From an optimization exercise on the open Yosys and OpenROAD flow, aimed at small area; shortcuts taken in it are not production practice. The RTL was checked by simulation tests, not by an equivalence proof against the original design. Not every run is shown, and edits may drop behaviour that the tests do not exercise.

==> design/flow/design.v <==
`timescale 1ns / 1ps
module sign_extender(
    input [11:0] writeData12,
    output [31:0] writeData32
    );
assign writeData32 = {
writeData12[11],
writeData12[11],
writeData12[11],
writeData12[11],
writeData12[11],
writeData12[11],
writeData12[11],
writeData12[11],
writeData12[11],
writeData12[11],
writeData12[11],
writeData12[11],
writeData12[11],
writeData12[11],
writeData12[11],
writeData12[11],
writeData12[11],
writeData12[11],
writeData12[11],
writeData12[11],
writeData12};
endmodule
`timescale 1ns / 1ps
module control_unit(
input opcode_31,
input [3:0] funct_IF,
output reg RegWrite,
output reg shift_cond,
output reg [3:0]ALUOperation_control_unit,
output reg load_int_cond
);
always@(*)
begin
    RegWrite = 1;
    ALUOperation_control_unit = funct_IF;
    shift_cond = 0;
    load_int_cond = 0;
    if(funct_IF ==0 || funct_IF == 2)
    begin
        shift_cond = 1;
    end
    if(opcode_31 == 1)
    begin
        load_int_cond = 1;
    end
end
endmodule
`timescale 1ns / 1ps
module MUX(
    input [31:0] A,
    input [31:0] B,
    input S,
    output reg [31:0] Y
    );
always@(*)
if(S == 0)
begin
Y = A;
end
else
begin
Y = B;
end
endmodule
`timescale 1ns / 1ps
module register_file(
    input [4:0] rs1,
    input [4:0] rs2,
    input [4:0] rd,
    input [31:0] sign_extend,
    input load_cond,
    output [31:0] Data1,
    output [31:0] Data2,
    input [31:0] wd,
    input RegWrite,
    input clk,
    input Reset
    );
    integer i;
    reg [31:0] RegMem [31:0];
    always@(posedge clk,negedge Reset)
    begin
        if(Reset==0)
        begin
            for(i=0;i<32;i=i+1)
                RegMem[i]<=32'h0;
            RegMem[1]<=32'h2;
            RegMem[2]<=32'h3;
            RegMem[5]<=32'h0A;
            RegMem[6]<=32'h6;
            RegMem[9]<=32'h7;
            RegMem[10]<=32'h4;
        end
        else if(RegWrite)
        begin
            if(load_cond == 1)
            begin
                RegMem[rd]<=sign_extend;
            end
            else
            begin
                RegMem[rd]<=wd;
            end
        end
    end
    assign Data1=RegMem[rs1];
    assign Data2=RegMem[rs2];
endmodule
`timescale 1ns / 1ps
module ALU(
input [3:0]ALUOperation,
input [31:0]Data1_RF,
input [31:0]Data2_shift_cond_mux,
input [4:0] shamt,
output reg [31:0]ALUResult_ALU,
output reg ZeroFlag
    );
always@(*)
begin
case(ALUOperation)
4'b1000: ALUResult_ALU = Data1_RF + Data2_shift_cond_mux;
4'b1010: ALUResult_ALU = Data1_RF - Data2_shift_cond_mux;
4'b1100: ALUResult_ALU = Data1_RF & Data2_shift_cond_mux;
4'b1101: ALUResult_ALU = Data1_RF | Data2_shift_cond_mux;
4'b0000: ALUResult_ALU = Data1_RF << shamt;
4'b0010: ALUResult_ALU = Data1_RF >> shamt;
default: ALUResult_ALU = 32'h0;
endcase
end
always@(*)
begin
if(ALUResult_ALU == 0)
    ZeroFlag =1;
else
    ZeroFlag = 0;
end
endmodule
`timescale 1ns / 1ps
module Instruction_Fetch(
    input clk,
    input reset,
    output [31:0] PC_out
    );
reg [31:0]PC;
assign PC_out = PC;
always@(posedge clk, negedge reset)
begin
	if(reset == 0)
		PC <= 0;
	else
		PC <= PC+4;
end
endmodule
`timescale 1ns / 1ps
module Main_Processor(
    input clk,
    input rst,
    input [31:0] instr,
    output [31:0] pc,
    output [31:0] wb_data,
    output zero
    );
wire RegWrite;
wire [31:0]ALUResult;
wire [3:0]ALUOperation; 
wire [31:0]Data1;
wire [31:0]Data2;
wire ZeroFlag;
wire [31:0]instruction_code;
wire [31:0]sign_extended_value;
wire shift_cond;
wire load_int_cond;
wire [31:0]wd_final;
Instruction_Fetch fetch(clk, rst, pc);
assign instruction_code = instr;
sign_extender sgn_extd(instruction_code[20:0], sign_extended_value);
wire funct_1=instruction_code[5];
wire [2:0]funct_2_0=instruction_code[2:0];
wire [3:0] cntrl_input_funct = {funct_1,funct_2_0};
control_unit cntrl_unit(instruction_code[31],cntrl_input_funct , RegWrite,shift_cond, ALUOperation,load_int_cond);
MUX load_mux(ALUResult,sign_extended_value,load_int_cond,wd_final);
register_file reg_file(
instruction_code[20:16],
instruction_code[15:11],
instruction_code[25:21],
sign_extended_value,
load_int_cond,
Data1,Data2,wd_final,RegWrite,clk,rst
);
ALU alu(ALUOperation, Data1, Data2, instruction_code[10:6],ALUResult, ZeroFlag);
assign wb_data = wd_final;
assign zero = ZeroFlag;
endmodule
==> design/flow/run.sh <==
#!/bin/bash
# synth_recipe.tcl (not shown) runs the flow's synth.tcl, then flattens the netlist and writes it again
# the make line also repeats each setting of config.mk as NAME=value (left out here)
make -C /OpenROAD-flow-scripts/flow DESIGN_CONFIG=/design/flow/config.mk WORK_HOME=/design/flow/orfs CLKGATE_MAP_FILE= SYNTH_SCRIPT=/design/flow/synth_recipe.tcl finish
==> design/flow/config.mk <==
export PLATFORM = sky130hd
export DESIGN_NAME = Main_Processor
export DESIGN_NICKNAME = Main_Processor
export VERILOG_FILES = /design/flow/design.v
export SDC_FILE = /design/flow/constraint.sdc
export NUM_CORES = 4
export LEC_CHECK = 0
export CAP_MARGIN = 20
export CORE_MARGIN = 2
export CORE_UTILIZATION = 30
export SLEW_MARGIN = 20
==> design/flow/constraint.sdc <==
create_clock -name core_clock -period 13.0 [get_ports {clk}]
set_input_delay 2.6000 -clock core_clock [delete_from_list [all_inputs] [get_ports {clk}]]
set_output_delay 2.6000 -clock core_clock [all_outputs]
set_load 0.01 [all_outputs]
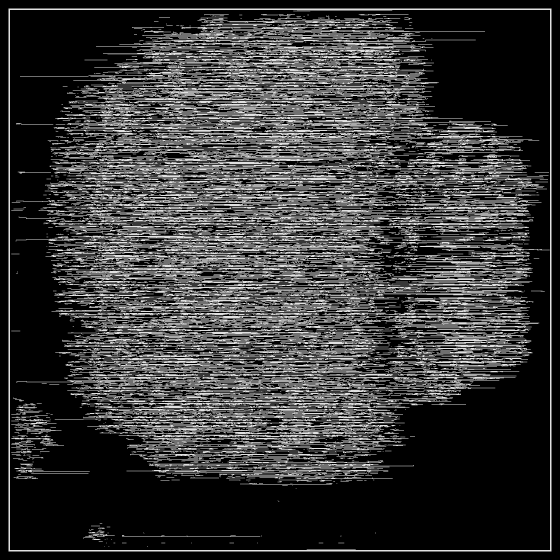
(run_1/m1.png)
main direction	horizontal
longest straight run	163 µm
wire length on this layer	139 mm
nets with wire on the layer	7030
DRT Wirelength: 378.7 mm
Vias: 67361

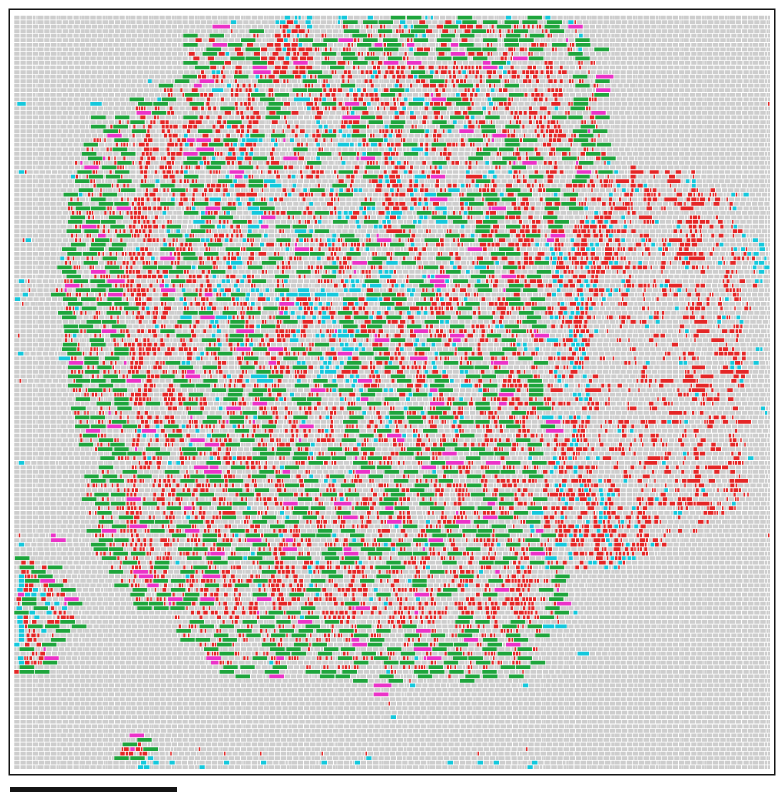
(run_1/class_map.png)
The bar under the picture is 100 µm long. Fill, decap, tap and diode cells in grey.
class	colour	cells
registers	green	1054
remaining logic cells	red	5335
remaining buffers and delay cells	cyan	823
clock drivers and dummy loads	magenta	212

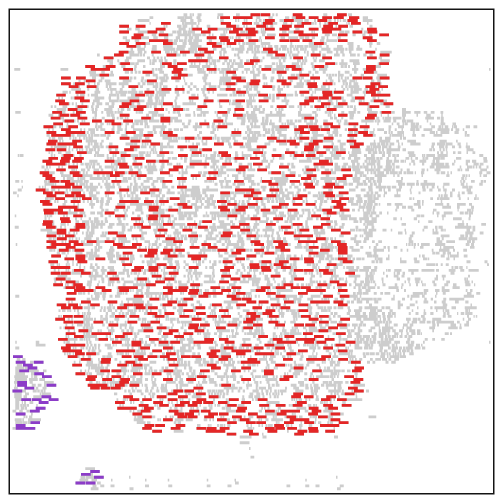
(run_1/blocks.png)
Other cells in grey.
scope	colour	placed flops
`fetch`	purple	30
`reg_file`	red	1024
Core Util, Final: 36.22%
die area: 0.2092 mm²
Layout Cells excl Fill: 10138

==> metrics.yaml, run 1 <==
h-tree-depth: 3
core-area_mm2: 0.2044
dp_cells: 9896
grt_overflow: 0
gp_congestion: 1.040
n_antenna_cell: 26
power_leader: "registers"
post_dp_cell_area_mm2: 0.06965
die_y_um: 457.4
register_area_mm2: 0.02639
grt_max_degree: 167
crit_fanout: 24
grt_use_met1_pct: 43.78
whs_path_depth: 1
layout-drive-gt1-share_pct: 18.43
cpLargestDelayFamily: "compound AO/OA/AOI/OAI gates"
synth-simple-area-share_pct: 23.28
ctsResizeCount: 5
fin_crit_sh_pct: 98.32
finClkSkew_ns: 0.07061
cpMostUsedCell: "buf_4"
final.fill_count: 21075
yosysUniqueCellTypes: 121
dr_wl_met3_mm: 57.66
synth_fa_ha_area_share_pct: 1.118
finalNetCount: 7400
root_buffer: "clkbuf_16"
p_clk_mw: 3.61
required_ns: 10.40
crit_path_top_delay_cell: "nor3_4"
use_met3_pct: 14.40
seq_cell_power_mw: 4.78
status: "complete, no violations"
largest_register_ffs: 1024
period_minus_slack_ns: 12.78
## Run 2: files that changed since run 1, shown whole
==> design/flow/design.v <==
`timescale 1ns / 1ps
module sign_extender(
    input [11:0] writeData12,
    output [31:0] writeData32
    );
assign writeData32 = {{20{writeData12[11]}}, writeData12};
endmodule
`timescale 1ns / 1ps
module control_unit(
    input [3:0] funct_IF,
    output op_add,    
    output op_log,    
    output op_or,     
    output op_sh,     
    output sub,       
    output right      
    );
wire [3:0] f = funct_IF;
assign op_add = f[3] & ~f[2] & ~f[0];
assign op_log = f[3] & f[2] & ~f[1];
assign op_or  = f[3] & f[2] & ~f[1] & f[0];
assign op_sh  = ~f[3] & ~f[2] & ~f[0];
assign sub    = f[1];
assign right  = f[1];
endmodule
`timescale 1ns / 1ps
module MUX(
    input [31:0] A,
    input [31:0] B,
    input S,
    output [31:0] Y
    );
assign Y = S ? B : A;
endmodule
module write_mux(
    input [31:0] A,
    input [31:0] B,
    input S,
    input S_n,
    output [31:0] Y
    );
assign Y = ({32{S}} & B) | ({32{S_n}} & A);
endmodule
module aoi222(input a1, input b1, input a2, input b2, input a3, input b3, output y);
assign y = ~(a1 & b1 | a2 & b2 | a3 & b3);
endmodule
module aoi22(input a1, input b1, input a2, input b2, output y);
assign y = ~(a1 & b1 | a2 & b2);
endmodule
module aoi221(input a1, input b1, input a2, input b2, input c, output y);
assign y = ~(a1 & b1 | a2 & b2 | c);
endmodule
module nand4g(input a, input b, input c, input d, output y);
assign y = ~(a & b & c & d);
endmodule
module nand3g(input a, input b, input c, output y);
assign y = ~(a & b & c);
endmodule
module or3g(input a, input b, input c, output y);
assign y = a | b | c;
endmodule
`timescale 1ns / 1ps
module register_file(
    input clk,
    input Reset,
    input [4:0] rs1,
    input [4:0] rs2,
    input [4:0] rd,
    input [31:0] wd,
    output [31:0] Data1,
    output [31:0] Data2
    );
    reg [1023:0] regs;
    wire [1023:0] regs_d;
    reg [31:0] valid;
    wire [31:0] we, we_n;
    wire [31:0] s1, s2;
    wire [3:0] init1, init2;
    write_decoder wdec(.rd(rd), .we(we), .we_n(we_n));
    always @(posedge clk, negedge Reset)
        if (Reset == 0) valid <= 32'd0;
        else            valid <= valid | we;
    genvar r;
    generate
        for (r = 0; r < 32; r = r + 1) begin : row
            write_mux wmux(.A(regs[r*32 +: 32]), .B(wd), .S(we[r]), .S_n(we_n[r]),
                           .Y(regs_d[r*32 +: 32]));
        end
    endgenerate
    always @(posedge clk) regs <= regs_d;
    read_decoder rdec1(.rs(rs1), .valid(valid), .sel(s1), .init(init1));
    read_decoder rdec2(.rs(rs2), .valid(valid), .sel(s2), .init(init2));
    read_port rp1(.regs(regs), .sel(s1), .init(init1), .d(Data1));
    read_port rp2(.regs(regs), .sel(s2), .init(init2), .d(Data2));
endmodule
module write_decoder(
    input [4:0] rd,
    output [31:0] we,
    output [31:0] we_n
    );
    assign we = 32'd1 << rd;
    assign we_n = ~we;
endmodule
module read_decoder(
    input [4:0] rs,
    input [31:0] valid,
    output [31:0] sel,
    output [3:0] init
    );
    wire [31:0] hit = 32'd1 << rs;
    wire [31:0] inv = hit & ~valid;
    assign sel = hit & valid;
    assign init[0] = inv[2] | inv[9];
    assign init[1] = inv[1] | inv[2] | inv[5] | inv[6] | inv[9];
    assign init[2] = inv[6] | inv[9] | inv[10];
    assign init[3] = inv[5];
endmodule
module read_port(
    input [1023:0] regs,
    input [31:0] sel,
    input [3:0] init,
    output [31:0] d
    );
    wire [32*11-1:0] x;
    wire [31:0] y0, y1, y2;
    genvar k;
    generate
        for (k = 0; k < 10; k = k + 1) begin : grp
            aoi_group3 g(.s0(sel[3*k]), .s1(sel[3*k+1]), .s2(sel[3*k+2]),
                         .q0(regs[(3*k)*32 +: 32]), .q1(regs[(3*k+1)*32 +: 32]),
                         .q2(regs[(3*k+2)*32 +: 32]), .y(x[k*32 +: 32]));
        end
    endgenerate
    aoi_group2 g10(.s0(sel[30]), .s1(sel[31]), .q0(regs[30*32 +: 32]), .q1(regs[31*32 +: 32]),
                   .init(init), .y(x[10*32 +: 32]));
    nand_group4 n0(.a(x[0 +: 32]), .b(x[32 +: 32]), .c(x[64 +: 32]), .d(x[96 +: 32]), .y(y0));
    nand_group4 n1(.a(x[128 +: 32]), .b(x[160 +: 32]), .c(x[192 +: 32]), .d(x[224 +: 32]), .y(y1));
    nand_group3 n2(.a(x[256 +: 32]), .b(x[288 +: 32]), .c(x[320 +: 32]), .y(y2));
    or_group3 o(.a(y0), .b(y1), .c(y2), .y(d));
endmodule
module aoi_group3(
    input s0, input s1, input s2,
    input [31:0] q0, input [31:0] q1, input [31:0] q2,
    output [31:0] y
    );
    assign y = ~(({32{s0}} & q0) | ({32{s1}} & q1) | ({32{s2}} & q2));
endmodule
module aoi_group2(
    input s0, input s1,
    input [31:0] q0, input [31:0] q1,
    input [3:0] init,
    output [31:0] y
    );
    assign y = ~(({32{s0}} & q0) | ({32{s1}} & q1) | {28'd0, init});
endmodule
module nand_group4(input [31:0] a, input [31:0] b, input [31:0] c, input [31:0] d, output [31:0] y);
    assign y = ~(a & b & c & d);
endmodule
module nand_group3(input [31:0] a, input [31:0] b, input [31:0] c, output [31:0] y);
    assign y = ~(a & b & c);
endmodule
module or_group3(input [31:0] a, input [31:0] b, input [31:0] c, output [31:0] y);
    assign y = a | b | c;
endmodule
`timescale 1ns / 1ps
module ALU(
    input op_add,
    input op_log,
    input op_or,
    input op_sh,
    input sub,
    input right,
    input [31:0] a,
    input [31:0] b,
    input [4:0] shamt,
    output [31:0] result,
    output ZeroFlag
    );
wire [31:0] g, p, s, shn;
adder add(.a(a), .b(b), .sub(sub), .g(g), .p(p), .s(s));
shifter shf(.a(a), .shamt(shamt), .right(right), .en(op_sh), .yn(shn));
assign result = ~(~(({32{op_add}} & s) | ({32{op_log}} & g) | ({32{op_or}} & p)) & shn);
assign ZeroFlag = ~|result;
endmodule
module adder(
    input [31:0] a,
    input [31:0] b,
    input sub,
    output [31:0] g,
    output [31:0] p,
    output [31:0] s
    );
wire [31:0] bx = b ^ {32{sub}};
assign g = a & bx;
assign p = a ^ bx;
reg [31:0] G, P;
integer l, i;
always @(*) begin
    G = g;
    P = p;
    G[0] = g[0] | (p[0] & sub);
    for (l = 0; l < 5; l = l + 1)
        for (i = 0; i < 32; i = i + 1)
            if (((i + 1) % (2 << l)) == 0) begin
                G[i] = G[i] | (P[i] & G[i - (1 << l)]);
                P[i] = P[i] & P[i - (1 << l)];
            end
    for (l = 3; l >= 0; l = l - 1)
        for (i = 0; i < 32; i = i + 1)
            if (((i + 1) % (2 << l)) == (1 << l) && i >= (2 << l)) begin
                G[i] = G[i] | (P[i] & G[i - (1 << l)]);
                P[i] = P[i] & P[i - (1 << l)];
            end
end
assign s = p ^ {G[30:0], sub};
endmodule
module shifter(
    input [31:0] a,
    input [4:0] shamt,
    input right,
    input en,
    output [31:0] yn
    );
wire [31:0] x1, x2, x3, x4;
wire [4:0] keep, left, rgt;
assign keep = ~shamt;
assign left = shamt & {5{~right}};
assign rgt  = shamt & {5{right}};
shift_stage #(.D(1),  .INV(0)) st0(.u(a),  .sn(keep[0]), .sl(left[0]), .sr(rgt[0]), .y(x1));
shift_stage #(.D(2),  .INV(1)) st1(.u(x1), .sn(keep[1]), .sl(left[1]), .sr(rgt[1]), .y(x2));
shift_stage #(.D(4),  .INV(0)) st2(.u(x2), .sn(keep[2]), .sl(left[2]), .sr(rgt[2]), .y(x3));
shift_stage #(.D(8),  .INV(1)) st3(.u(x3), .sn(keep[3]), .sl(left[3]), .sr(rgt[3]), .y(x4));
shift_stage #(.D(16), .INV(0)) st4(.u(x4), .sn(keep[4] & en), .sl(left[4] & en), .sr(rgt[4] & en), .y(yn));
endmodule
module shift_stage #(parameter D = 1, parameter INV = 0) (
    input [31:0] u,
    input sn,
    input sl,
    input sr,
    output [31:0] y
    );
genvar i;
generate
    for (i = 0; i < 32; i = i + 1) begin : b
        wire tl, tr;
        if (i >= D) begin : l
            assign tl = sl & u[i-D];
        end else begin : lz
            assign tl = INV ? sl : 1'b0;
        end
        if (i + D < 32) begin : r
            assign tr = sr & u[i+D];
        end else begin : rz
            assign tr = INV ? sr : 1'b0;
        end
        assign y[i] = ~(sn & u[i] | tl | tr);
    end
endgenerate
endmodule
`timescale 1ns / 1ps
module Instruction_Fetch(
    input clk,
    input reset,
    output [31:0] PC_out
    );
reg [29:0] PC;
wire [29:0] nxt;
wire [30:0] c;
assign c[0] = 1'b1;
genvar i;
generate
    for (i = 0; i < 30; i = i + 1) begin : inc
        half_adder ha(.a(PC[i]), .b(c[i]), .s(nxt[i]), .co(c[i+1]));
    end
endgenerate
assign PC_out = {PC, 2'b00};
always @(posedge clk, negedge reset)
    if (reset == 0) PC <= 30'd0;
    else            PC <= nxt;
endmodule
module half_adder(input a, input b, output s, output co);
assign s = a ^ b;
assign co = a & b;
endmodule
`timescale 1ns / 1ps
module Main_Processor(
    input clk,
    input rst,
    input [31:0] instr,
    output [31:0] pc,
    output [31:0] wb_data,
    output zero
    );
wire [31:0] Data1, Data2, ALUResult, imm32;
wire op_add, op_log, op_or, op_sh, sub, right;
Instruction_Fetch fetch(.clk(clk), .reset(rst), .PC_out(pc));
sign_extender sgn_extd(.writeData12(instr[11:0]), .writeData32(imm32));
control_unit cntrl_unit(.funct_IF({instr[5], instr[2:0]}), .op_add(op_add), .op_log(op_log),
                        .op_or(op_or), .op_sh(op_sh), .sub(sub), .right(right));
register_file reg_file(.clk(clk), .Reset(rst), .rs1(instr[20:16]), .rs2(instr[15:11]),
                       .rd(instr[25:21]), .wd(wb_data), .Data1(Data1), .Data2(Data2));
ALU alu(.op_add(op_add), .op_log(op_log), .op_or(op_or), .op_sh(op_sh), .sub(sub), .right(right),
        .a(Data1), .b(Data2), .shamt(instr[10:6]), .result(ALUResult), .ZeroFlag(zero));
MUX load_mux(.A(ALUResult), .B(imm32), .S(instr[31]), .Y(wb_data));
endmodule
==> design/flow/config.mk <==
export PLATFORM = sky130hd
export DESIGN_NAME = Main_Processor
export DESIGN_NICKNAME = Main_Processor
export VERILOG_FILES = /design/flow/design.v
export SDC_FILE = /design/flow/constraint.sdc
export NUM_CORES = 4
export LEC_CHECK = 0
export CAP_MARGIN = 20
export CORE_MARGIN = 2
export CORE_UTILIZATION = 60
export CTS_CLUSTER_DIAMETER = 80
export CTS_CLUSTER_SIZE = 24
export SLEW_MARGIN = 20
export SYNTH_HIERARCHICAL = 1
export SYNTH_MINIMUM_KEEP_SIZE = 0
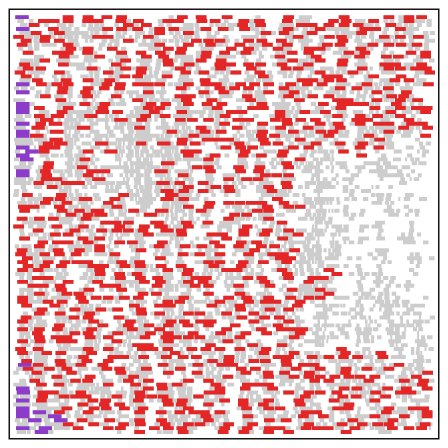
(run_2/blocks.png)
Other cells in grey.
scope	colour	placed flops	where
`fetch`	purple	30	a column on the left
`reg_file`	red	1056	spread over the die

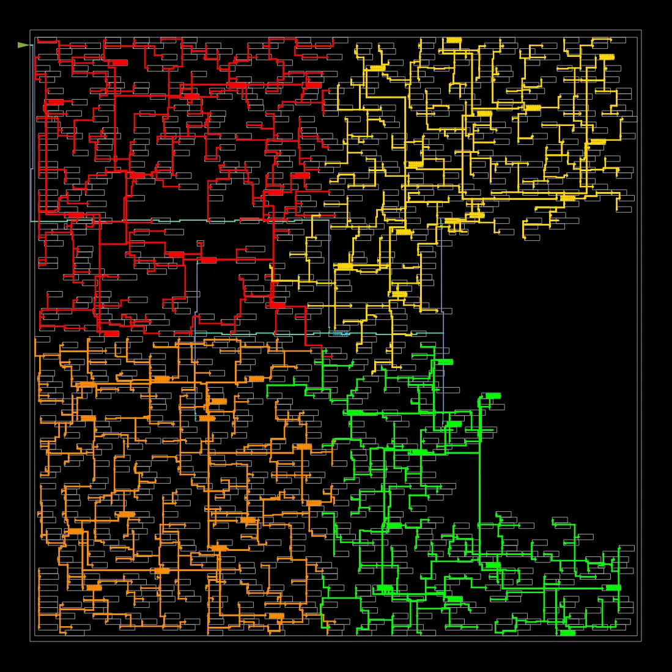
(run_2/cts.png)
CTS sink cnt: 1086
CTS Buf Count: 53
clk root buf: clkbuf_16

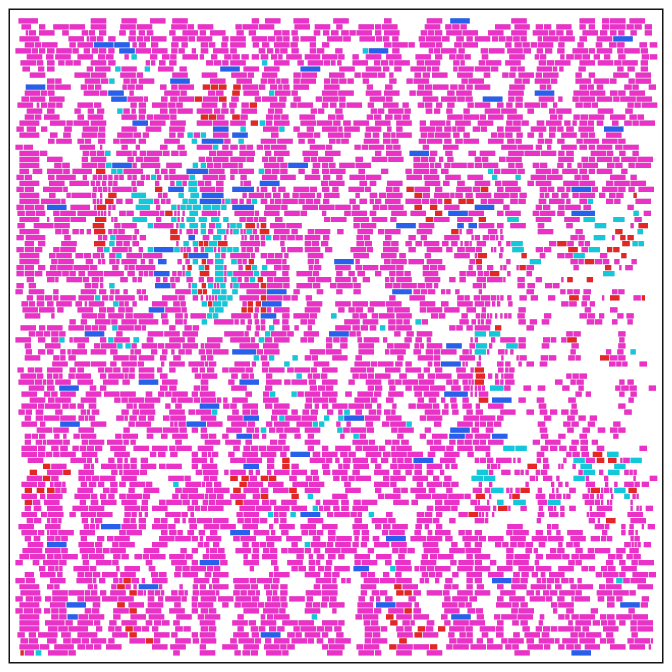
(run_2/sizing.png)
size	colour	cells	share
x3 and x4	cyan	199	4.8%
x1 and smaller	magenta	3740	90%
x2	red	144	3.5%
x6 and larger	blue	87	2.1%

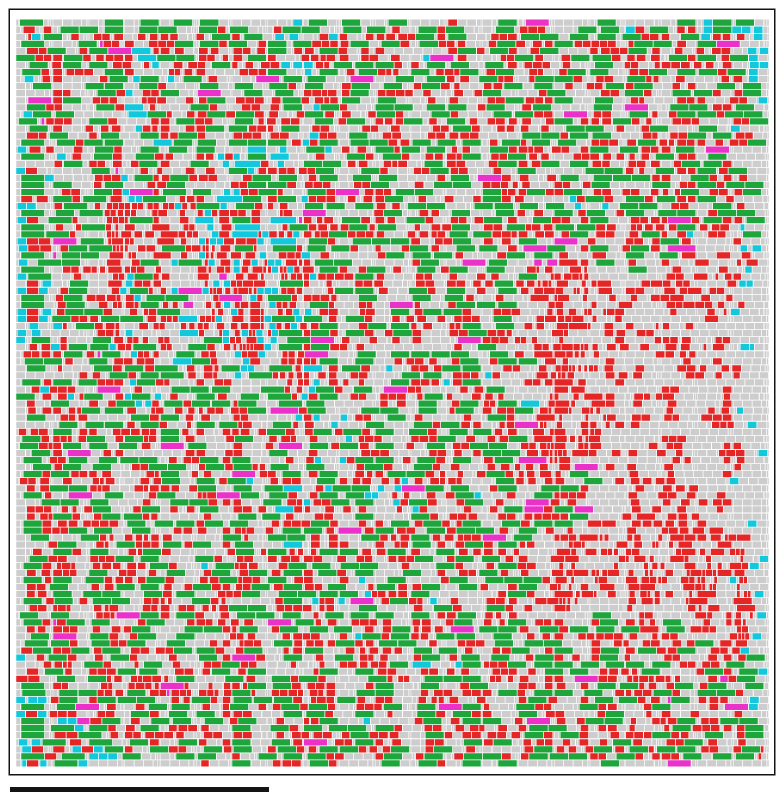
(run_2/class_map.png)
The bar under the picture is 100 µm long. Fill, decap, tap and diode cells in grey.
class	colour	cells
remaining logic cells	red	2761
registers	green	1086
clock drivers and dummy loads	magenta	74
remaining buffers and delay cells	cyan	249

==> metrics.yaml, run 2 <==
design.die.area_mm2: 0.08677  # -59%
seq_cell_power_mw: 4.71  # -1%
crit_path_top_delay_cell: "clkdlybuf4s50_1"
layout-drive-gt1-share_pct: 10.31  # -8.1 points
yosysUniqueCellTypes: 71  # -41%
synth-simple-area-share_pct: 6.945  # -16 points
synth-warning-count: 9
status: "complete, no violations"
hold_slack_ns: 0.4863
max-slew-margin-rel_pct: 14.31
synthTopCellsByCount: "dfxtp_1 (1024), a22o_1 (960), a222oi_1 (738)"
fin_crit_sh_pct: 99.30  # +0.98 points
die_y_um: 294.6  # -36%
crit_fanout: 16  # -33%
dr_wl_met3_mm: 40.61  # -30%
post-route-util_pct: 61.53  # +25 points
n_antenna_cell: 19  # -27%
gp_congestion: 1.018  # -2.2%
cts_tree: "yes"
grt_overflow: 0  # unchanged
power_leader: "registers"
final.fill_count: 6635  # -69%
grt_use_met1_pct: 59.81  # +16 points
insertion_delay_ns: 0.68
finClkSkew_ns: 0.02973  # -0.04088 ns
largest_register_ffs: 1024  # unchanged
ctsResizeCount: 0  # -5
dp_cells: 5224  # -47%
grt_max_degree: 63  # -62%
synth_seq_cells: 1086
core-area_mm2: 0.08369  # -59%
finalWirelength_mm: 223.1  # -41%
vias: 47684  # -29%
finalNetCount: 4263  # -42%
r2r_end: "reg_file.regs[461]$_DFF_P_"
irDropWorstVdd_uv: 122.8
post_dp_cell_area_mm2: 0.04971  # -29%
antenna_found_initial: 38
seqPwrFrac_pct: 54.3
p_clk_mw: 1.97  # -45%
required_ns: 10.40  # about the same
whs_path_depth: 1  # unchanged
h-tree-depth: 2  # -1
period_minus_slack_ns: 12.91  # +0.1275 ns
synth_fa_ha_area_share_pct: 2.163  # +1.0 points
cpLargestDelayFamily: "simple AND/OR/NAND/NOR gates"
cpMostUsedCell: "a222oi_1"
register_area_mm2: 0.02205  # -16%
fin_area_mm2: 0.05149
use_met3_pct: 23.32  # +8.9 points
final-instance-count-excl-fill: 5323  # -47%
==> run 2 -> run 3 <==
--- a/design/flow/design.v
+++ b/design/flow/design.v
@@ -175,3 +175,5 @@
     input [4:0] shamt,
-    output [31:0] result,
+    input li,
+    input [11:0] imm,
+    output [31:0] wb,
     output ZeroFlag
@@ -181,4 +183,16 @@
 shifter shf(.a(a), .shamt(shamt), .right(right), .en(op_sh), .yn(shn));
-assign result = ~(~(({32{op_add}} & s) | ({32{op_log}} & g) | ({32{op_or}} & p)) & shn);
-assign ZeroFlag = ~|result;
+wire [31:0] t = ~(({32{op_add}} & s) | ({32{op_log}} & g) | ({32{op_or}} & p));
+writeback wbk(.t(t), .shn(shn), .li(li), .imm(imm), .wb(wb), .zero(ZeroFlag));
+endmodule
+module writeback(
+    input [31:0] t,
+    input [31:0] shn,
+    input li,
+    input [11:0] imm,
+    output [31:0] wb,
+    output zero
+    );
+wire [31:0] imm_n = ~{{20{imm[11]}}, imm};
+assign wb = ~(({32{~li}} & t & shn) | ({32{li}} & imm_n));
+assign zero = &(t & shn);
 endmodule
@@ -193,4 +207,14 @@
 wire [31:0] bx = b ^ {32{sub}};
+wire [31:0] c;
 assign g = a & bx;
 assign p = a ^ bx;
+carry_tree ct(.g(g), .p(p), .cin(sub), .c(c));
+assign s = p ^ c;
+endmodule
+module carry_tree(
+    input [31:0] g,
+    input [31:0] p,
+    input cin,
+    output [31:0] c
+    );
 reg [31:0] G, P;
@@ -200,3 +224,3 @@
     P = p;
-    G[0] = g[0] | (p[0] & sub);
+    G[0] = g[0] | (p[0] & cin);
     for (l = 0; l < 5; l = l + 1)
@@ -214,3 +238,3 @@
 end
-assign s = p ^ {G[30:0], sub};
+assign c = {G[30:0], cin};
 endmodule
@@ -293,6 +317,5 @@
     );
-wire [31:0] Data1, Data2, ALUResult, imm32;
+wire [31:0] Data1, Data2;
 wire op_add, op_log, op_or, op_sh, sub, right;
 Instruction_Fetch fetch(.clk(clk), .reset(rst), .PC_out(pc));
-sign_extender sgn_extd(.writeData12(instr[11:0]), .writeData32(imm32));
 control_unit cntrl_unit(.funct_IF({instr[5], instr[2:0]}), .op_add(op_add), .op_log(op_log),
@@ -302,4 +325,4 @@
 ALU alu(.op_add(op_add), .op_log(op_log), .op_or(op_or), .op_sh(op_sh), .sub(sub), .right(right),
-        .a(Data1), .b(Data2), .shamt(instr[10:6]), .result(ALUResult), .ZeroFlag(zero));
-MUX load_mux(.A(ALUResult), .B(imm32), .S(instr[31]), .Y(wb_data));
+        .a(Data1), .b(Data2), .shamt(instr[10:6]), .li(instr[31]), .imm(instr[11:0]),
+        .wb(wb_data), .ZeroFlag(zero));
 endmodule
==> design/flow/flow/run.sh (new file) <==
#!/bin/bash
# Layout flow: the standard synthesis, then every combinational cell of the
# netlist swapped to the smallest cell of its family (the layout's repair steps
# upsize only what slew, capacitance or timing need), then the standard
# layout with a clock tree built without dummy loads, and the smallest buffer
# (not a clock-delay cell) on each input and output port.
set -euo pipefail
here=$(pwd)
lib=$FLOW_HOME/platforms/$FLOW_PLATFORM/lib/sky130_fd_sc_hd__tt_025C_1v80.lib
results=$here/orfs/results/$FLOW_PLATFORM/Main_Processor/base

bash standard.sh synth > "$here/synth.log" 2>&1
python3 flow/downsize.py "$lib" "$results/1_2_yosys.v" > "$here/downsize.log" 2>&1
# the netlist is now newer than 1_synth.odb, so make rebuilds it from there on
touch "$results/1_2_yosys.v"
export CTS_ARGS="-sink_clustering_enable -repair_clock_nets -dont_use_dummy_load -sink_clustering_size 24 -sink_clustering_max_diameter 80"
export BUFFER_PORTS_ARGS="-buffer_cell sky130_fd_sc_hd__buf_1"
bash standard.sh finish > "$here/layout.log" 2>&1
==> design/flow/flow/downsize.py (new file) <==
#!/usr/bin/env python3
"""Swap every combinational cell of a gate-level netlist to the smallest-area
cell of its family (same function and pins, another drive strength; of equal
areas the strongest). The
layout's own sizing (repair_design, repair_timing) then upsizes only where
slew, capacitance or timing need it. Flip-flops and buffers are left alone.

usage: downsize.py LIBERTY NETLIST   (NETLIST is rewritten in place)"""
import collections
import re
import sys

lib, net = sys.argv[1], sys.argv[2]
text = open(lib).read()
area = {m.group(1): float(m.group(2)) for m in re.finditer(
    r'cell \("?(sky130_fd_sc_hd__\w+)"?\)\s*\{.*?area\s*:\s*([\d.]+)', text, re.S)}
pins = {}
for m in re.finditer(r'cell \("?(sky130_fd_sc_hd__\w+)"?\)\s*\{(.*?)\n    \}', text, re.S):
    pins[m.group(1)] = tuple(sorted(re.findall(r'\bpin \("?(\w+)"?\)', m.group(2))))
family = collections.defaultdict(list)
for c in area:
    m = re.match(r'(sky130_fd_sc_hd__\w+?)_(\d+)$', c)
    if m:
        family[m.group(1)].append(c)

def smallest(cell):
    m = re.match(r'(sky130_fd_sc_hd__\w+?)_(\d+)$', cell)
    if not m:
        return cell
    f = m.group(1)
    if re.search(r'__(df|edf|sdf|sedf|dl|buf|clkbuf|clkdly|dlygate|dlymetal|conb|tap|fill|decap|diode)', f):
        return cell
    same = [c for c in family[f] if pins.get(c) == pins.get(cell)]
    # among the smallest, the strongest
    return min(same, key=lambda c: (area[c], -int(c.rsplit('_', 1)[1])))

src = open(net).read()
swaps = collections.Counter()

def sub(m):
    new = smallest(m.group(2))
    if new != m.group(2):
        swaps[(m.group(2), new)] += 1
    return m.group(1) + new + m.group(3)

out = re.sub(r'^(\s*)(sky130_fd_sc_hd__\w+)(\s)', sub, src, flags=re.M)
open(net, 'w').write(out)
saved = sum(n * (area[a] - area[b]) for (a, b), n in swaps.items())
for (a, b), n in sorted(swaps.items()):
    print(f"{n:5d} {a} -> {b}")
print(f"swapped {sum(swaps.values())} cells, {saved:.1f} um2 less")
==> design/flow/standard.sh (new file) <==
#!/bin/bash
# synth_recipe.tcl (not shown) runs the flow's synth.tcl, then flattens the netlist and writes it again
# the make line also repeats each setting of config.mk as NAME=value (left out here)
make -C /OpenROAD-flow-scripts/flow DESIGN_CONFIG=/design/flow/config.mk WORK_HOME=/design/flow/orfs CLKGATE_MAP_FILE= SYNTH_SCRIPT=/design/flow/synth_recipe.tcl "${@:-finish}"
--- a/design/flow/config.mk
+++ b/design/flow/config.mk
@@ -9,3 +9,3 @@
 export CORE_MARGIN = 2
-export CORE_UTILIZATION = 60
+export CORE_UTILIZATION = 50
 export CTS_CLUSTER_DIAMETER = 80
removed: design/flow/run.sh
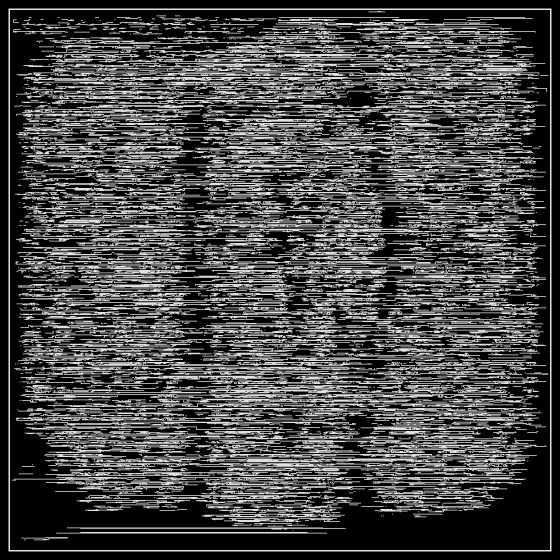
(run_3/m1.png)
main direction	horizontal
nets with wire on the layer	4154
longest straight run	160 µm
share of all routed wire	38%

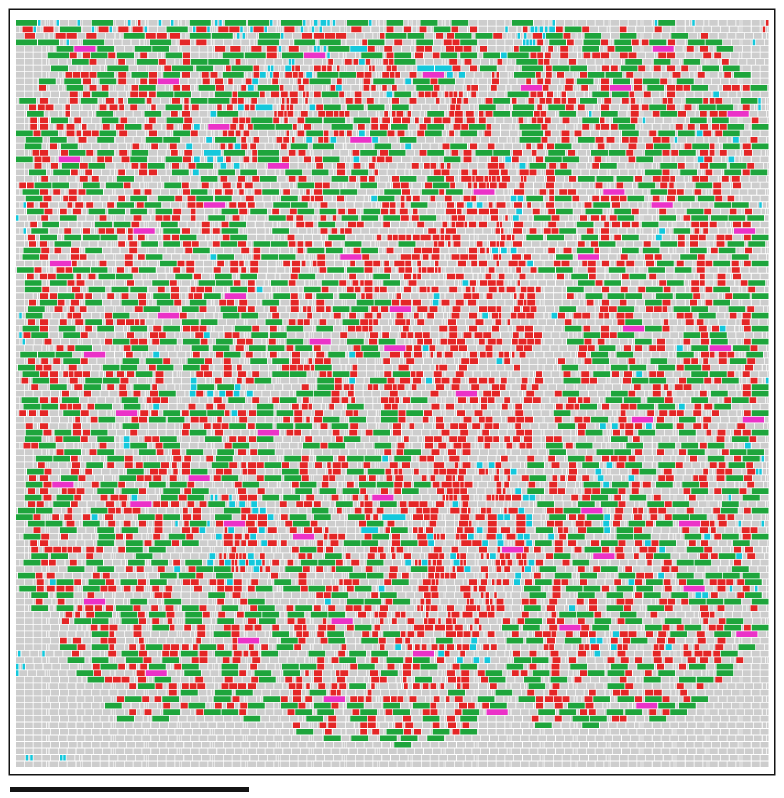
(run_3/class_map.png)
The bar under the picture is 100 µm long. Fill, decap, tap and diode cells in grey.
class	colour	cells
remaining buffers and delay cells	cyan	276
registers	green	1086
clock-net drivers	magenta	55
remaining logic cells	red	2743

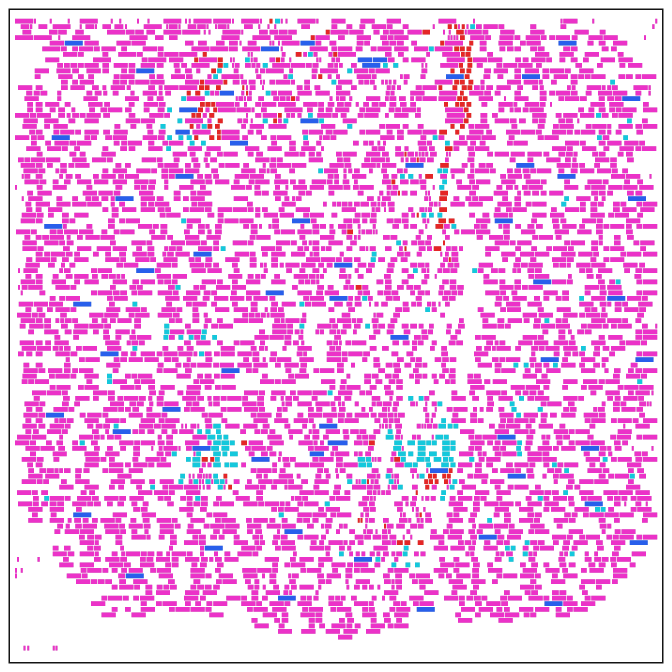
(run_3/sizing.png)
size	colour	cells	share
x3 and x4	cyan	210	5.0%
x2	red	127	3.1%
x6 and larger	blue	62	1.5%
x1 and smaller	magenta	3761	90%

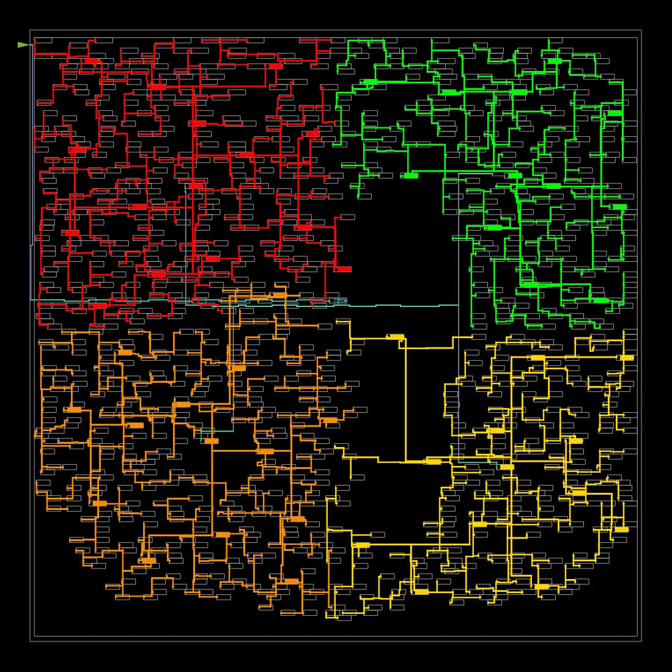
(run_3/cts.png)
sequential cell count: 1086
CTS Buf Count: 55

==> metrics.yaml, run 3 <==
status: "complete, no violations"
n_antenna_cell: 3  # -16
grt_overflow: 0  # unchanged
root_buffer: "clkbuf_16"
finalWirelength_mm: 213.8  # -4.2%
synth_seq_cells: 1086  # unchanged
gp_congestion: 0.9656  # -5.1%
register_area_mm2: 0.02205  # unchanged
post-route-util_pct: 51.02  # -11 points
dr_wl_met3_mm: 33.59  # -17%
layout-drive-gt1-share_pct: 9.591  # -0.72 points
crit_path_top_delay_cell: "or3_1"
required_ns: 10.40  # about the same
design.die.area_mm2: 0.1021  # +18%
final.fill_count: 8798  # +33%
insertion_delay_ns: 0.74  # +0.06 ns
yosysUniqueCellTypes: 70  # -1.4%
cpLargestDelayFamily: "simple AND/OR/NAND/NOR gates"
cts_tree: "yes"
h-tree-depth: 2  # unchanged
synthTopCellsByCount: "dfxtp_1 (1024), a22o_1 (960), a222oi_1 (770)"
period_minus_slack_ns: 12.07  # -0.8392 ns
fin_area_mm2: 0.05029  # -2.3%
irDropWorstVdd_uv: 103.6  # -16%
seqPwrFrac_pct: 55.4  # +1.1 points
vias: 45467  # -4.6%
fin_crit_sh_pct: 92.85  # -6.5 points
use_met3_pct: 14.15  # -9.2 points
grt_max_degree: 63  # unchanged
grt_use_met1_pct: 52.03  # -7.8 points
synth-simple-area-share_pct: 6.761  # -0.18 points
hold_slack_ns: 0.4892  # +0.002901 ns
whs_path_depth: 1  # unchanged
synth-warning-count: 9  # unchanged
antenna_found_initial: 18  # -53%
finClkSkew_ns: 0.06938  # +0.03965 ns
==> run 3 -> run 4 <==
--- a/design/flow/flow/run.sh
+++ b/design/flow/flow/run.sh
@@ -15,3 +15,3 @@
 touch "$results/1_2_yosys.v"
-export CTS_ARGS="-sink_clustering_enable -repair_clock_nets -dont_use_dummy_load -sink_clustering_size 24 -sink_clustering_max_diameter 80"
+export CTS_ARGS="-sink_clustering_enable -repair_clock_nets -dont_use_dummy_load -sink_clustering_size 28 -sink_clustering_max_diameter 80"
 export BUFFER_PORTS_ARGS="-buffer_cell sky130_fd_sc_hd__buf_1"
--- a/design/flow/config.mk
+++ b/design/flow/config.mk
@@ -12,2 +12,3 @@
 export CTS_CLUSTER_SIZE = 24
+export PLACE_DENSITY = 0.72
 export SLEW_MARGIN = 20
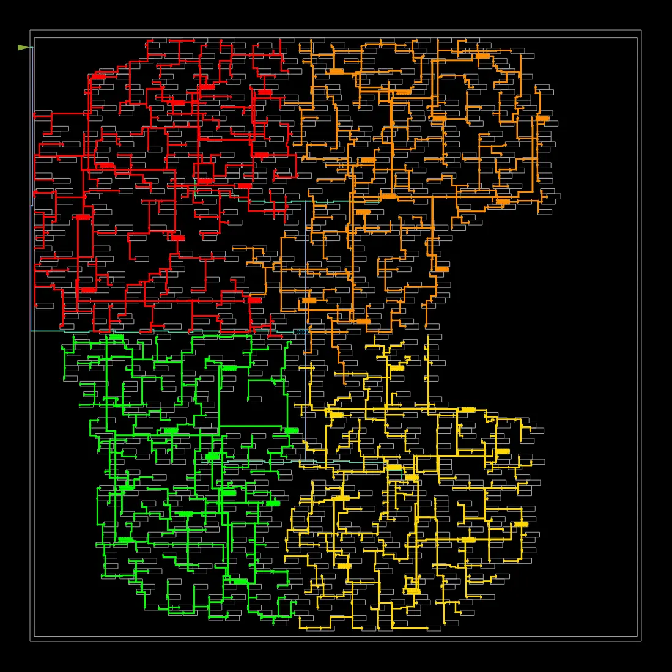
(run_4/cts.png)
CTS Buf Count: 47
H-tree depth: 2

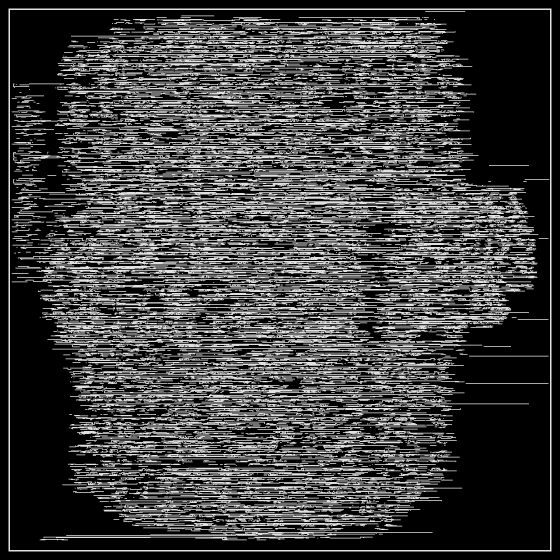
(run_4/m1.png)
main direction	horizontal
wire length on this layer	73.3 mm

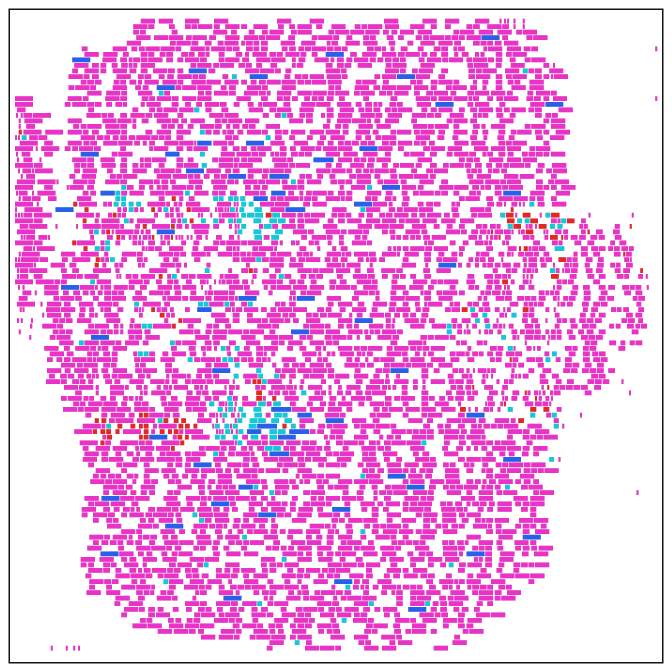
(run_4/sizing.png)
size	colour	cells	share
x3 and x4	cyan	172	4.2%
x1 and smaller	magenta	3794	92%
x2	red	97	2.4%
x6 and larger	blue	63	1.5%

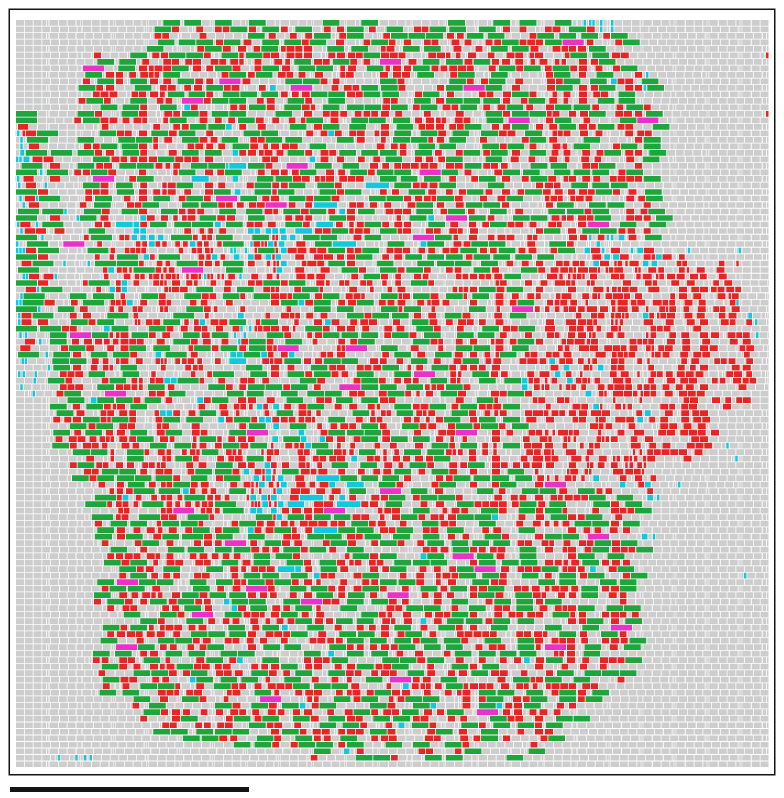
(run_4/class_map.png)
The bar under the picture is 100 µm long. Fill, decap, tap and diode cells in grey.
class	colour	cells
remaining logic cells	red	2743
clock-net drivers	magenta	47
remaining buffers and delay cells	cyan	250
registers	green	1086
design area: 0.05002 mm²
fraction of area in registers: 44.09%
Core Util, Final: 50.74%

==> metrics.yaml, run 4 <==
status: "complete, no violations"
period_minus_slack_ns: 12.54  # +0.4724 ns
grt_use_met1_pct: 48.68  # -3.3 points
irDropWorstVdd_uv: 107.8  # +4.0%
netlist.area_leader.share_pct: 40.90
insertion_delay_ns: 0.68  # -0.06 ns
largest_register_ffs: 1024
antenna_found_initial: 16  # -2
hold_slack_ns: 0.4864  # -0.002789 ns
dr_wl_met3_mm: 35.03  # +4.3%
layout-drive-gt1-share_pct: 8.047  # -1.5 points
dp_cells: 5357
synthTopCellsByCount: "dfxtp_1 (1024), a22o_1 (960), a222oi_1 (770)"
synth_seq_cells: 1086  # unchanged
synth-simple-area-share_pct: 6.761  # unchanged
fin_crit_sh_pct: 96.48  # +3.6 points
startpoint_type: "primary input"
finalWirelength_mm: 204.4  # -4.4%
required_ns: 10.40  # about the same
final.fill_count: 8631  # -1.9%
register_area_mm2: 0.02205  # unchanged
gp_congestion: 1.001  # +3.6%
vias: 45617  # +0.33%
crit_path_top_delay_cell: "and3_2"
finClkSkew_ns: 0.05800  # -0.01138 ns
n_antenna_cell: 18  # +15
cpLargestDelayFamily: "simple AND/OR/NAND/NOR gates"
use_met3_pct: 15.12  # +0.97 points
root_buffer: "clkbuf_16"
grt_max_degree: 63  # unchanged
whs_path_depth: 1  # unchanged
grt_overflow: 0  # unchanged
cts_tree: "yes"
==> run 4 -> run 5 <==
--- a/design/flow/design.v
+++ b/design/flow/design.v
@@ -26,10 +26,2 @@
 `timescale 1ns / 1ps
-module MUX(
-    input [31:0] A,
-    input [31:0] B,
-    input S,
-    output [31:0] Y
-    );
-assign Y = S ? B : A;
-endmodule
 module write_mux(
@@ -43,20 +35,2 @@
 endmodule
-module aoi222(input a1, input b1, input a2, input b2, input a3, input b3, output y);
-assign y = ~(a1 & b1 | a2 & b2 | a3 & b3);
-endmodule
-module aoi22(input a1, input b1, input a2, input b2, output y);
-assign y = ~(a1 & b1 | a2 & b2);
-endmodule
-module aoi221(input a1, input b1, input a2, input b2, input c, output y);
-assign y = ~(a1 & b1 | a2 & b2 | c);
-endmodule
-module nand4g(input a, input b, input c, input d, output y);
-assign y = ~(a & b & c & d);
-endmodule
-module nand3g(input a, input b, input c, output y);
-assign y = ~(a & b & c);
-endmodule
-module or3g(input a, input b, input c, output y);
-assign y = a | b | c;
-endmodule
 `timescale 1ns / 1ps
--- a/design/flow/flow/run.sh
+++ b/design/flow/flow/run.sh
@@ -15,3 +15,3 @@
 touch "$results/1_2_yosys.v"
-export CTS_ARGS="-sink_clustering_enable -repair_clock_nets -dont_use_dummy_load -sink_clustering_size 28 -sink_clustering_max_diameter 80"
+export CTS_ARGS="-sink_clustering_enable -repair_clock_nets -dont_use_dummy_load -sink_clustering_size 24 -sink_clustering_max_diameter 80"
 export BUFFER_PORTS_ARGS="-buffer_cell sky130_fd_sc_hd__buf_1"
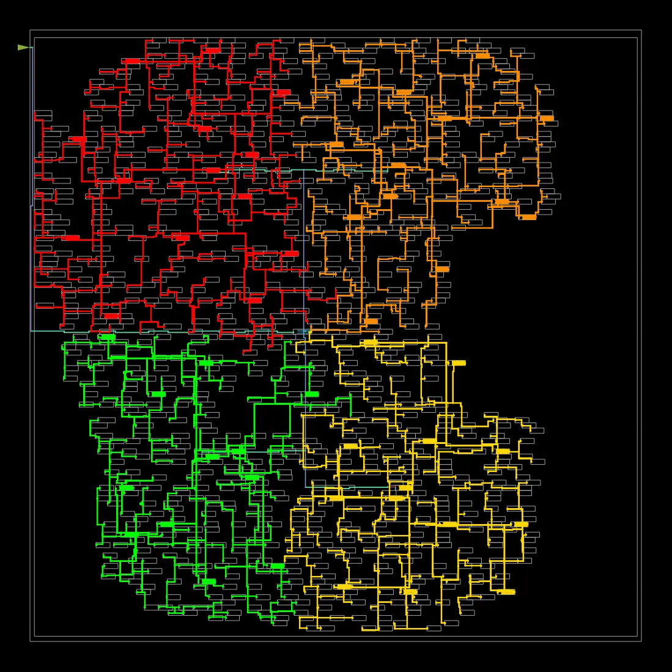
(run_5/cts.png)
CTS Buf Count: 53

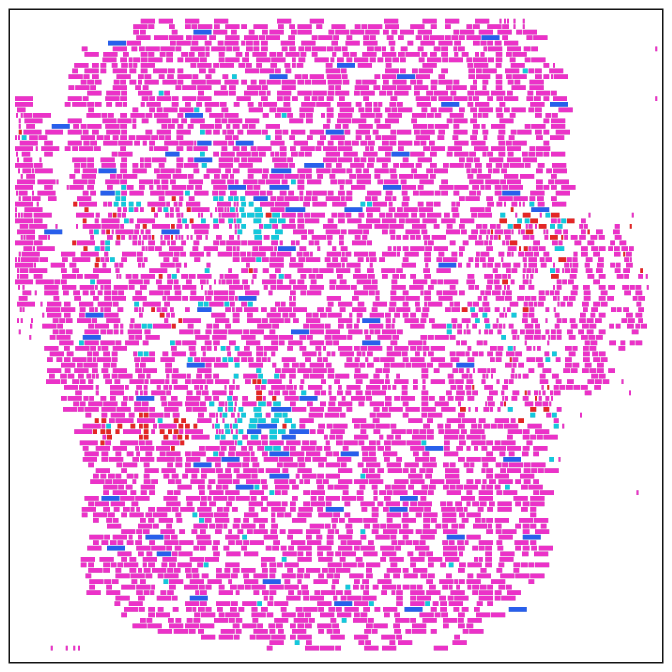
(run_5/sizing.png)
size	colour	cells	share
x6 and larger	blue	70	1.7%
x1 and smaller	magenta	3794	92%
x2	red	97	2.3%
x3 and x4	cyan	172	4.2%

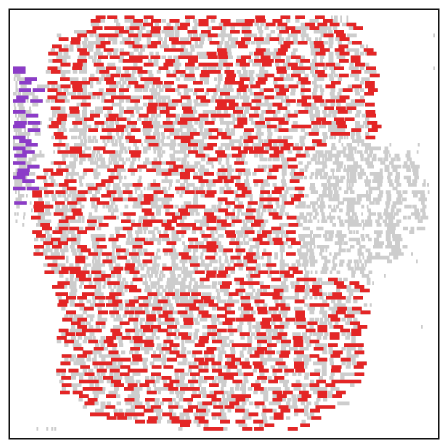
(run_5/blocks.png)
Other cells in grey.
scope	colour	placed flops
`reg_file`	red	1056
`fetch`	purple	30

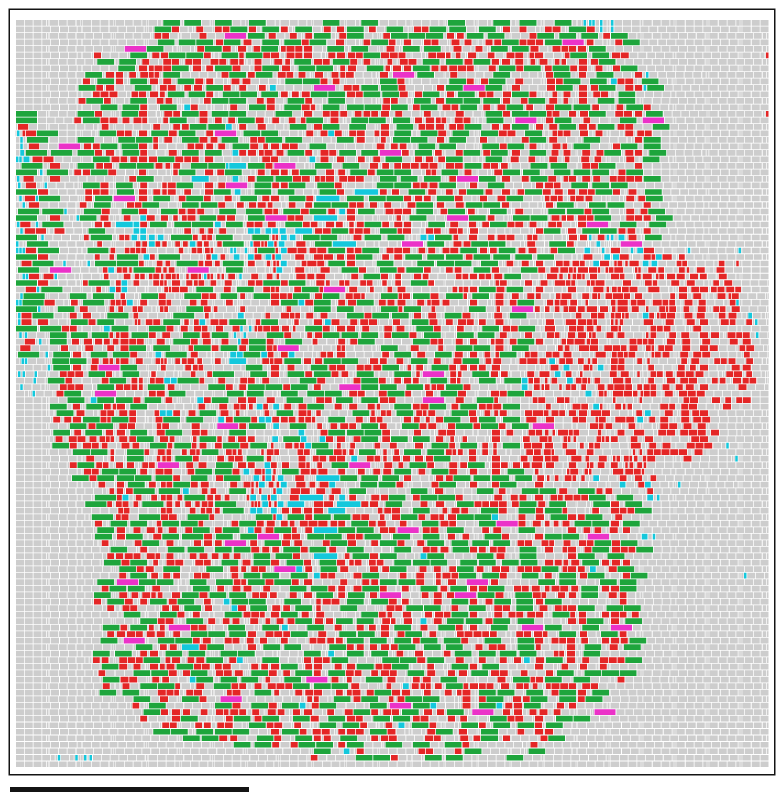
(run_5/class_map.png)
The bar under the picture is 100 µm long. Fill, decap, tap and diode cells in grey.
class	colour	cells
clock-net drivers	magenta	53
remaining logic cells	red	2743
remaining buffers and delay cells	cyan	251
registers	green	1086
fraction of area in registers: 43.93%
Rows: 115
design area: 0.05020 mm²
total core area: 0.09856 mm²

==> metrics.yaml, run 5 <==
gp_congestion: 1.001  # unchanged
synthTopCellsByCount: "dfxtp_1 (1024), a22o_1 (960), a222oi_1 (770)"
vias: 45686  # +0.15%
cpLargestDelayFamily: "simple AND/OR/NAND/NOR gates"
required_ns: 10.40  # about the same
h-tree-depth: 2  # unchanged
post-route-util_pct: 50.93  # +0.19 points
startpoint_type: "primary input"
finClkSkew_ns: 0.06369  # +0.005698 ns
whs_path_depth: 1  # unchanged
grt_use_met1_pct: 48.40  # -0.29 points
powerDensity_mw_per_mm2: 170.2
netlist.area_leader.share_pct: 40.90  # unchanged
routed.top_layer: "met5"
root_buffer: "clkbuf_16"
grt_max_degree: 63  # unchanged
final.fill_count: 8625  # -0.070%
fin_crit_sh_pct: 96.47  # about the same
synth_cells: 4298
top_area_cell_class: "multi-input combinational cells"
largest_register_ffs: 1024  # unchanged
port_buffers: 91
crit_path_top_delay_cell: "and3_2"
dp_cells: 5357  # unchanged
status: "complete, no violations"
use_met3_pct: 15.71  # +0.60 points
synth-simple-area-share_pct: 6.761  # unchanged
layout-drive-gt1-share_pct: 8.202  # +0.16 points
dr_wl_met3_mm: 35.11  # +0.23%
antenna_found_initial: 19  # +3
register_area_mm2: 0.02205  # unchanged
p_comb_mw: 1.99
==> run 5 -> run 6 <==
--- a/design/flow/flow/run.sh
+++ b/design/flow/flow/run.sh
@@ -4,3 +4,3 @@
 # upsize only what slew, capacitance or timing need), then the standard
-# layout with a clock tree built without dummy loads, and the smallest buffer
+# layout with a clock tree of small buffers built without dummy loads, and the smallest buffer
 # (not a clock-delay cell) on each input and output port.
@@ -15,3 +15,3 @@
 touch "$results/1_2_yosys.v"
-export CTS_ARGS="-sink_clustering_enable -repair_clock_nets -dont_use_dummy_load -sink_clustering_size 24 -sink_clustering_max_diameter 80"
+export CTS_ARGS="-sink_clustering_enable -repair_clock_nets -dont_use_dummy_load -buf_list sky130_fd_sc_hd__clkbuf_4 -sink_clustering_size 10 -sink_clustering_max_diameter 40"
 export BUFFER_PORTS_ARGS="-buffer_cell sky130_fd_sc_hd__buf_1"
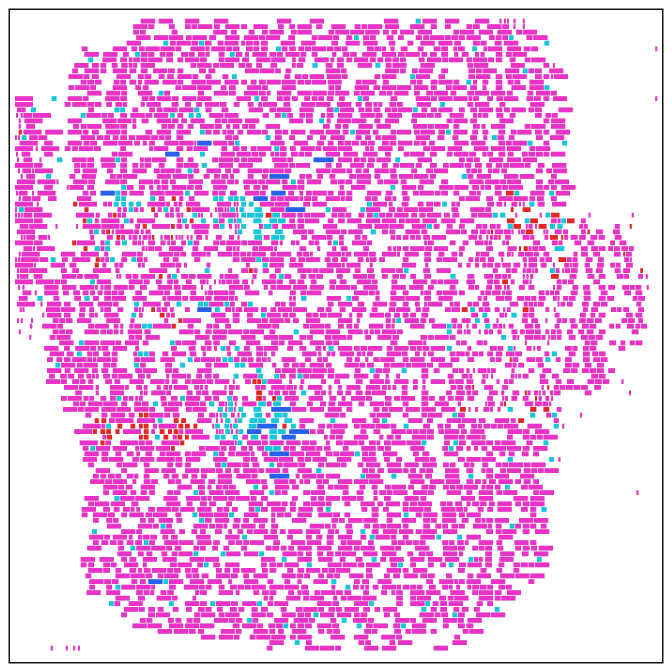
(run_6/sizing.png)
size	colour	cells	share
x1 and smaller	magenta	3794	90%
x2	red	97	2.3%
x6 and larger	blue	17	0.40%
x3 and x4	cyan	314	7.4%

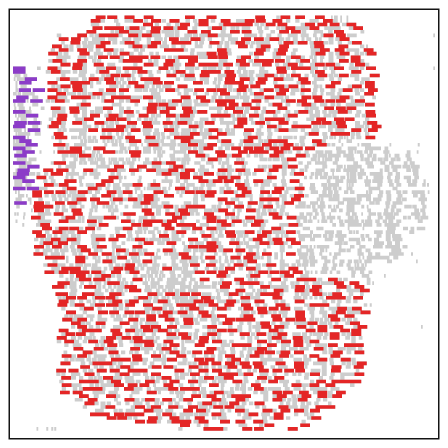
(run_6/blocks.png)
Other cells in grey.
scope	colour	placed flops
`fetch`	purple	30
`reg_file`	red	1056
Core Util, Final: 50.66%
Layout Cells excl Fill: 5527
die area: 0.1021 mm²

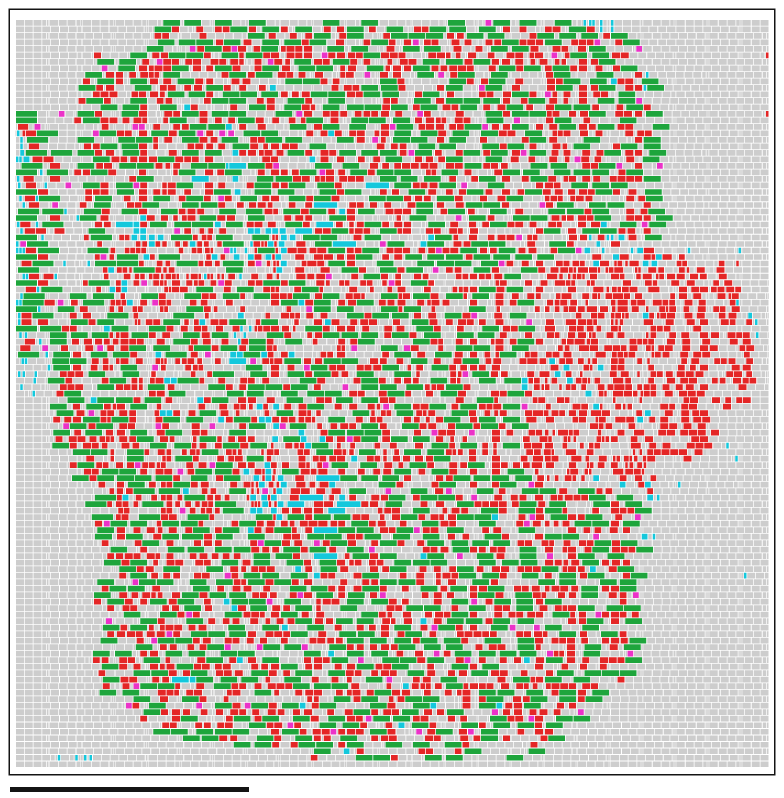
(run_6/class_map.png)
The bar under the picture is 100 µm long. Fill, decap, tap and diode cells in grey.
class	colour	cells
remaining logic cells	red	2743
clock-net drivers	magenta	142
registers	green	1086
remaining buffers and delay cells	cyan	251
fraction of area in registers: 44.16%
design area: 0.04993 mm²

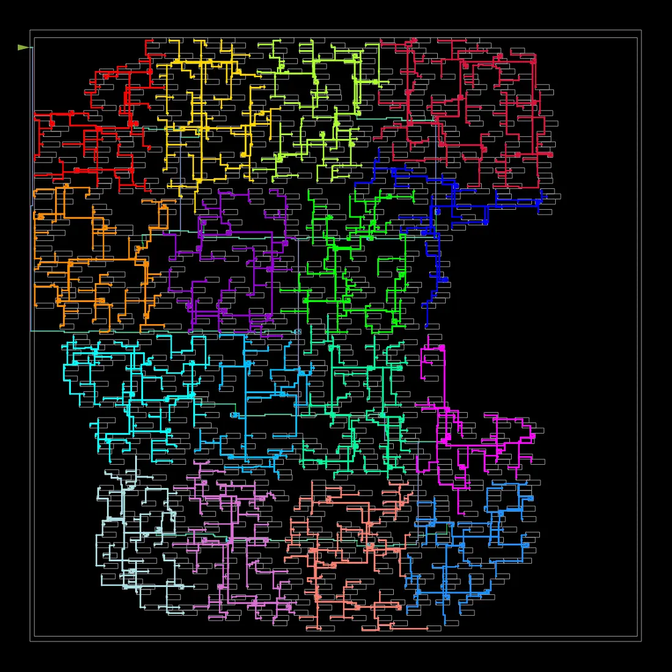
(run_6/cts.png)
clk root buf: clkbuf_4
H-tree depth: 4
CTS Buf Count: 142

==> metrics.yaml, run 6 <==
status: "complete, no violations"
grt_overflow: 0
routed.top_layer: "met5"
antenna_found_initial: 17  # -2
final.fill_count: 8690  # +0.75%
syn_area_mm2: 0.04979
fin_crit_sh_pct: 96.35  # -0.13 points
grt_use_met1_pct: 48.64  # +0.25 points
die_width_um: 319.6
drv_cap: 0
async_reset_ff_share_pct: 5.709
die_y_um: 319.6
dp_cells: 5357  # unchanged
synth_most_common_cell: "dfxtp_1"
num-clock-buffers: 142
vias: 46105  # +0.92%
cp-startpoint: "instr[11]"
startpoint_type: "primary input"
crit_end: "zero"
max-slew-margin-rel_pct: 12.07
dp_hpwl_mm: 121.6
hold_viol_final: 0
largest_register_ffs: 1024  # unchanged
ctsResizeCount: 0
synth-warning-count: 9
fp-row-count: 115  # unchanged
holdBufCountCts: 0
grt_max_degree: 63  # unchanged
synth-simple-area-share_pct: 6.761  # unchanged
netlist.area_leader.share_pct: 40.90  # unchanged
post_dp_cell_area_mm2: 0.04856
port_buffers: 91  # unchanged
cpLargestDelayFamily: "simple AND/OR/NAND/NOR gates"
powerDensity_mw_per_mm2: 167.2  # -1.8%
register_area_mm2: 0.02205  # unchanged
r2r_cells: 21
use_met3_pct: 15.94  # +0.23 points
met2_usage_pct: 51.09
layout-drive-gt1-share_pct: 10.14  # +1.9 points
required_ns: 10.40  # about the same
cts_tree: "yes"
reg_top3: "reg_file.regs (1024), reg_file.valid (32), fetch.PC (30)"
finClkSkew_ns: 0.1537  # +0.09004 ns
dr_wl_met3_mm: 35.42  # +0.89%
top_area_cell_class: "multi-input combinational cells"
whs_path_depth: 1  # unchanged
crit_path_top_delay_cell: "and3_2"
p_comb_mw: 1.99  # about the same
synthTopCellsByCount: "dfxtp_1 (1024), a22o_1 (960), a222oi_1 (770)"
gp_congestion: 1.001  # unchanged
syn2layout_area_growth_pct: 0.2915
cpMostUsedCell: "a21oi_1"
synth_cells: 4298  # unchanged
synth_edf_count: 0
clock.fmax_ghz: 0.07984
core-area_mm2: 0.09856  # unchanged
crit_fanout: 32

-- re-timing with driven ports --
How much do the figures lean on ideal ports? The routed layouts below were timed once more, with nothing changed but the port constraints. Step 1 sets driving cells, clkbuf_16 on the clock port and buf_2 on the other inputs (assumed; they add their load-dependent delay and slew). Step 2 adds t to the input delays and takes it off the output delays; t is the mean of the earliest and latest rising clock arrival at the registers after step 1. Input paths then give back, and output paths get back, about the clock's delay inside the block. a / b / c = ideal ports / drivers / drivers and shift; a / b = the first two.
run | t, ns | setup slack, ns | hold slack, ns | latest minus earliest clock arrival (ns)
run 1 | 0.849 | 0.218 / 0.199 / 0.199 | 0.471 / 0.471 / 0.471 | 0.070 / 0.071
run 2 | 0.736 | 0.091 / 0.039 / 0.039 | 0.486 / 0.486 / 0.486 | 0.030 / 0.030
run 3 | 0.768 | 0.930 / 0.895 / 0.895 | 0.489 / 0.489 / 0.489 | 0.069 / 0.069
run 4 | 0.719 | 0.457 / 0.335 / 0.335 | 0.486 / 0.486 / 0.486 | 0.058 / 0.058
run 5 | 0.735 | 0.458 / 0.332 / 0.332 | 0.487 / 0.487 / 0.487 | 0.063 / 0.064
run 6 | 1.147 | 0.475 / 0.365 / 0.365 | 0.483 / 0.483 / 0.483 | 0.154 / 0.153
After both steps every run listed still meets setup and hold. The setup slack of run 5, which loses most, moves by -0.126 ns with the drivers and by -0.126 ns with both steps.
